From an optimization exercise on the open Yosys and OpenROAD flow, aimed at small area and a short achievable clock period; shortcuts taken in it are not production practice. In this exercise RTL edits were held to simulation tests only and were not proved equivalent to the original. The series may have gaps, and a smaller design here may also do less where the tests do not look.

**Run 1: cell placement**

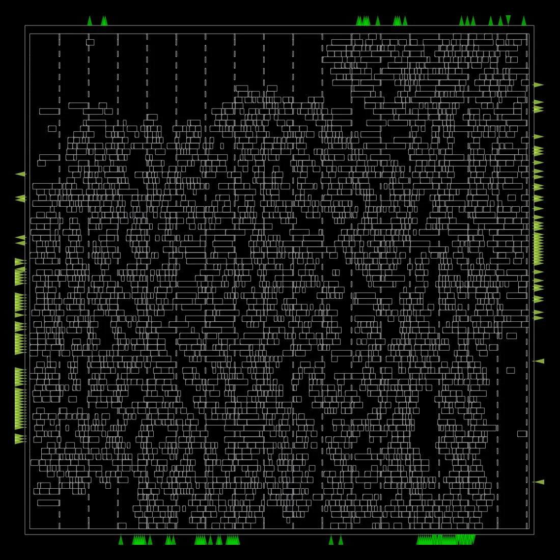
**Run 1: logic cells by family**

(3 px per µm)
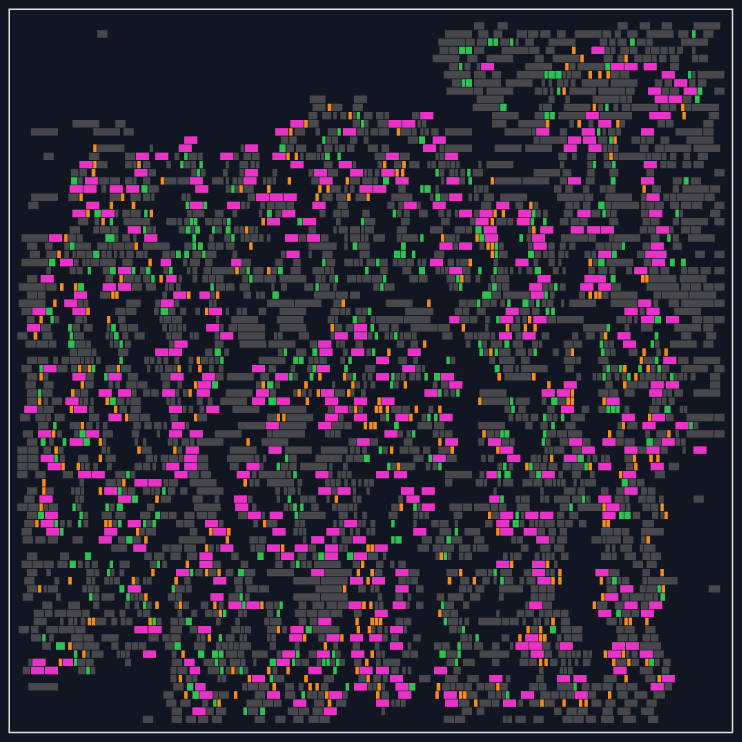
**Run 1: clock network drawn from the DEF**

(2 px per µm)
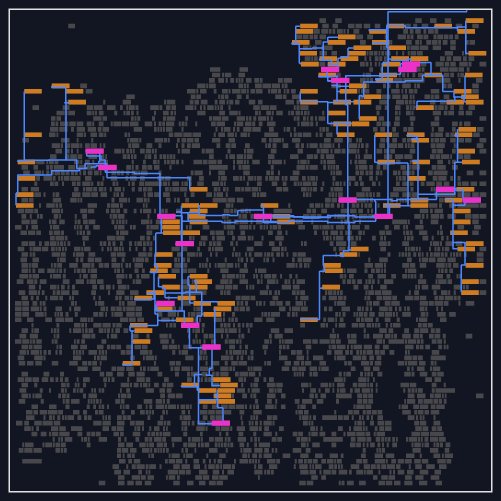
==> flow/design.v <==
module node
#(
    parameter DATA_WIDTH = 8,
    parameter LOW_MUX = 1,  
    parameter HI_MUX = 1  
)(
    input [DATA_WIDTH-1:0] data_a,
    input [DATA_WIDTH-1:0] data_b,
    output reg [DATA_WIDTH-1:0] data_hi,
    output reg [DATA_WIDTH-1:0] data_lo
);
    reg sel0;
    always @(*)
    begin : comparator
        if(data_a < data_b) begin
            sel0 = 1'b0;  
        end else begin
            sel0 = 1'b1;  
        end
    end
    always @(*)
    begin : mux_lo_hi
        data_lo = {DATA_WIDTH{1'b0}};
        data_hi = {DATA_WIDTH{1'b0}};
        case (sel0)
            1'b0 :
            begin
                if(LOW_MUX == 1)
                    data_lo = data_a;
                if(HI_MUX == 1)
                    data_hi = data_b;
            end
            1'b1 :
            begin
                if(LOW_MUX == 1)
                    data_lo = data_b;
                if(HI_MUX == 1)
                    data_hi = data_a;
            end
            default :
            begin
                data_lo = {DATA_WIDTH{1'b0}};
                data_hi = {DATA_WIDTH{1'b0}};
            end
        endcase
    end
endmodule
module dff_3_pipe
#(
    parameter DATA_WIDTH = 8
)(
    input clk,
    input rst_n,
    input [DATA_WIDTH-1:0] d0,
    input [DATA_WIDTH-1:0] d1,
    input [DATA_WIDTH-1:0] d2,
    output reg [DATA_WIDTH-1:0] q0,
    output reg [DATA_WIDTH-1:0] q1,
    output reg [DATA_WIDTH-1:0] q2
);
always @(posedge clk or negedge rst_n)
begin : register_bank_3u
    if(~rst_n) begin
        q0 <= {DATA_WIDTH{1'b0}};
        q1 <= {DATA_WIDTH{1'b0}};
        q2 <= {DATA_WIDTH{1'b0}};
    end else begin
        q0 <= d0;
        q1 <= d1;
        q2 <= d2;
    end
end
endmodule
module common_network
#(
    parameter DATA_WIDTH = 8
)(
    input [DATA_WIDTH-1:0] x2_y1,
    input [DATA_WIDTH-1:0] x2_y0,
    input [DATA_WIDTH-1:0] x2_ym1,
    input [DATA_WIDTH-1:0] x1_y1,
    input [DATA_WIDTH-1:0] x1_y0,
    input [DATA_WIDTH-1:0] x1_ym1,
    input [DATA_WIDTH-1:0] x0_y1,
    input [DATA_WIDTH-1:0] x0_y0,
    input [DATA_WIDTH-1:0] x0_ym1,
    input [DATA_WIDTH-1:0] xm1_y1,
    input [DATA_WIDTH-1:0] xm1_y0,
    input [DATA_WIDTH-1:0] xm1_ym1,
    output [DATA_WIDTH-1:0] c3l,
    output [DATA_WIDTH-1:0] c3h,
    output [DATA_WIDTH-1:0] c3m,
    output [DATA_WIDTH-1:0] c2l,
    output [DATA_WIDTH-1:0] c2h,
    output [DATA_WIDTH-1:0] c2m,
    output [DATA_WIDTH-1:0] c1l,
    output [DATA_WIDTH-1:0] c1h,
    output [DATA_WIDTH-1:0] c1m,
    output [DATA_WIDTH-1:0] c0h,
    output [DATA_WIDTH-1:0] c0m,
    output [DATA_WIDTH-1:0] c0l
);
    wire [DATA_WIDTH-1:0] node_u0_hi;
    wire [DATA_WIDTH-1:0] node_u0_lo;
    wire [DATA_WIDTH-1:0] node_u1_hi;
    wire [DATA_WIDTH-1:0] node_u1_lo;
    wire [DATA_WIDTH-1:0] node_u2_hi;
    wire [DATA_WIDTH-1:0] node_u2_lo;
    wire [DATA_WIDTH-1:0] node_u3_hi;
    wire [DATA_WIDTH-1:0] node_u3_lo;
    wire [DATA_WIDTH-1:0] node_u4_hi;
    wire [DATA_WIDTH-1:0] node_u4_lo;
    wire [DATA_WIDTH-1:0] node_u5_hi;
    wire [DATA_WIDTH-1:0] node_u5_lo;
    wire [DATA_WIDTH-1:0] node_u6_hi;
    wire [DATA_WIDTH-1:0] node_u6_lo;
    wire [DATA_WIDTH-1:0] node_u7_hi;
    wire [DATA_WIDTH-1:0] node_u7_lo;
    wire [DATA_WIDTH-1:0] node_u8_hi;
    wire [DATA_WIDTH-1:0] node_u8_lo;
    wire [DATA_WIDTH-1:0] node_u9_hi;
    wire [DATA_WIDTH-1:0] node_u9_lo;
    wire [DATA_WIDTH-1:0] node_u10_hi;
    wire [DATA_WIDTH-1:0] node_u10_lo;
    wire [DATA_WIDTH-1:0] node_u11_hi;
    wire [DATA_WIDTH-1:0] node_u11_lo;
    wire [DATA_WIDTH-1:0] node_u12_hi;
    wire [DATA_WIDTH-1:0] node_u12_lo;
    assign c3l = node_u4_lo;
    assign c3h = node_u8_hi;
    assign c3m = node_u8_lo;
    assign c2l = node_u5_lo;
    assign c2h = node_u9_hi;
    assign c2m = node_u9_lo;
    assign c1l = node_u6_lo;
    assign c1h = node_u10_hi;
    assign c1m = node_u10_lo;
    assign c0h = node_u11_hi;
    assign c0m = node_u11_lo;
    assign c0l = node_u7_lo;
    node
    #(
        .DATA_WIDTH(DATA_WIDTH),
        .LOW_MUX(1),  
        .HI_MUX(1)  
    ) node_u0 (
        .data_a(x2_y1),
        .data_b(x2_y0),
        .data_hi(node_u0_hi),
        .data_lo(node_u0_lo)
    );
    node
    #(
        .DATA_WIDTH(DATA_WIDTH),
        .LOW_MUX(1),  
        .HI_MUX(1)  
    ) node_u1 (
        .data_a(x1_y1),
        .data_b(x1_y0),
        .data_hi(node_u1_hi),
        .data_lo(node_u1_lo)
    );
    node
    #(
        .DATA_WIDTH(DATA_WIDTH),
        .LOW_MUX(1),  
        .HI_MUX(1)  
    ) node_u2 (
        .data_a(x0_y1),
        .data_b(x0_y0),
        .data_hi(node_u2_hi),
        .data_lo(node_u2_lo)
    );
    node
    #(
        .DATA_WIDTH(DATA_WIDTH),
        .LOW_MUX(1),  
        .HI_MUX(1)  
    ) node_u3 (
        .data_a(xm1_y1),
        .data_b(xm1_y0),
        .data_hi(node_u3_hi),
        .data_lo(node_u3_lo)
    );
    node
    #(
        .DATA_WIDTH(DATA_WIDTH),
        .LOW_MUX(1),  
        .HI_MUX(1)  
    ) node_u4 (
        .data_a(node_u0_lo),
        .data_b(x2_ym1),
        .data_hi(node_u4_hi),
        .data_lo(node_u4_lo)
    );
    node
    #(
        .DATA_WIDTH(DATA_WIDTH),
        .LOW_MUX(1),  
        .HI_MUX(1)  
    ) node_u5 (
        .data_a(node_u1_lo),
        .data_b(x1_ym1),
        .data_hi(node_u5_hi),
        .data_lo(node_u5_lo)
    );
    node
    #(
        .DATA_WIDTH(DATA_WIDTH),
        .LOW_MUX(1),  
        .HI_MUX(1)  
    ) node_u6 (
        .data_a(node_u2_lo),
        .data_b(x0_ym1),
        .data_hi(node_u6_hi),
        .data_lo(node_u6_lo)
    );
    node
    #(
        .DATA_WIDTH(DATA_WIDTH),
        .LOW_MUX(1),  
        .HI_MUX(1)  
    ) node_u7 (
        .data_a(node_u3_lo),
        .data_b(xm1_ym1),
        .data_hi(node_u7_hi),
        .data_lo(node_u7_lo)
    );
    node
    #(
        .DATA_WIDTH(DATA_WIDTH),
        .LOW_MUX(1),  
        .HI_MUX(1)  
    ) node_u8 (
        .data_a(node_u0_hi),
        .data_b(node_u4_hi),
        .data_hi(node_u8_hi),
        .data_lo(node_u8_lo)
    );
    node
    #(
        .DATA_WIDTH(DATA_WIDTH),
        .LOW_MUX(1),  
        .HI_MUX(1)  
    ) node_u9 (
        .data_a(node_u1_hi),
        .data_b(node_u5_hi),
        .data_hi(node_u9_hi),
        .data_lo(node_u9_lo)
    );
    node
    #(
        .DATA_WIDTH(DATA_WIDTH),
        .LOW_MUX(1),  
        .HI_MUX(1)  
    ) node_u10 (
        .data_a(node_u2_hi),
        .data_b(node_u6_hi),
        .data_hi(node_u10_hi),
        .data_lo(node_u10_lo)
    );
    node
    #(
        .DATA_WIDTH(DATA_WIDTH),
        .LOW_MUX(1),  
        .HI_MUX(1)  
    ) node_u11 (
        .data_a(node_u3_hi),
        .data_b(node_u7_hi),
        .data_hi(node_u11_hi),
        .data_lo(node_u11_lo)
    );
endmodule
module pixel_network
#(
    parameter DATA_WIDTH = 8
)(
    input [DATA_WIDTH-1:0] c3h,
    input [DATA_WIDTH-1:0] c3m,
    input [DATA_WIDTH-1:0] c3l,
    input [DATA_WIDTH-1:0] c2h,
    input [DATA_WIDTH-1:0] c2m,
    input [DATA_WIDTH-1:0] c2l,
    input [DATA_WIDTH-1:0] c1h,
    input [DATA_WIDTH-1:0] c1m,
    input [DATA_WIDTH-1:0] c1l,
    output [DATA_WIDTH-1:0] median
);
    wire [DATA_WIDTH-1:0] node_u0_lo;
    wire [DATA_WIDTH-1:0] node_u1_hi;
    wire [DATA_WIDTH-1:0] node_u1_lo;
    wire [DATA_WIDTH-1:0] node_u2_hi;
    wire [DATA_WIDTH-1:0] node_u3_lo;
    wire [DATA_WIDTH-1:0] node_u4_hi;
    wire [DATA_WIDTH-1:0] node_u5_hi;
    wire [DATA_WIDTH-1:0] node_u6_lo;
    wire [DATA_WIDTH-1:0] node_u7_hi;
    wire [DATA_WIDTH-1:0] node_u7_lo;
    wire [DATA_WIDTH-1:0] node_u8_hi;
    node
    #(
        .DATA_WIDTH(DATA_WIDTH),
        .LOW_MUX(1),  
        .HI_MUX(0)  
    ) node_u0 (
        .data_a(c3h),
        .data_b(c2h),
        .data_lo(node_u0_lo)
    );
    node
    #(
        .DATA_WIDTH(DATA_WIDTH),
        .LOW_MUX(1),  
        .HI_MUX(1)  
    ) node_u1 (
        .data_a(c3m),
        .data_b(c2m),
        .data_hi(node_u1_hi),
        .data_lo(node_u1_lo)
    );
    node
    #(
        .DATA_WIDTH(DATA_WIDTH),
        .LOW_MUX(0),  
        .HI_MUX(1)  
    ) node_u2 (
        .data_a(c2l),
        .data_b(c1l),
        .data_hi(node_u2_hi)
    );
    node
    #(
        .DATA_WIDTH(DATA_WIDTH),
        .LOW_MUX(1),  
        .HI_MUX(0)  
    ) node_u3 (
        .data_a(node_u0_lo),
        .data_b(c1h),
        .data_lo(node_u3_lo)
    );
    node
    #(
        .DATA_WIDTH(DATA_WIDTH),
        .LOW_MUX(0),  
        .HI_MUX(1)  
    ) node_u4 (
        .data_a(node_u1_lo),
        .data_b(c1m),
        .data_hi(node_u4_hi)
    );
    node
    #(
        .DATA_WIDTH(DATA_WIDTH),
        .LOW_MUX(0),  
        .HI_MUX(1)  
    ) node_u5 (
        .data_a(c3l),
        .data_b(node_u2_hi),
        .data_hi(node_u5_hi)
    );
    node
    #(
        .DATA_WIDTH(DATA_WIDTH),
        .LOW_MUX(1),  
        .HI_MUX(0)  
    ) node_u6 (
        .data_a(node_u1_hi),
        .data_b(node_u4_hi),
        .data_lo(node_u6_lo)
    );
    node
    #(
        .DATA_WIDTH(DATA_WIDTH),
        .LOW_MUX(1),  
        .HI_MUX(1)  
    ) node_u7 (
        .data_a(node_u3_lo),
        .data_b(node_u6_lo),
        .data_hi(node_u7_hi),
        .data_lo(node_u7_lo)
    );
    node
    #(
        .DATA_WIDTH(DATA_WIDTH),
        .LOW_MUX(0),  
        .HI_MUX(1)  
    ) node_u8 (
        .data_a(node_u7_lo),
        .data_b(node_u5_hi),
        .data_hi(node_u8_hi)
    );
    node
    #(
        .DATA_WIDTH(DATA_WIDTH),
        .LOW_MUX(1),  
        .HI_MUX(0)  
    ) node_u9 (
        .data_a(node_u7_hi),
        .data_b(node_u8_hi),
        .data_lo(median)
    );
endmodule
module state_machine
#(
    parameter LUT_ADDR_WIDTH = 10,
    parameter IMG_WIDTH = 234,
    parameter IMG_HEIGHT = 234
)(
    input clk,  
    input rst_n,  
    output reg [LUT_ADDR_WIDTH-1:0] raddr_a,
    output reg [LUT_ADDR_WIDTH-1:0] raddr_b,
    output reg [LUT_ADDR_WIDTH-1:0] raddr_c,
    output reg [LUT_ADDR_WIDTH-1:0] waddr,
    output reg [1:0] window_line_counter,
    output reg [9:0] window_column_counter,
    output reg [9:0] memory_shift
);
    reg valid;
    always @(posedge clk or negedge rst_n)
    begin : out_memory_counter
        if(~rst_n) begin
            waddr <= {LUT_ADDR_WIDTH{1'b0}};
        end else if(valid) begin
            waddr <= waddr + 1'b1;
        end
    end
    always @(posedge clk or negedge rst_n)
    begin : addr_counter
        if(~rst_n) begin
            window_column_counter <= 10'd0;
            window_line_counter <= 2'b00;
            valid <= 1'b0;
            raddr_a <= {LUT_ADDR_WIDTH{1'b0}};
            raddr_b <= {LUT_ADDR_WIDTH{1'b0}};
            raddr_c <= {LUT_ADDR_WIDTH{1'b0}};
        end else begin
            if(window_column_counter != ((IMG_WIDTH/4)-1)) begin
                window_column_counter <= window_column_counter + 1'b1;
                valid <= 1'b1;
                raddr_a <= raddr_a + 1'b1;
                raddr_b <= raddr_b + 1'b1;
                raddr_c <= raddr_c + 1'b1;
            end else begin
                window_column_counter <= 10'd0;
                case (window_line_counter)
                    2'b00 :
                    begin
                        raddr_a <= raddr_a + 1'b1;
                        raddr_b <= raddr_b - window_column_counter;
                        raddr_c <= raddr_c - window_column_counter;
                        window_line_counter <= window_line_counter + 1'b1;
                    end
                    2'b01 :
                    begin
                        raddr_b <= raddr_b + 1'b1;
                        raddr_a <= raddr_a - window_column_counter;
                        raddr_c <= raddr_c - window_column_counter;
                        window_line_counter <= window_line_counter + 1'b1;
                    end
                    2'b10 :
                    begin
                        raddr_b <= raddr_b - window_column_counter;
                        raddr_a <= raddr_a - window_column_counter;
                        raddr_c <= raddr_c + 1'b1;
                        window_line_counter <= 2'b00;
                    end
                    default :
                    begin
                        raddr_a <= {LUT_ADDR_WIDTH{1'b0}};
                        raddr_b <= {LUT_ADDR_WIDTH{1'b0}};
                        raddr_c <= {LUT_ADDR_WIDTH{1'b0}};
                    end
                endcase
            end
        end
    end
endmodule
module median
#(
    parameter MEM_DATA_WIDTH = 32,
    parameter LUT_ADDR_WIDTH = 10,  
    parameter MEM_ADDR_WIDTH = 10,  
    parameter PIXEL_DATA_WIDTH = 8,
    parameter IMG_WIDTH  = 320,
    parameter IMG_HEIGHT = 320
)(
    input clk,  
    input rst_n,  
    input [31:0] word0,
    input [31:0] word1,
    input [31:0] word2,
    output [PIXEL_DATA_WIDTH-1:0] pixel1,
    output [PIXEL_DATA_WIDTH-1:0] pixel2,
    output [PIXEL_DATA_WIDTH-1:0] pixel3,
    output [PIXEL_DATA_WIDTH-1:0] pixel4,
    output [LUT_ADDR_WIDTH-1:0] raddr_a,
    output [LUT_ADDR_WIDTH-1:0] raddr_b,
    output [LUT_ADDR_WIDTH-1:0] raddr_c,
    output [MEM_ADDR_WIDTH-1:0] waddr
);
    wire [PIXEL_DATA_WIDTH-1:0] x2_y1;
    wire [PIXEL_DATA_WIDTH-1:0] x2_y0;
    wire [PIXEL_DATA_WIDTH-1:0] x2_ym1;
    wire [PIXEL_DATA_WIDTH-1:0] x1_y1;
    wire [PIXEL_DATA_WIDTH-1:0] x1_y0;
    wire [PIXEL_DATA_WIDTH-1:0] x1_ym1;
    wire [PIXEL_DATA_WIDTH-1:0] x0_y1;
    wire [PIXEL_DATA_WIDTH-1:0] x0_y0;
    wire [PIXEL_DATA_WIDTH-1:0] x0_ym1;
    wire [PIXEL_DATA_WIDTH-1:0] xm1_y1;
    wire [PIXEL_DATA_WIDTH-1:0] xm1_y0;
    wire [PIXEL_DATA_WIDTH-1:0] xm1_ym1;
    assign x2_y1   = word0[PIXEL_DATA_WIDTH-1:0];
    assign x2_y0   = word1[PIXEL_DATA_WIDTH-1:0];
    assign x2_ym1  = word2[PIXEL_DATA_WIDTH-1:0];
    assign x1_y1   = word0[(PIXEL_DATA_WIDTH*2)-1:PIXEL_DATA_WIDTH];
    assign x1_y0   = word1[(PIXEL_DATA_WIDTH*2)-1:PIXEL_DATA_WIDTH];
    assign x1_ym1  = word2[(PIXEL_DATA_WIDTH*2)-1:PIXEL_DATA_WIDTH];
    assign x0_y1   = word0[(PIXEL_DATA_WIDTH*3)-1:(PIXEL_DATA_WIDTH*2)];
    assign x0_y0   = word1[(PIXEL_DATA_WIDTH*3)-1:(PIXEL_DATA_WIDTH*2)];
    assign x0_ym1  = word2[(PIXEL_DATA_WIDTH*3)-1:(PIXEL_DATA_WIDTH*2)];
    assign xm1_y1  = word0[(PIXEL_DATA_WIDTH*4)-1:(PIXEL_DATA_WIDTH*3)];
    assign xm1_y0  = word1[(PIXEL_DATA_WIDTH*4)-1:(PIXEL_DATA_WIDTH*3)];
    assign xm1_ym1 = word2[(PIXEL_DATA_WIDTH*4)-1:(PIXEL_DATA_WIDTH*3)];
    wire [PIXEL_DATA_WIDTH-1:0] c3l;
    wire [PIXEL_DATA_WIDTH-1:0] c3h;
    wire [PIXEL_DATA_WIDTH-1:0] c3m;
    wire [PIXEL_DATA_WIDTH-1:0] c3l_reg;
    wire [PIXEL_DATA_WIDTH-1:0] c3h_reg;
    wire [PIXEL_DATA_WIDTH-1:0] c3m_reg;
    wire [PIXEL_DATA_WIDTH-1:0] c2l;
    wire [PIXEL_DATA_WIDTH-1:0] c2h;
    wire [PIXEL_DATA_WIDTH-1:0] c2m;
    wire [PIXEL_DATA_WIDTH-1:0] c2l_reg;
    wire [PIXEL_DATA_WIDTH-1:0] c2h_reg;
    wire [PIXEL_DATA_WIDTH-1:0] c2m_reg;
    wire [PIXEL_DATA_WIDTH-1:0] c1l;
    wire [PIXEL_DATA_WIDTH-1:0] c1h;
    wire [PIXEL_DATA_WIDTH-1:0] c1m;
    wire [PIXEL_DATA_WIDTH-1:0] c0h;
    wire [PIXEL_DATA_WIDTH-1:0] c0m;
    wire [PIXEL_DATA_WIDTH-1:0] c0l;
    wire [PIXEL_DATA_WIDTH-1:0] p1_sig;
    wire [PIXEL_DATA_WIDTH-1:0] p2_sig;
    wire [PIXEL_DATA_WIDTH-1:0] p3_sig;
    state_machine
    #(
        .LUT_ADDR_WIDTH(LUT_ADDR_WIDTH),
        .IMG_WIDTH(IMG_WIDTH),
        .IMG_HEIGHT(IMG_HEIGHT)
    ) window_contol (
        .clk(clk),  
        .rst_n(rst_n),  
        .raddr_a(raddr_a),
        .raddr_b(raddr_b),
        .raddr_c(raddr_c),
        .waddr(waddr)
    );
    common_network
    #(
        .DATA_WIDTH(PIXEL_DATA_WIDTH)
    ) common_network_u0 (
        .x2_y1(x2_y1),
        .x2_y0(x2_y0),
        .x2_ym1(x2_ym1),
        .x1_y1(x1_y1),
        .x1_y0(x1_y0),
        .x1_ym1(x1_ym1),
        .x0_y1(x0_y1),
        .x0_y0(x0_y0),
        .x0_ym1(x0_ym1),
        .xm1_y1(xm1_y1),
        .xm1_y0(xm1_y0),
        .xm1_ym1(xm1_ym1),
        .c3l(c3l),
        .c3h(c3h),
        .c3m(c3m),
        .c2l(c2l),
        .c2h(c2h),
        .c2m(c2m),
        .c1l(c1l),
        .c1h(c1h),
        .c1m(c1m),
        .c0h(c0h),
        .c0m(c0m),
        .c0l(c0l)
    );
    dff_3_pipe
    #(
        .DATA_WIDTH(PIXEL_DATA_WIDTH)
    ) dff_c3_pipe (
        .clk(clk),
        .rst_n(rst_n),
        .d0(c3h),
        .d1(c3m),
        .d2(c3l),
        .q0(c3h_reg),
        .q1(c3m_reg),
        .q2(c3l_reg)
    );
    dff_3_pipe
    #(
        .DATA_WIDTH(PIXEL_DATA_WIDTH)
    ) dff_c2_pipe (
        .clk(clk),
        .rst_n(rst_n),
        .d0(c2h),
        .d1(c2m),
        .d2(c2l),
        .q0(c2h_reg),
        .q1(c2m_reg),
        .q2(c2l_reg)
    );
    dff_3_pipe
    #(
        .DATA_WIDTH(PIXEL_DATA_WIDTH)
    ) dff_out_pipe (
        .clk(clk),
        .rst_n(rst_n),
        .d0(p1_sig),
        .d1(p2_sig),
        .d2(p3_sig),
        .q0(pixel1),
        .q1(pixel2),
        .q2(pixel3)
    );
    pixel_network
    #(
        .DATA_WIDTH(PIXEL_DATA_WIDTH)
    ) pixel_network_u0 (
        .c3h(c1h),
        .c3m(c1m),
        .c3l(c1l),
        .c2h(c0h),
        .c2m(c0m),
        .c2l(c0l),
        .c1h(c3h_reg),
        .c1m(c3m_reg),
        .c1l(c3l_reg),
        .median(p1_sig)
    );
    pixel_network
    #(
        .DATA_WIDTH(PIXEL_DATA_WIDTH)
    ) pixel_network_u1 (
        .c3h(c2h),
        .c3m(c2m),
        .c3l(c2l),
        .c2h(c1h),
        .c2m(c1m),
        .c2l(c1l),
        .c1h(c0h),
        .c1m(c0m),
        .c1l(c0l),
        .median(p2_sig)
    );
    pixel_network
    #(
        .DATA_WIDTH(PIXEL_DATA_WIDTH)
    ) pixel_network_u2 (
        .c3h(c3h),
        .c3m(c3m),
        .c3l(c3l),
        .c2h(c2h),
        .c2m(c2m),
        .c2l(c2l),
        .c1h(c1h),
        .c1m(c1m),
        .c1l(c1l),
        .median(p3_sig)
    );
    pixel_network
    #(
        .DATA_WIDTH(PIXEL_DATA_WIDTH)
    ) pixel_network_u3 (
        .c3h(c0h),
        .c3m(c0m),
        .c3l(c0l),
        .c2h(c3h_reg),
        .c2m(c3m_reg),
        .c2l(c3l_reg),
        .c1h(c2h_reg),
        .c1m(c2m_reg),
        .c1l(c2l_reg),
        .median(pixel4)
    );
endmodule
==> flow/run.sh <==
#!/bin/bash
# synth_recipe.tcl (not shown) runs the flow's synth.tcl, then flattens the netlist and writes it again
# the make line also repeats each setting of config.mk as NAME=value (left out here)
make -C /OpenROAD-flow-scripts/flow DESIGN_CONFIG=/design/flow/config.mk WORK_HOME=/design/flow/orfs CLKGATE_MAP_FILE= SYNTH_SCRIPT=/design/flow/synth_recipe.tcl finish
==> flow/config.mk <==
export PLATFORM = sky130hd
export DESIGN_NAME = median
export DESIGN_NICKNAME = median
export VERILOG_FILES = /design/flow/design.v
export SDC_FILE = /design/flow/constraint.sdc
export NUM_CORES = 4
export LEC_CHECK = 0
export CAP_MARGIN = 20
export CORE_MARGIN = 2
export CORE_UTILIZATION = 40
export SLEW_MARGIN = 20
==> flow/constraint.sdc <==
create_clock -name core_clock -period 26.0 [get_ports {clk}]
set_input_delay 5.2000 -clock core_clock [delete_from_list [all_inputs] [get_ports {clk}]]
set_output_delay 5.2000 -clock core_clock [all_outputs]
set_load 0.01 [all_outputs]
==> results_dict.tcl, run 1 <==
set metrics [dict create \
    status "complete, no violations" \
    cp_common_cell "a21o_1" \
    largest_class "multi-input gates" \
    grt_antenna_before_repair 2 \
    synth_seq_cells 125 \
    hold_viol 0 \
    drv_slew 0 \
    hp-class "flop to flop" \
    rsz0062_at_grt "yes" \
    sh_seq_area_pct 11.80 \
    dr.pass1.iters 8 \
    hold_path_end "window_contol.waddr[9]" \
    routed_wl_um 80540 \
    grtUsageMet3_pct 3.900 \
    reg2reg_to "dff_out_pipe.q0[0]" \
    bufAreaShareNonClock_pct 9.985 \
    cts_tree "done" \
    worstRegToRegCells 39 \
    cts_max_level 4 \
    met1_usage_pct 35.94 \
    busiest_layer "met2" \
    period_share_pct 97.80 \
    yosysTopAreaCell "ha_1" \
    synth_ff_type "dfrtp_1" \
    fin_crit_ns 25.43 \
    drc 0 \
    rr_startpoint "dff_c3_pipe.q1[2]" \
    nets 3653 \
    wl_per_cell_um 20.44 \
    via_per_inst 5.869 \
    synthesis.area_mm2 0.02238 \
    vias 23120 \
    io_pins 170 \
    routedLengthMet1_um 34960 \
    synth_most_common_cell "ha_1" \
    relSlewSlack_pct 24.67 \
    whs_path_depth 1 \
    post-synth-top-area-fraction_pct 20.96 \
    cts_sinks 125 \
    setup_violations 0 \
    setup-tns-final_ns 0 \
    worstPathArrival_ns 20.23 \
    required_ns 20.80 \
    antenna_left 0 \
    synth_edf_count 0 \
    final_cell_mix "375 x ha_1, 319 x inv_1, 298 x nor2_1" \
    clock.fmax_mhz 39.33 \
    clk_pin_slew_ns 0.06 \
]
-- 'cell placement' (at the start) --
FFs & Latches: 125
CORE AREA: 0.05520 mm²
placement row count: 86
Tapcells: 748

-- 'logic cells by family' (at the start) --
family	colour	cells	where
NAND gates	green	352	widely spread
inverters	orange	320	widely spread
adder and majority cells	magenta	389	widely spread
multi-input combinational area share: 67.69%
Layout Cells excl Fill: 3,940
commonest non-fill, non-tap cell in the layout: ha_1

-- 'clock network drawn from the DEF' (at the start) --
[cells driving clock nets] magenta | count: 17
[clock wires] blue | length: 2,300 µm
[flip-flops] orange | count: 125
routed clock nets	18
skew final: 0.01142 ns

==> run 1: logic make-up (layout without fill, tap and decap cells) <==
family          count (synthesis)  count (layout)  share of synthesized area, %
compound gates                905             905                         26.74
xor+xnor                       66              66                         2.582
fa+ha+maj                     389             389                         21.72
buf+inv                       409             644                         7.026
flops                         125             125                         13.97
mux                           245             245                         11.26
other cells                     0               2                             0
simple gates                  816             816                         16.70
==> run 1: how the worst max path moves through the flow <==
stage / startpoint / to / slack, ns
after global routing: word1[31] / pixel4[0] / -0.23
final: word1[30] / pixel4[0] / 0.57
after CTS: word1[30] / pixel4[0] / 0.005
after floorplan: word1[31] / pixel4[0] / 0.06
after detailed placement: word1[30] / pixel4[0] / -0.26
after global placement: word1[31] / pixel4[0] / 0.13
==> run 1: worst max-delay path: cells and delay by family <==
kind	cells	cell delay (ns)
AO/OA/AOI/OAI	41	7.10
adder cells (fa/ha/maj)	9	2.34
buffers and inverters	12	2.44
multiplexers	6	1.28
AND/OR/NAND/NOR	12	1.83
==> run 1: repair_timing <==
item,4_1_cts,5_1_grt
buffers inserted,1,15
pin swaps,0,10
gates resized for setup,8,48
setup endpoints to repair,8,9
gates cloned,0,2
==> run 2: a larger rewrite; changed files in full <==
==> flow/design.v <==
module sort3
#(
    parameter DATA_WIDTH = 8
)(
    input  [DATA_WIDTH-1:0] v0,
    input  [DATA_WIDTH-1:0] v1,
    input  [DATA_WIDTH-1:0] v2,
    output [DATA_WIDTH-1:0] lo,
    output [DATA_WIDTH-1:0] mid,
    output [DATA_WIDTH-1:0] hi
);
    wire c01; lt8 u_c01 (.a(v1), .b(v0), .y(c01));
    wire c02; lt8 u_c02 (.a(v2), .b(v0), .y(c02));
    wire c12; lt8 u_c12 (.a(v2), .b(v1), .y(c12));
    assign lo  = ({DATA_WIDTH{~c01 & ~c02}} & v0) |
                 ({DATA_WIDTH{ c01 & ~c12}} & v1) |
                 ({DATA_WIDTH{ c02 &  c12}} & v2);
    assign mid = ({DATA_WIDTH{c01 ^ c02}}   & v0) |
                 ({DATA_WIDTH{c01 ~^ c12}}  & v1) |
                 ({DATA_WIDTH{c02 ^ c12}}   & v2);
    assign hi  = ({DATA_WIDTH{ c01 &  c02}} & v0) |
                 ({DATA_WIDTH{~c01 &  c12}} & v1) |
                 ({DATA_WIDTH{~c02 & ~c12}} & v2);
endmodule
module lt8
#(
    parameter DATA_WIDTH = 8
)(
    input  [DATA_WIDTH-1:0] a,
    input  [DATA_WIDTH-1:0] b,
    output y
);
    wire [DATA_WIDTH:0] c;
    assign c[0] = 1'b0;
    genvar i;
    generate
        for (i = 0; i < DATA_WIDTH; i = i + 1) begin : bit_lt
            assign c[i+1] = (~a[i] & b[i]) | (~a[i] & c[i]) | (b[i] & c[i]);
        end
    endgenerate
    assign y = c[DATA_WIDTH];
endmodule
module dff_3_pipe
#(
    parameter DATA_WIDTH = 8
)(
    input clk,
    input rst_n,
    input [DATA_WIDTH-1:0] d,
    output reg [DATA_WIDTH-1:0] q
);
    always @(posedge clk or negedge rst_n) begin
        if (~rst_n)
            q <= {DATA_WIDTH{1'b0}};
        else
            q <= d;
    end
endmodule
module common_network
#(
    parameter DATA_WIDTH = 8
)(
    input  [DATA_WIDTH-1:0] p1,
    input  [DATA_WIDTH-1:0] p2,
    input  [DATA_WIDTH-1:0] p3,
    input  [DATA_WIDTH-1:0] q1,
    input  [DATA_WIDTH-1:0] q2,
    input  [DATA_WIDTH-1:0] q3,
    output [DATA_WIDTH-1:0] s1,
    output [DATA_WIDTH-1:0] s2,
    output [DATA_WIDTH-1:0] s3,
    output [DATA_WIDTH-1:0] s4
);
    wire l_sw, h_sw, m_sw;
    lt8 #(.DATA_WIDTH(DATA_WIDTH)) u_l_sw (.a(p1), .b(q1), .y(l_sw));
    lt8 #(.DATA_WIDTH(DATA_WIDTH)) u_h_sw (.a(q3), .b(p3), .y(h_sw));
    lt8 #(.DATA_WIDTH(DATA_WIDTH)) u_m_sw (.a(q2), .b(p2), .y(m_sw));
    wire [DATA_WIDTH-1:0] l  = l_sw ? q1 : p1;
    wire [DATA_WIDTH-1:0] h  = h_sw ? q3 : p3;
    wire [DATA_WIDTH-1:0] ml = m_sw ? q2 : p2;
    wire [DATA_WIDTH-1:0] mh = m_sw ? p2 : q2;
    wire lm, hm, hl;
    lt8 #(.DATA_WIDTH(DATA_WIDTH)) u_lm (.a(ml), .b(l),  .y(lm));    
    lt8 #(.DATA_WIDTH(DATA_WIDTH)) u_hm (.a(h),  .b(mh), .y(hm));    
    lt8 #(.DATA_WIDTH(DATA_WIDTH)) u_hl (.a(h),  .b(l),  .y(hl));    
    wire sw = hl & lm & hm;
    assign s1 = lm ? ml : l;
    assign s4 = hm ? mh : h;
    assign s2 = sw ? h : (lm ? l : ml);
    assign s3 = sw ? l : (hm ? h : mh);
endmodule
module pixel_network
#(
    parameter DATA_WIDTH = 8
)(
    input  [DATA_WIDTH-1:0] s1,
    input  [DATA_WIDTH-1:0] s2,
    input  [DATA_WIDTH-1:0] s3,
    input  [DATA_WIDTH-1:0] s4,
    input  [DATA_WIDTH-1:0] x,
    input  [DATA_WIDTH-1:0] y,
    input  [DATA_WIDTH-1:0] z,
    output [DATA_WIDTH-1:0] median
);
    wire z1; lt8 u_z1 (.a(z), .b(s1), .y(z1));
    wire y2; lt8 u_y2 (.a(y), .b(s2), .y(y2));
    wire z2; lt8 u_z2 (.a(z), .b(s2), .y(z2));
    wire x3; lt8 u_x3 (.a(x), .b(s3), .y(x3));
    wire y3; lt8 u_y3 (.a(y), .b(s3), .y(y3));
    wire x4; lt8 u_x4 (.a(x), .b(s4), .y(x4));
    wire sel_s1 = z1;
    wire sel_s2 = ~z1 &  y2 & ~z2;
    wire sel_z  = ~z1 &  y2 &  z2;
    wire sel_s3 = ~y2 &  x3 & ~y3;
    wire sel_y  = ~y2 &  x3 &  y3;
    wire sel_s4 = ~x3 & ~x4;
    wire sel_x  = ~x3 &  x4;
    assign median = ({DATA_WIDTH{sel_s1}} & s1) |
                    ({DATA_WIDTH{sel_s2}} & s2) |
                    ({DATA_WIDTH{sel_s3}} & s3) |
                    ({DATA_WIDTH{sel_s4}} & s4) |
                    ({DATA_WIDTH{sel_x }} & x ) |
                    ({DATA_WIDTH{sel_y }} & y ) |
                    ({DATA_WIDTH{sel_z }} & z );
endmodule
module pixel_network_raw
#(
    parameter DATA_WIDTH = 8
)(
    input  [DATA_WIDTH-1:0] s1,
    input  [DATA_WIDTH-1:0] s2,
    input  [DATA_WIDTH-1:0] s3,
    input  [DATA_WIDTH-1:0] s4,
    input  [DATA_WIDTH-1:0] v0,
    input  [DATA_WIDTH-1:0] v1,
    input  [DATA_WIDTH-1:0] v2,
    output [DATA_WIDTH-1:0] median
);
    wire c01; lt8 u_c01 (.a(v1), .b(v0), .y(c01));
    wire c02; lt8 u_c02 (.a(v2), .b(v0), .y(c02));
    wire c12; lt8 u_c12 (.a(v2), .b(v1), .y(c12));
    wire r0_lo = ~c01 & ~c02;
    wire r1_lo =  c01 & ~c12;
    wire r2_lo =  c02 &  c12;
    wire r0_hi =  c01 &  c02;
    wire r1_hi = ~c01 &  c12;
    wire r2_hi = ~c02 & ~c12;
    wire r0_md = ~r0_lo & ~r0_hi;
    wire r1_md = ~r1_lo & ~r1_hi;
    wire r2_md = ~r2_lo & ~r2_hi;
    wire [2:0] b1; lt8 u_b1_0 (.a(v0), .b(s1), .y(b1[0])); lt8 u_b1_1 (.a(v1), .b(s1), .y(b1[1])); lt8 u_b1_2 (.a(v2), .b(s1), .y(b1[2]));
    wire [2:0] b2; lt8 u_b2_0 (.a(v0), .b(s2), .y(b2[0])); lt8 u_b2_1 (.a(v1), .b(s2), .y(b2[1])); lt8 u_b2_2 (.a(v2), .b(s2), .y(b2[2]));
    wire [2:0] b3; lt8 u_b3_0 (.a(v0), .b(s3), .y(b3[0])); lt8 u_b3_1 (.a(v1), .b(s3), .y(b3[1])); lt8 u_b3_2 (.a(v2), .b(s3), .y(b3[2]));
    wire [2:0] b4; lt8 u_b4_0 (.a(v0), .b(s4), .y(b4[0])); lt8 u_b4_1 (.a(v1), .b(s4), .y(b4[1])); lt8 u_b4_2 (.a(v2), .b(s4), .y(b4[2]));
    wire z1 = &b1;
    wire y2 = (b2[0] & b2[1]) | (b2[0] & b2[2]) | (b2[1] & b2[2]);
    wire z2 = &b2;
    wire x3 = |b3;
    wire y3 = (b3[0] & b3[1]) | (b3[0] & b3[2]) | (b3[1] & b3[2]);
    wire x4 = |b4;
    wire sel_s1 = z1;
    wire sel_s2 = ~z1 &  y2 & ~z2;
    wire sel_z  = ~z1 &  y2 &  z2;
    wire sel_s3 = ~y2 &  x3 & ~y3;
    wire sel_y  = ~y2 &  x3 &  y3;
    wire sel_s4 = ~x3 & ~x4;
    wire sel_x  = ~x3 &  x4;
    wire e0 = (sel_x & r0_lo) | (sel_y & r0_md) | (sel_z & r0_hi);
    wire e1 = (sel_x & r1_lo) | (sel_y & r1_md) | (sel_z & r1_hi);
    wire e2 = (sel_x & r2_lo) | (sel_y & r2_md) | (sel_z & r2_hi);
    assign median = ({DATA_WIDTH{e0    }} & v0) |
                    ({DATA_WIDTH{e1    }} & v1) |
                    ({DATA_WIDTH{e2    }} & v2) |
                    ({DATA_WIDTH{sel_s1}} & s1) |
                    ({DATA_WIDTH{sel_s2}} & s2) |
                    ({DATA_WIDTH{sel_s3}} & s3) |
                    ({DATA_WIDTH{sel_s4}} & s4);
endmodule
module state_machine
(
    input clk,
    input rst_n,
    output [9:0] raddr_a,
    output [9:0] raddr_b,
    output [9:0] raddr_c,
    output [9:0] waddr
);
    reg [3:0] cc_lo;    
    reg [2:0] cc_hi;    
    reg [1:0] lc;       
    reg [5:0] rc_hi;    
    reg [5:0] wa_hi;    
    reg       valid;
    wire wrap = &cc_lo;                  
    wire eol  = wrap & cc_hi[2];         
    always @(posedge clk or negedge rst_n) begin
        if (~rst_n) begin
            cc_lo <= 4'd0;
            cc_hi <= 3'd0;
            lc    <= 2'd0;
            rc_hi <= 6'd0;
            wa_hi <= 6'd0;
            valid <= 1'b0;
        end else begin
            valid <= 1'b1;
            cc_lo <= cc_lo + 1'b1;
            if (wrap) begin
                cc_hi <= eol ? 3'd0 : cc_hi + 1'b1;
                rc_hi <= rc_hi + ((eol & ~lc[1]) ? 6'b111100 : 6'b000001);
            end
            if (eol)
                lc <= {lc[0], ~lc[1] & ~lc[0]};
            if (valid & (cc_lo == 4'd0))
                wa_hi <= wa_hi + 1'b1;
        end
    end
    assign raddr_c = {rc_hi, cc_lo};
    assign raddr_a = {rc_hi + ((lc[1] | lc[0]) ? 6'd5 : 6'd0), cc_lo};
    assign raddr_b = {rc_hi + (lc[1] ? 6'd5 : 6'd0), cc_lo};
    assign waddr   = {wa_hi, valid ? cc_lo - 1'b1 : 4'd0};
endmodule
module median
(
    input clk,
    input rst_n,
    input [31:0] word0,
    input [31:0] word1,
    input [31:0] word2,
    output [7:0] pixel1,
    output [7:0] pixel2,
    output [7:0] pixel3,
    output [7:0] pixel4,
    output [9:0] raddr_a,
    output [9:0] raddr_b,
    output [9:0] raddr_c,
    output [9:0] waddr
);
    state_machine window_control (
        .clk(clk), .rst_n(rst_n),
        .raddr_a(raddr_a), .raddr_b(raddr_b), .raddr_c(raddr_c),
        .waddr(waddr)
    );
    wire [7:0] a_lo, a_md, a_hi, b_lo, b_md, b_hi;
    wire [7:0] c_lo, c_md, c_hi, d_lo, d_md, d_hi;
    sort3 sort_a (.v0(word0[31:24]), .v1(word1[31:24]), .v2(word2[31:24]), .lo(a_lo), .mid(a_md), .hi(a_hi));
    sort3 sort_b (.v0(word0[23:16]), .v1(word1[23:16]), .v2(word2[23:16]), .lo(b_lo), .mid(b_md), .hi(b_hi));
    sort3 sort_c (.v0(word0[15:8]),  .v1(word1[15:8]),  .v2(word2[15:8]),  .lo(c_lo), .mid(c_md), .hi(c_hi));
    sort3 sort_d (.v0(word0[7:0]),   .v1(word1[7:0]),   .v2(word2[7:0]),   .lo(d_lo), .mid(d_md), .hi(d_hi));
    wire [7:0] x1, x2, x3, x4, y1, y2, y3, y4;
    common_network pair_ab (.p1(a_lo), .p2(a_md), .p3(a_hi), .q1(b_lo), .q2(b_md), .q3(b_hi),
                            .s1(x1), .s2(x2), .s3(x3), .s4(x4));
    common_network pair_cd (.p1(c_lo), .p2(c_md), .p3(c_hi), .q1(d_lo), .q2(d_md), .q3(d_hi),
                            .s1(y1), .s2(y2), .s3(y3), .s4(y4));
    wire [23:0] d_reg;
    wire [31:0] y_reg;
    dff_3_pipe #(.DATA_WIDTH(24)) store_d (.clk(clk), .rst_n(rst_n), .d({d_hi, d_md, d_lo}), .q(d_reg));
    dff_3_pipe #(.DATA_WIDTH(32)) store_y (.clk(clk), .rst_n(rst_n), .d({y4, y3, y2, y1}), .q(y_reg));
    wire [7:0] p1, p2, p3;
    pixel_network med_p1 (.s1(x1), .s2(x2), .s3(x3), .s4(x4), .x(d_reg[7:0]), .y(d_reg[15:8]), .z(d_reg[23:16]), .median(p1));
    pixel_network med_p2 (.s1(x1), .s2(x2), .s3(x3), .s4(x4), .x(c_lo), .y(c_md), .z(c_hi), .median(p2));
    pixel_network med_p3 (.s1(y1), .s2(y2), .s3(y3), .s4(y4), .x(b_lo), .y(b_md), .z(b_hi), .median(p3));
    dff_3_pipe #(.DATA_WIDTH(24)) out_pipe (.clk(clk), .rst_n(rst_n), .d({p1, p2, p3}), .q({pixel1, pixel2, pixel3}));
    pixel_network_raw med_p4 (.s1(y_reg[7:0]), .s2(y_reg[15:8]), .s3(y_reg[23:16]), .s4(y_reg[31:24]),
        .v0(word0[31:24]), .v1(word1[31:24]), .v2(word2[31:24]), .median(pixel4));
endmodule
==> results_dict.tcl, run 2 <==
set metrics [dict create \
    synth_most_common_cell "nand2_1" \
    fin_crit_ns 16.15 \
    rsz0062_at_grt "no" \
    whs_path_depth 1 \
    synth_edf_count 0 \
    dr.pass1.iters 8 \
    multi_input_area_share_pct 66.55 \
    post-synth-top-area-fraction_pct 16.27 \
    yosys.area_share.adder_pct 8.014 \
    crit_path_start "word2[24]" \
    routed_wl_um 75340 \
    wl_per_cell_um 27.44 \
    yosysTopAreaCell "dfrtp_1" \
    synth_mux_area_share_pct 9.394 \
    synth_compound_area_share_pct 37.73 \
    drc 0 \
    cts_max_level 3 \
    worstPathArrival_ns 16.41 \
    hold_path_end "window_control.wa_hi[5]" \
    final_common_cell "nand2_1" \
    clk_pin_slew_ns 0.09 \
    yosys.area_share.xor_xnor_pct 1.858 \
    synthesis.area_mm2 0.01569 \
    nets 2341 \
    largest_class "multi-input gates" \
    worst-path-buf-inv 6 \
    vias 18790 \
    reg2reg_to "out_pipe.q[18]" \
    setup_violations 0 \
    post-cts-setup-buffers 0 \
    cts_tree "done" \
    skew_ns 0.01652 \
    cp_common_cell "a21oi_1" \
    relSlewSlack_pct 16.47 \
    stdcell_count 2745 \
    io_pins 170 \
    hp-class "flop to flop" \
    synth_seq_cells 102 \
    status "complete, no violations" \
    cts_resized 0 \
    bufAreaShareNonClock_pct 11.14 \
    setup-tns-final_ns 0 \
    required_ns 26.27 \
    synthSimpleGateAreaFrac_pct 19.76 \
    final_cell_mix "226 x nand2_1, 168 x clkdlybuf4s50_1, 141 x a21oi_1" \
    cts_sinks 102 \
    worstRegToRegCells 10 \
    antenna_left 0 \
]
[run 2: cell count changes after synthesis, sizes merged, moves of 87 or more]
cell and change:
nor2 -160, ha -354, a21o -108, a21oi -120
inv -177, maj3 +87, mux2i -94
[run 2: worst max path at each step]
stage,slack (ns),endpoint
floorplan,11.82,pixel4[3]
global placement,9.88,out_pipe.q[8]
detailed placement,9.92,out_pipe.q[11]
CTS,10.24,pixel4[2]
global route,9.42,out_pipe.q[11]
finish,9.85,out_pipe.q[11]
[run 2: cell families (layout without fill, tap and decap cells)]
kind of cell,count (synthesis),in the layout
multiplexers,142,142
XOR/XNOR,29,29
other,1,2
buffers and inverters,253,373
flip-flops,102,102
AND/OR/NAND/NOR,654,654
adder cells (fa/ha/maj),119,119
AO/OA/AOI/OAI,806,806
[run 2: metal layers]
metal  share of wire [%]  GRT usage [%]  vias up
met5               0.024              0        -
met4                 5.4          17.94        2
met3                 8.2          4.740      232
met2                  45          58.38     1087
met1                  41          46.39     9083
li1                    -              -     8384
**Run 2: placed cells, one colour a class**

(2 px per µm)
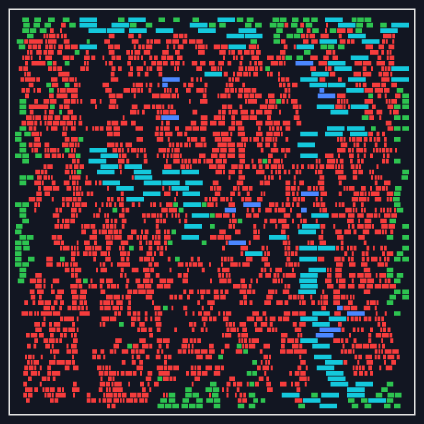
class	colour	cells
all other logic	red	1,895
clock drivers and dummy loads	blue	15
flops	cyan	102
other buffers and delay cells	green	214
final core occ: 46.97%
placement row count: 72
Final Instance Area: 0.01815 mm²
fraction of area in registers: 14.06%

**Run 2: clock network drawn from the DEF**

(3 px per µm)
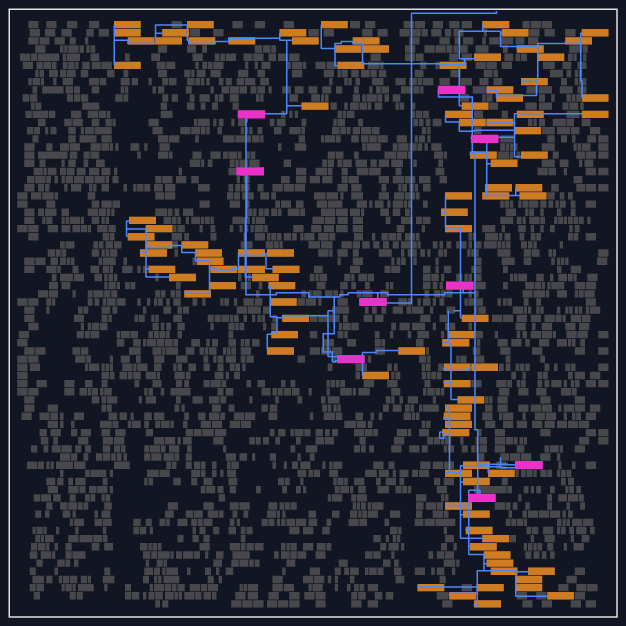
[clock wires] blue | length: 1,570 µm
[cells driving clock nets] magenta | count: 9
[flip-flops] orange | count: 102
routed clock nets	10
Clk Latency, worst-skew pair: 0.39 ns

==> run 3: a larger rewrite; changed files in full <==
removed: flow/run.sh
==> flow/design.v <==
module sel3
(
    input  [7:0] v0,
    input  [7:0] v1,
    input  [7:0] v2,
    input  c01,
    input  c02,
    input  c12,
    output [7:0] lo,
    output [7:0] mid,
    output [7:0] hi
);
    assign lo  = ({8{~c01 & ~c02}} & v0) |
                 ({8{ c01 & ~c12}} & v1) |
                 ({8{ c02 &  c12}} & v2);
    assign mid = ({8{c01 ^ c02}}   & v0) |
                 ({8{c01 ~^ c12}}  & v1) |
                 ({8{c02 ^ c12}}   & v2);
    assign hi  = ({8{ c01 &  c02}} & v0) |
                 ({8{~c01 &  c12}} & v1) |
                 ({8{~c02 & ~c12}} & v2);
endmodule
module sort3
(
    input  [7:0] v0,
    input  [7:0] v1,
    input  [7:0] v2,
    output [7:0] lo,
    output [7:0] mid,
    output [7:0] hi
);
    wire c01, c02, c12;
    lt8 u_c01 (.a(v1), .b(v0), .y(c01));
    lt8 u_c02 (.a(v2), .b(v0), .y(c02));
    lt8 u_c12 (.a(v2), .b(v1), .y(c12));
    sel3 u_sel (.v0(v0), .v1(v1), .v2(v2), .c01(c01), .c02(c02), .c12(c12),
                .lo(lo), .mid(mid), .hi(hi));
endmodule
module lt8
(
    input  [7:0] a,
    input  [7:0] b,
    output y
);
    wire [8:0] c;
    assign c[0] = 1'b0;
    genvar i;
    generate
        for (i = 0; i < 8; i = i + 1) begin : bit_lt
            assign c[i+1] = (~a[i] & b[i]) | (~a[i] & c[i]) | (b[i] & c[i]);
        end
    endgenerate
    assign y = c[8];
endmodule
module lt8f
(
    input  [7:0] a,
    input  [7:0] b,
    output y
);
    wire [7:0] l0 = ~a & b;
    wire [7:0] g0 = a & ~b;
    wire [3:0] l1, g1;
    wire [1:0] l2, g2;
    genvar i;
    generate
        for (i = 0; i < 4; i = i + 1) begin : lvl1
            assign l1[i] = l0[2*i+1] | (~g0[2*i+1] & l0[2*i]);
            assign g1[i] = g0[2*i+1] | (~l0[2*i+1] & g0[2*i]);
        end
        for (i = 0; i < 2; i = i + 1) begin : lvl2
            assign l2[i] = l1[2*i+1] | (~g1[2*i+1] & l1[2*i]);
            assign g2[i] = g1[2*i+1] | (~l1[2*i+1] & g1[2*i]);
        end
    endgenerate
    assign y = l2[1] | (~g2[1] & l2[0]);
endmodule
module common_network
(
    input  [7:0] p1,
    input  [7:0] p2,
    input  [7:0] p3,
    input  [7:0] q1,
    input  [7:0] q2,
    input  [7:0] q3,
    output [7:0] s1,
    output [7:0] s2,
    output [7:0] s3,
    output [7:0] s4
);
    wire l_sw, h_sw, m_sw;
    lt8 u_l_sw (.a(p1), .b(q1), .y(l_sw));
    lt8 u_h_sw (.a(q3), .b(p3), .y(h_sw));
    lt8 u_m_sw (.a(q2), .b(p2), .y(m_sw));
    wire [7:0] l  = l_sw ? q1 : p1;
    wire [7:0] h  = h_sw ? q3 : p3;
    wire [7:0] ml = m_sw ? q2 : p2;
    wire [7:0] mh = m_sw ? p2 : q2;
    wire lm, hm, hl;
    lt8 u_lm (.a(ml), .b(l),  .y(lm));    
    lt8 u_hm (.a(h),  .b(mh), .y(hm));    
    lt8 u_hl (.a(h),  .b(l),  .y(hl));    
    wire sw = hl & lm & hm;
    assign s1 = lm ? ml : l;
    assign s4 = hm ? mh : h;
    assign s2 = sw ? h : (lm ? l : ml);
    assign s3 = sw ? l : (hm ? h : mh);
endmodule
module pixel_network
(
    input  [7:0] s1,
    input  [7:0] s2,
    input  [7:0] s3,
    input  [7:0] s4,
    input  [7:0] x,
    input  [7:0] y,
    input  [7:0] z,
    output [7:0] median
);
    wire z1, y2, z2, x3, y3, x4;
    lt8 u_z1 (.a(z), .b(s1), .y(z1));
    lt8 u_y2 (.a(y), .b(s2), .y(y2));
    lt8 u_z2 (.a(z), .b(s2), .y(z2));
    lt8 u_x3 (.a(x), .b(s3), .y(x3));
    lt8 u_y3 (.a(y), .b(s3), .y(y3));
    lt8 u_x4 (.a(x), .b(s4), .y(x4));
    wire sel_s1 = z1;
    wire sel_s2 = ~z1 &  y2 & ~z2;
    wire sel_z  = ~z1 &  y2 &  z2;
    wire sel_s3 = ~y2 &  x3 & ~y3;
    wire sel_y  = ~y2 &  x3 &  y3;
    wire sel_s4 = ~x3 & ~x4;
    wire sel_x  = ~x3 &  x4;
    assign median = ({8{sel_s1}} & s1) |
                    ({8{sel_s2}} & s2) |
                    ({8{sel_s3}} & s3) |
                    ({8{sel_s4}} & s4) |
                    ({8{sel_x }} & x ) |
                    ({8{sel_y }} & y ) |
                    ({8{sel_z }} & z ) ;
endmodule
module pixel_network_raw
(
    input  [7:0] s1,
    input  [7:0] s2,
    input  [7:0] s3,
    input  [7:0] s4,
    input  [7:0] v0,
    input  [7:0] v1,
    input  [7:0] v2,
    output [7:0] median,
    output c01,
    output c02,
    output c12
);
    lt8f u_c01 (.a(v1), .b(v0), .y(c01));
    lt8f u_c02 (.a(v2), .b(v0), .y(c02));
    lt8f u_c12 (.a(v2), .b(v1), .y(c12));
    wire r0_lo = ~c01 & ~c02;
    wire r1_lo =  c01 & ~c12;
    wire r2_lo =  c02 &  c12;
    wire r0_hi =  c01 &  c02;
    wire r1_hi = ~c01 &  c12;
    wire r2_hi = ~c02 & ~c12;
    wire r0_md = ~r0_lo & ~r0_hi;
    wire r1_md = ~r1_lo & ~r1_hi;
    wire r2_md = ~r2_lo & ~r2_hi;
    wire [2:0] b1, b2, b3, b4;
    lt8f u_b10 (.a(v0), .b(s1), .y(b1[0]));
    lt8f u_b11 (.a(v1), .b(s1), .y(b1[1]));
    lt8f u_b12 (.a(v2), .b(s1), .y(b1[2]));
    lt8f u_b20 (.a(v0), .b(s2), .y(b2[0]));
    lt8f u_b21 (.a(v1), .b(s2), .y(b2[1]));
    lt8f u_b22 (.a(v2), .b(s2), .y(b2[2]));
    lt8f u_b30 (.a(v0), .b(s3), .y(b3[0]));
    lt8f u_b31 (.a(v1), .b(s3), .y(b3[1]));
    lt8f u_b32 (.a(v2), .b(s3), .y(b3[2]));
    lt8f u_b40 (.a(v0), .b(s4), .y(b4[0]));
    lt8f u_b41 (.a(v1), .b(s4), .y(b4[1]));
    lt8f u_b42 (.a(v2), .b(s4), .y(b4[2]));
    wire z1 = &b1;
    wire y2 = (b2[0] & b2[1]) | (b2[0] & b2[2]) | (b2[1] & b2[2]);
    wire z2 = &b2;
    wire x3 = |b3;
    wire y3 = (b3[0] & b3[1]) | (b3[0] & b3[2]) | (b3[1] & b3[2]);
    wire x4 = |b4;
    wire sel_s1 = z1;
    wire sel_s2 = ~z1 &  y2 & ~z2;
    wire sel_z  = ~z1 &  y2 &  z2;
    wire sel_s3 = ~y2 &  x3 & ~y3;
    wire sel_y  = ~y2 &  x3 &  y3;
    wire sel_s4 = ~x3 & ~x4;
    wire sel_x  = ~x3 &  x4;
    wire e0 = (sel_x & r0_lo) | (sel_y & r0_md) | (sel_z & r0_hi);
    wire e1 = (sel_x & r1_lo) | (sel_y & r1_md) | (sel_z & r1_hi);
    wire e2 = (sel_x & r2_lo) | (sel_y & r2_md) | (sel_z & r2_hi);
    assign median = ({8{e0    }} & v0) |
                    ({8{e1    }} & v1) |
                    ({8{e2    }} & v2) |
                    ({8{sel_s1}} & s1) |
                    ({8{sel_s2}} & s2) |
                    ({8{sel_s3}} & s3) |
                    ({8{sel_s4}} & s4);
endmodule
module state_machine
(
    input  [3:0] cc_lo,      
    input  [2:0] cc_hi,      
    input  [1:0] lc,
    input  [5:0] rc_hi,      
    input  [5:0] wa_hi,      
    input        valid,
    output [3:0] cc_lo_n,
    output [2:0] cc_hi_n,
    output [1:0] lc_n,
    output [5:0] rc_hi_n,
    output [5:0] wa_hi_n,
    output [9:0] raddr_a,
    output [9:0] raddr_b,
    output [9:0] raddr_c,
    output [9:0] waddr
);
    wire wrap = &cc_lo;                  
    wire eol  = wrap & cc_hi[2];         
    assign cc_lo_n = cc_lo + 1'b1;
    assign cc_hi_n = wrap ? (eol ? 3'd0 : cc_hi + 1'b1) : cc_hi;
    assign rc_hi_n = wrap ? rc_hi + ((eol & ~lc[1]) ? 6'b111100 : 6'b000001) : rc_hi;
    assign lc_n    = eol ? {lc[0], ~lc[1] & ~lc[0]} : lc;
    assign wa_hi_n = (valid & (cc_lo == 4'd0)) ? wa_hi + 1'b1 : wa_hi;
    assign raddr_c = {rc_hi, cc_lo};
    assign raddr_a = {rc_hi + ((lc[1] | lc[0]) ? 6'd5 : 6'd0), cc_lo};
    assign raddr_b = {rc_hi + (lc[1] ? 6'd5 : 6'd0), cc_lo};
    assign waddr   = {wa_hi, valid ? cc_lo - 1'b1 : 4'd0};
endmodule
module median
(
    input clk,
    input rst_n,
    input [31:0] word0,
    input [31:0] word1,
    input [31:0] word2,
    output reg [7:0] pixel1,
    output reg [7:0] pixel2,
    output reg [7:0] pixel3,
    output [7:0] pixel4,
    output [9:0] raddr_a,
    output [9:0] raddr_b,
    output [9:0] raddr_c,
    output [9:0] waddr
);
    reg [3:0] cc_lo;
    reg [2:0] cc_hi;
    reg [1:0] lc;
    reg [5:0] rc_hi;
    reg [5:0] wa_hi;
    reg       valid;
    wire [3:0] cc_lo_n;
    wire [2:0] cc_hi_n;
    wire [1:0] lc_n;
    wire [5:0] rc_hi_n;
    wire [5:0] wa_hi_n;
    state_machine window_control (
        .cc_lo(cc_lo), .cc_hi(cc_hi), .lc(lc), .rc_hi(rc_hi), .wa_hi(wa_hi), .valid(valid),
        .cc_lo_n(cc_lo_n), .cc_hi_n(cc_hi_n), .lc_n(lc_n), .rc_hi_n(rc_hi_n), .wa_hi_n(wa_hi_n),
        .raddr_a(raddr_a), .raddr_b(raddr_b), .raddr_c(raddr_c), .waddr(waddr)
    );
    always @(posedge clk or negedge rst_n) begin
        if (~rst_n) begin
            cc_lo <= 4'd0;
            cc_hi <= 3'd0;
            lc    <= 2'd0;
            rc_hi <= 6'd0;
            wa_hi <= 6'd0;
            valid <= 1'b0;
        end else begin
            cc_lo <= cc_lo_n;
            cc_hi <= cc_hi_n;
            lc    <= lc_n;
            rc_hi <= rc_hi_n;
            wa_hi <= wa_hi_n;
            valid <= 1'b1;
        end
    end
    reg [7:0] d_lo_r, d_md_r, d_hi_r;
    reg [7:0] y1_r, y2_r, y3_r, y4_r;
    wire a01, a02, a12;
    pixel_network_raw med_p4 (
        .s1(y1_r), .s2(y2_r), .s3(y3_r), .s4(y4_r),
        .v0(word0[31:24]), .v1(word1[31:24]), .v2(word2[31:24]),
        .median(pixel4), .c01(a01), .c02(a02), .c12(a12)
    );
    wire [7:0] a_lo, a_md, a_hi, b_lo, b_md, b_hi;
    wire [7:0] c_lo, c_md, c_hi, d_lo, d_md, d_hi;
    sel3  sort_a (.v0(word0[31:24]), .v1(word1[31:24]), .v2(word2[31:24]),
                  .c01(a01), .c02(a02), .c12(a12), .lo(a_lo), .mid(a_md), .hi(a_hi));
    sort3 sort_b (.v0(word0[23:16]), .v1(word1[23:16]), .v2(word2[23:16]), .lo(b_lo), .mid(b_md), .hi(b_hi));
    sort3 sort_c (.v0(word0[15:8]),  .v1(word1[15:8]),  .v2(word2[15:8]),  .lo(c_lo), .mid(c_md), .hi(c_hi));
    sort3 sort_d (.v0(word0[7:0]),   .v1(word1[7:0]),   .v2(word2[7:0]),   .lo(d_lo), .mid(d_md), .hi(d_hi));
    wire [7:0] x1, x2, x3, x4, y1, y2, y3, y4;
    common_network pair_ab (.p1(a_lo), .p2(a_md), .p3(a_hi), .q1(b_lo), .q2(b_md), .q3(b_hi),
                            .s1(x1), .s2(x2), .s3(x3), .s4(x4));
    common_network pair_cd (.p1(c_lo), .p2(c_md), .p3(c_hi), .q1(d_lo), .q2(d_md), .q3(d_hi),
                            .s1(y1), .s2(y2), .s3(y3), .s4(y4));
    wire [7:0] p1, p2, p3;
    pixel_network med_p1 (.s1(x1), .s2(x2), .s3(x3), .s4(x4), .x(d_lo_r), .y(d_md_r), .z(d_hi_r), .median(p1));
    pixel_network med_p2 (.s1(x1), .s2(x2), .s3(x3), .s4(x4), .x(c_lo), .y(c_md), .z(c_hi), .median(p2));
    pixel_network med_p3 (.s1(y1), .s2(y2), .s3(y3), .s4(y4), .x(b_lo), .y(b_md), .z(b_hi), .median(p3));
    always @(posedge clk or negedge rst_n) begin
        if (~rst_n) begin
            d_lo_r <= 8'd0;
            d_md_r <= 8'd0;
            d_hi_r <= 8'd0;
            y1_r   <= 8'd0;
            y2_r   <= 8'd0;
            y3_r   <= 8'd0;
            y4_r   <= 8'd0;
            pixel1 <= 8'd0;
            pixel2 <= 8'd0;
            pixel3 <= 8'd0;
        end else begin
            d_lo_r <= d_lo;
            d_md_r <= d_md;
            d_hi_r <= d_hi;
            y1_r   <= y1;
            y2_r   <= y2;
            y3_r   <= y3;
            y4_r   <= y4;
            pixel1 <= p1;
            pixel2 <= p2;
            pixel3 <= p3;
        end
    end
endmodule
==> flow/flow/run.sh <==
#!/bin/bash
set -euo pipefail
cd "$(dirname "${BASH_SOURCE[0]}")/.."
WORK=$(pwd)
rm -rf "$WORK/orfs_scripts"
cp -r "$FLOW_HOME/scripts" "$WORK/orfs_scripts"
cp "$WORK/flow/abc.script" "$WORK/orfs_scripts/abc_speed.script"
export SCRIPTS_DIR="$WORK/orfs_scripts"
export BUFFER_PORTS_ARGS="-buffer_cell sky130_fd_sc_hd__buf_2"
export SETUP_SLACK_MARGIN=12
export TNS_END_PERCENT=0
bash standard.sh > "$WORK/flow_make.log" 2>&1
==> flow/flow/abc.script <==
&get -n
&st
&dch -f
&nf -p -a -R 30
&put
buffer -c
topo
stime -c
upsize -c
dnsize -c
==> flow/standard.sh <==
#!/bin/bash
# synth_recipe.tcl (not shown) runs the flow's synth.tcl, then flattens the netlist and writes it again
# the make line also repeats each setting of config.mk as NAME=value (left out here)
make -C /OpenROAD-flow-scripts/flow DESIGN_CONFIG=/design/flow/config.mk WORK_HOME=/design/flow/orfs CLKGATE_MAP_FILE= SYNTH_SCRIPT=/design/flow/synth_recipe.tcl "${@:-finish}"
==> flow/config.mk <==
export PLATFORM = sky130hd
export DESIGN_NAME = median
export DESIGN_NICKNAME = median
export VERILOG_FILES = /design/flow/design.v
export SDC_FILE = /design/flow/constraint.sdc
export NUM_CORES = 4
export LEC_CHECK = 0
export CAP_MARGIN = 20
export CORE_MARGIN = 2
export CORE_UTILIZATION = 60
export SLEW_MARGIN = 20
==> results_dict.tcl, run 3 <==
set metrics [dict create \
    setup-tns-final_ns 0 \
    synth_mux_area_share_pct 3.446 \
    period_share_pct 53.48 \
    place.gp.congestion 1.044 \
    synthesis.area_mm2 0.01274 \
    routed_wl_um 51260 \
    routedLengthMet1_um 19400 \
    yosys.area_share.xor_xnor_pct 1.443 \
    tap-cell-count 275 \
    hold_viol 0 \
    cts_max_level 3 \
    grtUsageMet2_pct 65.78 \
    pre_cts_slack_ns 10.07 \
    yosysTopAreaCell "dfrtp_1" \
    clk_latency_ns 0.37 \
    wl_met2_um 21990 \
    synth_most_common_cell "nand2_1" \
    wl_per_cell_um 23.06 \
    clk_pin_slew_ns 0.07 \
    stdcell_count 2223 \
    yosys.area_share.adder_pct 6.646 \
    seq_cell_count 102 \
    hp-class "flop to flop" \
    grtUsageMet3_pct 10.85 \
    row_count 53 \
    vias 16410 \
    cts_sinks 102 \
    nMultiInputCombCells 1481 \
    synth_edf_count 0 \
    synth_ff_type "dfrtp_1" \
    dr.max_layer_used "met5" \
    crit_path_start "word0[26]" \
    final_common_cell "nand2_1" \
    synth_seq_cells 102 \
    met1_usage_pct 59.06 \
    setup_violations 0 \
    status "complete, no violations" \
    via_per_inst 7.380 \
    rr_startpoint "d_lo_r[0]" \
    clock.fmax_mhz 71.92 \
    cts_made_buffers 9 \
    bufAreaShareNonClock_pct 8.507 \
    drv_slew 0 \
    synth_top_family_by_area "compound AO/OA/AOI/OAI gates" \
    grt_antenna_before_repair 1 \
    nets 2062 \
    drc 0 \
    relSlewSlack_pct 30.69 \
    rsz0062_at_grt "yes" \
    overflow 0 \
    synthSimpleGateAreaFrac_pct 19.73 \
    fin_area_mm2 0.01480 \
    synth_compound_area_share_pct 41.85 \
    reg2reg_to "pixel1[2]" \
    worstPathArrival_ns 8.70 \
    antenna_left 0 \
    hold_path_end "wa_hi[5]" \
    worstRegToRegCells 12 \
    fin_crit_ns 13.90 \
    post-synth-top-area-fraction_pct 20.03 \
    cts_tree "done" \
    busiest_layer "met2" \
    skew_ns 0.01374 \
    final_cell_mix "254 x nand2_1, 168 x buf_2, 143 x a21oi_1" \
    largest_class "multi-input gates" \
    endpoint "pixel4[7]" \
    synthTopCellsByArea "dfrtp_1 20%, nand2_1 7.6%, a22oi_1 6.7%, a21oi_1 6.0%, o22ai_1 5.5%" \
    multi_input_area_share_pct 66.33 \
    whs_path_depth 1 \
    sh_seq_area_pct 17.25 \
    required_ns 20.80 \
    wl_met3_um 7544 \
    dieHeight_um 149.7 \
]
[run 3: cell types whose count changed after synthesis, sizes merged, moves of 19 or more]
cell / before / now
mux2i: 106 / 30
o22ai: 55 / 112
buf: 50 / 28
a211oi: 28 / 4
inv: 143 / 121
a22oi: 57 / 113
o21ai: 135 / 105
mux2: 36 / 12
nand3: 53 / 31
nor3: 49 / 30
maj3: 98 / 56
nand2: 227 / 260
[run 3: repair_timing]
action	CTS	global route
pin swaps	7	16
hold buffers	0	0
endpoints found under the hold margin	0	0
cloned	2	5
endpoints found under the setup margin	32	32
resized for setup	33	70
setup buffers	14	20
[run 3: worst max-delay path, cell delays in order]
cell,delay (ns)
buf_2,0.19
clkinvlp_4,0.22
o22ai_1,0.20
a21oi_1,0.06
a21oi_1,0.25
a21oi_1,0.07
a221oi_1,0.26
o2bb2ai_1,0.14
maj3_1,0.36
maj3_1,0.38
maj3_1,0.45
nor3b_4,0.44
a222oi_1,0.23
nand3_1,0.12
buf_2,0.13
**Run 3: wires at chosen ports, followed through buffers**

(4 px per µm)
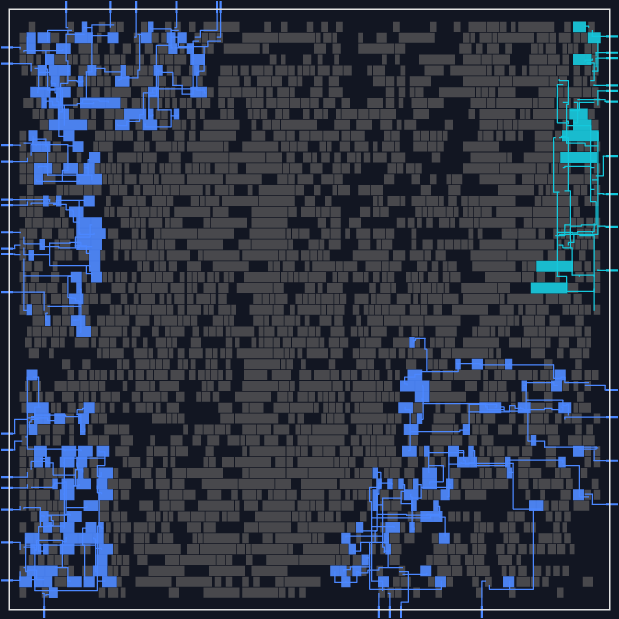
port	colour	bits	direction	edge	end cells	buffers	wire
raddr_b	cyan	10	output	right	10	10	359 µm
word0	blue	32	input	17 left, 6 top, 5 bottom, 4 right	199	32	1,820 µm
I/O Pins: 170
PortBufs: 169

**Run 3: placed cells, one colour a class**

(2 px per µm)
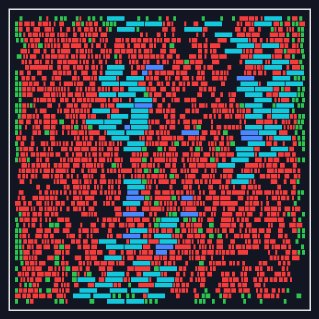
class	colour	cells
all other logic	red	1,606
flops	cyan	102
clock drivers and dummy loads	blue	16
other buffers and delay cells	green	224
CORE AREA: 0.02096 mm²
final core occ: 70.61%

--- run 4 (diff from run 3) ---
--- a/flow/flow/run.sh
+++ b/flow/flow/run.sh
@@ -8,4 +8,4 @@
 export SCRIPTS_DIR="$WORK/orfs_scripts"
-export BUFFER_PORTS_ARGS="-buffer_cell sky130_fd_sc_hd__buf_2"
-export SETUP_SLACK_MARGIN=12
+export BUFFER_PORTS_ARGS="-buffer_cell sky130_fd_sc_hd__buf_1"
+export SETUP_SLACK_MARGIN=12.5
 export TNS_END_PERCENT=0
==> flow/flow/abc.script (replaced) <==
&get -n
&st
&dch -f
&nf -p
&put
buffer -c
topo
stime -c
upsize -c
dnsize -c
==> results_dict.tcl, run 4 <==
set metrics [dict create \
    worstPathArrival_ns 8.27 \
    final_util_pct 68.46 \
    final_cell_mix "245 x nand2_1, 158 x buf_1, 120 x inv_1" \
    io_pins 170 \
    synth_ff_type "dfrtp_1" \
    grt_usage_pct 43.91 \
    nets 2092 \
    dr.max_layer_used "met4" \
    relSlewSlack_pct 22.56 \
    wl_met3_um 9426 \
    synth_edf_count 0 \
    whs_ns 0.4611 \
    cts_sinks 102 \
    portBuffers 169 \
    cts_made_buffers 9 \
    tightest_slew_ns 1.150 \
    grtUsageMet3_pct 16.27 \
    cts_tree "done" \
    overflow 0 \
    synthTopCellsByArea "dfrtp_1 19%, nand2_1 7.0%, a22oi_1 5.8%, a222oi_1 4.8%, o22ai_1 4.7%" \
    dr.pass1.iters 12 \
    routedLengthMet1_um 20100 \
    clk_pin_slew_ns 0.06 \
    via_per_inst 7.554 \
    synth_seq_cells 102 \
    rsz0062_at_grt "yes" \
    antenna_left 0 \
    grt_antenna_before_repair 0 \
    synthesis.area_mm2 0.01329 \
    grtUsageMet2_pct 65.43 \
    post-cts-setup-buffers 2 \
    setup_violations 0 \
    place.gp.congestion 1.099 \
    yosysTopAreaCell "dfrtp_1" \
    slowest_delay_ns 0.41 \
    period_share_pct 51.83 \
    status "complete, no violations" \
    synth_most_common_cell "nand2_1" \
    clock.fmax_mhz 74.21 \
    wl_met2_um 23000 \
    cts_resized 23 \
    post-synth-top-area-fraction_pct 19.20 \
    met1_usage_pct 58.26 \
    cts_max_level 3 \
    ctsHoldBuffers 0 \
    vias 17060 \
    crit_path_cell_trace "clkbuf_2, nor2b_1, maj3_1, maj3_1, o21ai_0, o221a_2, a221oi_1, a221oi_1, o22ai_1, o2111a_2, nor2_2, a22oi_2, nand2_4, a22oi_1, nand3_1, buf_1" \
    crit_family "compound AO/OA/AOI/OAI gates" \
]
run 4: final timing paths:
path                            from  cells after the start         to
max                        word1[24]                     16  pixel4[7]
min                         wa_hi[5]                      1   wa_hi[5]
max reg2reg                d_lo_r[2]                     11  pixel1[5]
min reg2reg                 wa_hi[5]                      1   wa_hi[5]
max in group asynchronous      rst_n                      2  d_lo_r[5]
min in group asynchronous      rst_n                      1   cc_hi[2]
run 4: through the flow:
| stage | instances | instance area [µm²] |
|---|---|---|
| after floorplan | 1822 | 13290 |
| after global placement | 2206 | 14030 |
| after detailed placement | 2207 | 14040 |
| after CTS | 2225 | 14410 |
| after global routing | 2258 | 14890 |
| final | 2258 | 14890 |
run 4: kinds of logic after synthesis:
kind of cell	share of synthesized area (%)
compound gates	42.20
flops	19.20
xor+xnor	1.779
simple gates	20.74
mux	5.865
other cells	0.02821
buf+inv	6.495
fa+ha+maj	3.690
run 4: area by class of cell:
type                            count  area (µm²)
Fill cell                        1884        6862
Tap cell                          280       350.3
Clock inverter                      6       56.30
Inverter                          126       478.0
Timing Repair Buffer              220        1031
Multi-Input combinational cell   1514       10200
Sequential cell                   102        2552
Clock buffer                       10       229.0
**Run 4: clock network drawn from the DEF**

(4 px per µm)
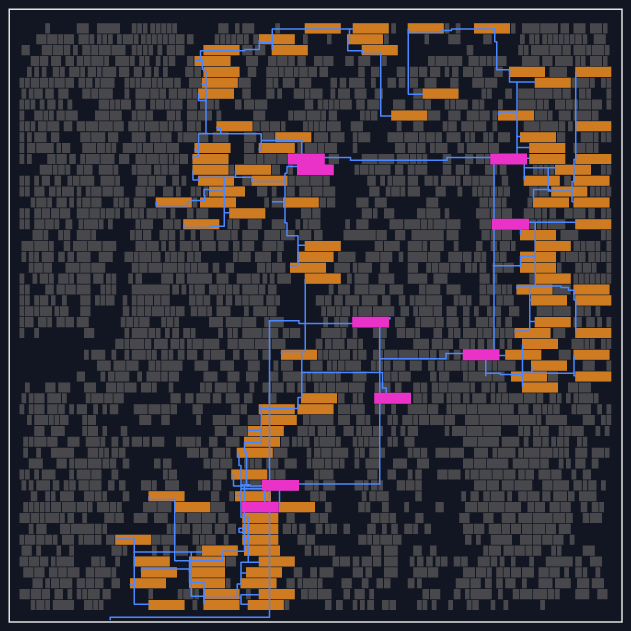
[cells driving clock nets] magenta | count: 9
[clock wires] blue | length: 1,320 µm
[flip-flops] orange | count: 102
routed clock nets	10
Clk Latency, worst-skew pair: 0.36 ns
skew final: 0.009927 ns

**Run 4: logic cells by family**

(4 px per µm)
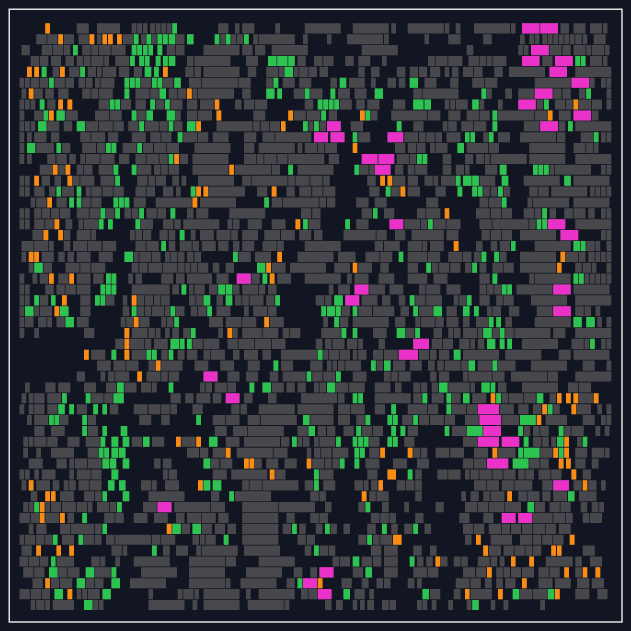
family	colour	cells
NAND gates	green	350
adder and majority cells	magenta	43
inverters	orange	126
Layout Cells excl Fill: 2,258
commonest non-fill, non-tap cell in the layout: nand2_1

--- run 5 (diff from run 4) ---
==> flow/run.sh (new file) <==
#!/bin/bash
# synth_recipe.tcl (not shown) runs the flow's synth.tcl, then flattens the netlist and writes it again
# the make line also repeats each setting of config.mk as NAME=value (left out here)
make -C /OpenROAD-flow-scripts/flow DESIGN_CONFIG=/design/flow/config.mk WORK_HOME=/design/flow/orfs CLKGATE_MAP_FILE= SYNTH_SCRIPT=/design/flow/synth_recipe.tcl finish
--- a/flow/config.mk
+++ b/flow/config.mk
@@ -7,5 +7,5 @@
 export LEC_CHECK = 0
-export CAP_MARGIN = 20
+export CAP_MARGIN = 60
 export CORE_MARGIN = 2
 export CORE_UTILIZATION = 60
-export SLEW_MARGIN = 20
+export SLEW_MARGIN = 60
removed: flow/flow/run.sh
removed: flow/flow/abc.script
removed: flow/standard.sh
==> results_dict.tcl, run 5 <==
set metrics [dict create \
    drv_cap 0 \
    place.gp.congestion 1.151 \
    wl_per_cell_um 25.88 \
    place_area_mm2 0.01775 \
    regArea_mm2 0.002552 \
    dieHeight_um 164.7 \
    via_per_inst 7.578 \
    coreArea_mm2 0.02525 \
    tightest_slew_ns 0.6680 \
    wl_met2_um 26980 \
    grt_pass1_wl_um 100200 \
    synth_most_common_cell "nand2_1" \
    cts_sinks 102 \
    vias 19660 \
    crit_slowest_cell "clkdlybuf4s50_1" \
    post-cts-setup-buffers 0 \
    synth_seq_cells 102 \
    wl_met3_um 11340 \
    ctsHoldBuffers 0 \
    post-synth-top-area-fraction_pct 16.48 \
    stdcell_count 2594 \
    crit_path_start "word1[24]" \
    place_inst 2564 \
    clk_latency_ns 0.37 \
    portBuffers 169 \
    routed_wl_um 67130 \
    cp_common_cell "maj3_1" \
    synth_edf_count 0 \
    dr.pass1.iters 11 \
    setup_violations 0 \
    fin_area_mm2 0.01824 \
    fillCellCount 2048 \
    hold_viol 0 \
    synth_ff_type "dfrtp_1" \
    hp-class "flop to flop" \
    clk_pin_slew_ns 0.08 \
    drc 0 \
    multi_input_comb_area_mm2 0.01234 \
    grt_usage_pct 47.88 \
    crit_cells 40 \
    synthesis.area_mm2 0.01548 \
    slowest_delay_ns 0.68 \
    row_count 58 \
    synthTopCellsByArea "dfrtp_1 16%, maj3_1 8.5%, nand2_1 6.4%, a21oi_1 4.9%, mux2i_1 4.1%" \
    dr.max_layer_used "met5" \
    synth_warnings 1 \
    final_cell_mix "265 x nand2_1, 167 x clkdlybuf4s50_1, 142 x a21oi_1" \
    cts_tree "done" \
    final_common_cell "nand2_1" \
    drv_slew 0 \
    crit_family "compound AO/OA/AOI/OAI gates" \
    nets 2374 \
    io_pins 170 \
    pre_cts_slack_ns 9.914 \
    relSlewSlack_pct 54.99 \
    worstPathArrival_ns 16.09 \
    endpoint "pixel2[0]" \
    worst-path-buf-inv 4 \
    clock.fmax_mhz 63.16 \
    grt_antenna_before_repair 6 \
    whs_path_depth 1 \
    cts_max_level 3 \
    setup-tns-final_ns 0 \
    yosysTopAreaCell "dfrtp_1" \
    final_util_pct 72.22 \
    status "complete, no violations" \
    rsz0062_at_grt "no" \
    antenna_left 0 \
    overflow 0 \
]
run 5: per-layer routing:
metal,vias up,global-route usage (%)
met3,412,18.21
met1,9044,63.98
met5,-,0
met2,1819,68.41
li1,8379,-
met4,4,21.15
run 5: area by class of cell:
type | instances | share of cell area (%)
multi-input combinational | 1773 | 67.67
sequential | 102 | 13.99
timing repair buffer | 232 | 11.63
inverter | 137 | 2.826
tap | 330 | 2.264
clock buffer | 10 | 1.255
clock inverter | 6 | 0.3018
antenna | 4 | 0.05488
run 5: cell families after synthesis:
| logic type | Yosys count | synth area share [%] |
|---|---|---|
| compound gates | 754 | 35.05 |
| simple gates | 722 | 22.05 |
| buf+inv | 252 | 6.739 |
| fa+ha+maj | 170 | 11.47 |
| flops | 102 | 16.48 |
| mux | 94 | 6.375 |
| xor+xnor | 32 | 1.810 |
| other cells | 1 | 0.02422 |
**Run 5: clock network drawn from the DEF**

(3 px per µm)
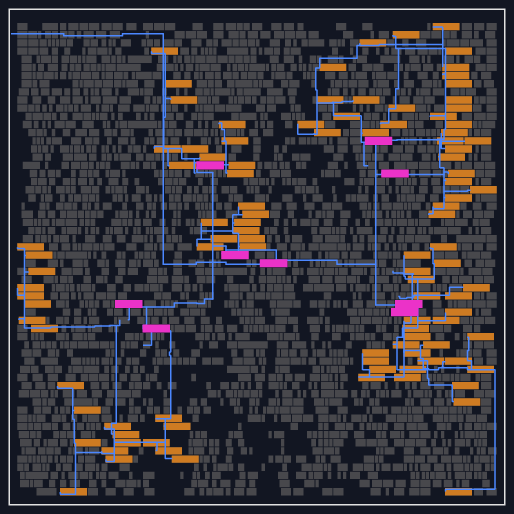
[cells driving clock nets] magenta | count: 9
[clock wires] blue | length: 1,500 µm
[flip-flops] orange | count: 102
flops lie	widely spread
routed clock nets	10
skew final: 0.01743 ns

**Run 5: cell placement**

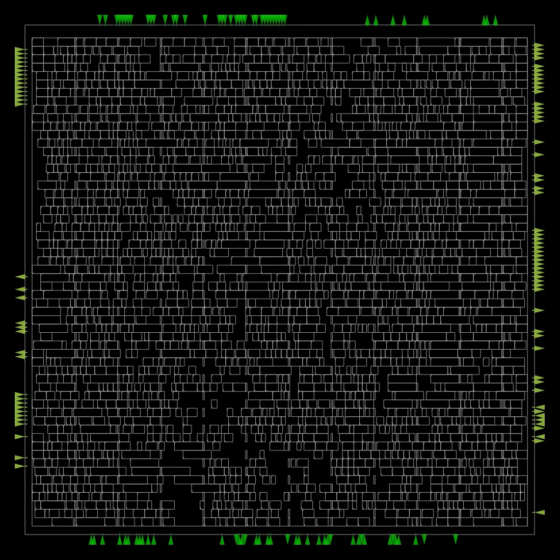
fraction of area in registers: 13.99%
Tapcells: 330

--- run 6 (diff from run 5) ---
--- a/flow/config.mk
+++ b/flow/config.mk
@@ -11 +11,2 @@
 export SLEW_MARGIN = 60
+export SYNTH_HIERARCHICAL = 1
==> results_dict.tcl, run 6 <==
set metrics [dict create \
    portBuffers 169 \
    skew_ns 0.01621 \
    place.gp.congestion 1.071 \
    relSlewSlack_pct 58.76 \
    worstRegToRegCells 8 \
    crit_family "buffers and inverters" \
    grt_antenna_before_repair 0 \
    setup-tns-final_ns 0 \
    cts_sinks 102 \
    post-synth-top-area-fraction_pct 15.04 \
    place_inst 2584 \
    crit_cells 13 \
    crit_path_cell_trace "clkdlybuf4s50_1, buf_4, inv_1, maj3_2, a211o_1, o211ai_2, inv_1, ha_1, nor4b_4, buf_2, o31ai_1, nand4_1, clkdlybuf4s50_1" \
    synth_seq_cells 102 \
    rsz0062_at_grt "no" \
    dr.pass1.iters 13 \
    whs_path_depth 1 \
    ctsHoldBuffers 0 \
    setup_violations 0 \
    worstPathArrival_ns 8.65 \
    tightest_slew_ns 0.6186 \
    via_per_inst 6.893 \
    grt_pass1_wl_um 92870 \
    whs_ns 0.4740 \
    synth_edf_count 0 \
    drc 0 \
    min-delay-start "wa_hi[5]" \
    hold_viol 0 \
    crit_path_start "word1[31]" \
    worst-path-buf-inv 6 \
    clk_latency_ns 0.37 \
    crit_slowest_cell "clkdlybuf4s50_1" \
    synth_warnings 7 \
    routed_wl_um 60000 \
    hold_path_end "wa_hi[5]" \
    rr_startpoint "d_md_r[3]" \
    grt_usage_pct 40.15 \
    clock.fmax_mhz 72.23 \
    reg2reg_to "pixel1[7]" \
    required_ns 20.80 \
    status "complete, no violations" \
    nets 2361 \
    fillCellCount 2349 \
    synthesis.area_mm2 0.01697 \
    wl_per_cell_um 23.05 \
    cts_resized 0 \
    yosysTopAreaCell "dfrtp_1" \
    pre_cts_slack_ns 12.15 \
    final_cell_mix "413 x inv_1, 150 x a222oi_1, 147 x clkdlybuf4s50_1" \
    hp-class "flop to flop" \
    overflow 0 \
]
## run 6: cell families after synthesis
| group | synth area share (%) |
|---|---|
| compound gates | 31.79 |
| xor+xnor | 1.135 |
| fa+ha+maj | 6.532 |
| buf+inv | 15.45 |
| flops | 15.04 |
| mux | 14.23 |
| other cells | 0.02210 |
| simple gates | 15.81 |
## run 6: area by class of cell
| class | instances | area (µm²) | share of cell area (%) |
|---|---|---|---|
| inverter | 491 | 1843 | 9.676 |
| multi-input combinational | 1419 | 12070 | 63.36 |
| sequential | 102 | 2552 | 13.40 |
| timing repair buffer | 197 | 1804 | 9.472 |
| tap | 378 | 473.0 | 2.483 |
| clock buffer | 9 | 225.2 | 1.182 |
| clock inverter | 7 | 81.33 | 0.4270 |
## run 6: per-layer routing
metal	GRT usage, %	vias up	wire length (µm)
li1	-	8080	-
met1	47.53	8408	22360
met2	66.07	1150	27430
met3	7.530	304	5776
met4	27.55	0	4428
met5	0	-	0
**Run 6: placed cells, one colour a class**

(2 px per µm)
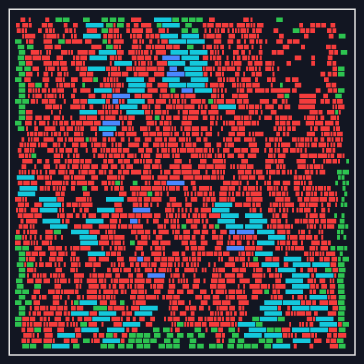
class	colour	cells
flops	cyan	102
all other logic	red	1,910
clock drivers and dummy loads	blue	16
other buffers and delay cells	green	197
final core occ: 68.56%
placement row count: 61
CORE AREA: 0.02778 mm²
Final Instance Area: 0.01905 mm²
fraction of area in registers: 13.40%

**Run 6: wires at chosen ports, followed through buffers**

(3 px per µm)
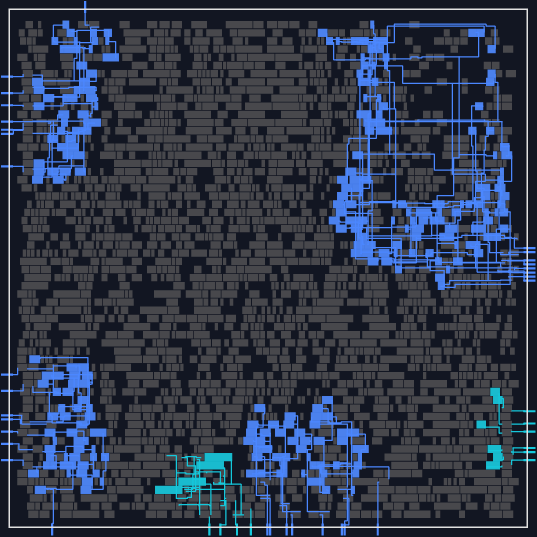
port	colour	bits	direction	edge	end cells	buffers	wire
word0	blue	32	input	14 left, 9 bottom, 8 right, 1 top	256	33	3,460 µm
raddr_b	cyan	10	output	6 right, 4 bottom	10	10	294 µm


==> screenshots <==
Cell placement.
Plate I
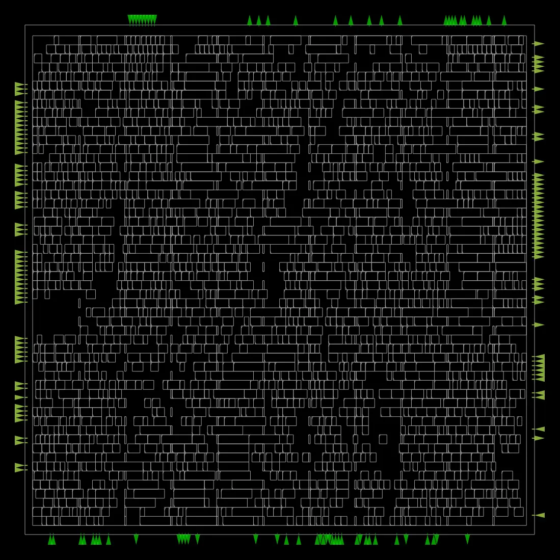
Plate II
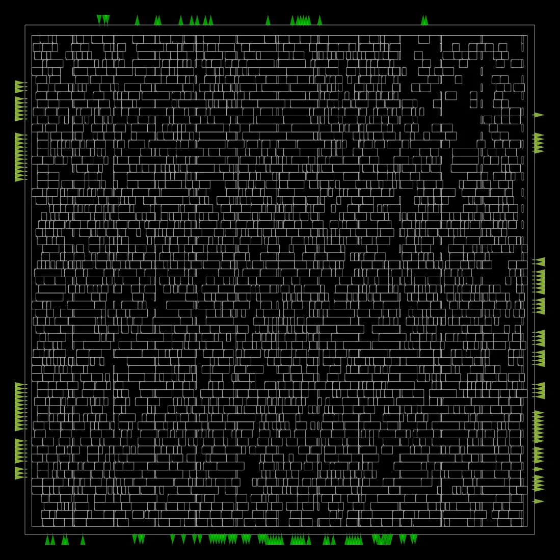
Plate III
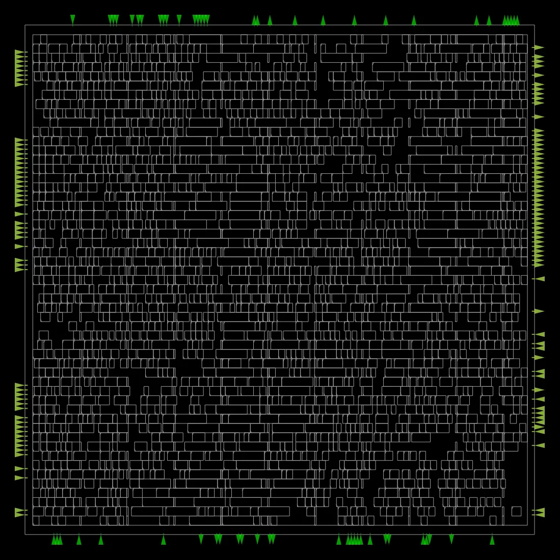
Plate IV
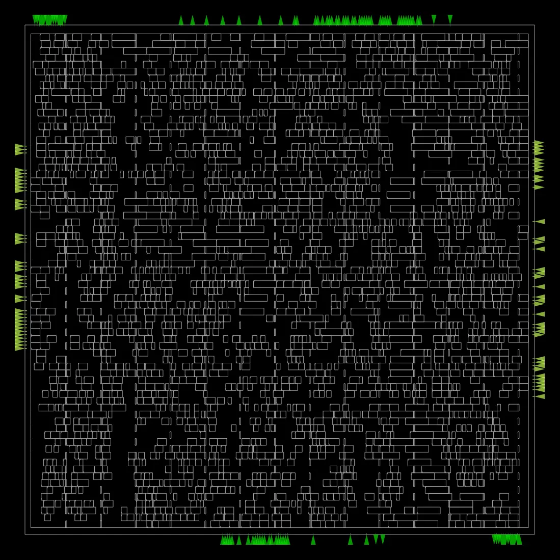
| picture | from |
|---|---|
| Plate I | run 4 |
| Plate II | run 6 |
| Plate IV | run 2 |
| Plate III | run 3 |


==> gallery <==
Placed cells, one colour a class.
panel A
(1.5 px per µm)
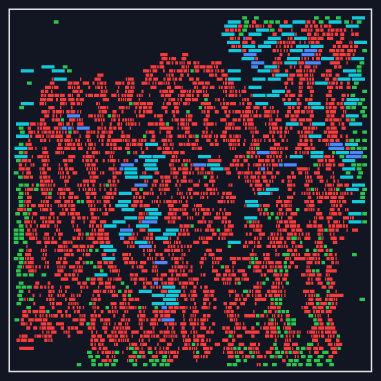
panel B
(2 px per µm)
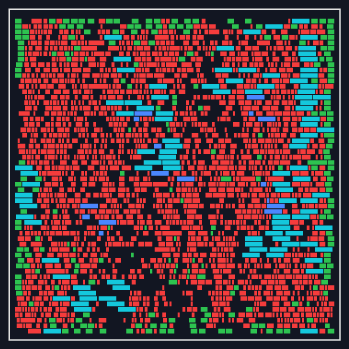
panel C
(2 px per µm)
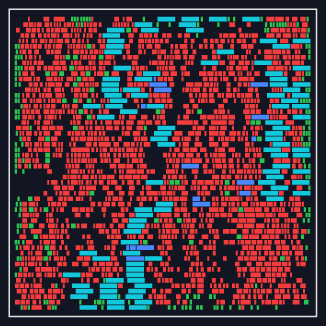
panel A -> run 1
panel B -> run 5
panel C -> run 4
Of these, lowest utilization: panel A

## separate check: timing with driven ports
No port has a modelled driver above. Below, the same layouts with a new extraction and two added sets of constraints.
Step 1: set_driving_cell puts a clkbuf_16 on clk and a buf_2 on each other input, an assumption about the parent block.
Step 2 adds t to the input delays and takes it off the output delays; t is the mean of the earliest and latest rising clock arrival at the registers after step 1. Input paths then give back, and output paths get back, about the clock's delay inside the block.
a / b / c = ideal ports / drivers / drivers and shift; a / b = the first two.
run	shift t [ns]	slack for setup (ns)	latest minus earliest clock arrival (ns)	worst slew at a driven data input, ns
run 1	0.512	0.572 / 0.547 / 0.547	0.014 / 0.014	0.06
run 2	0.428	9.854 / 9.880 / 9.451	0.019 / 0.019	0.04
run 3	0.410	12.096 / 12.076 / 11.715	0.015 / 0.015	0.03
run 4	0.404	12.525 / 12.503 / 12.265	0.019 / 0.019	0.04
run 5	0.414	10.168 / 10.199 / 9.785	0.021 / 0.022	0.05
run 6	0.409	12.155 / 12.128 / 12.128	0.021 / 0.021	0.04
After both steps setup and hold are still met in every run listed. The setup slack of run 2, which loses most, moves by +0.026 ns with the drivers and by -0.403 ns with both steps.
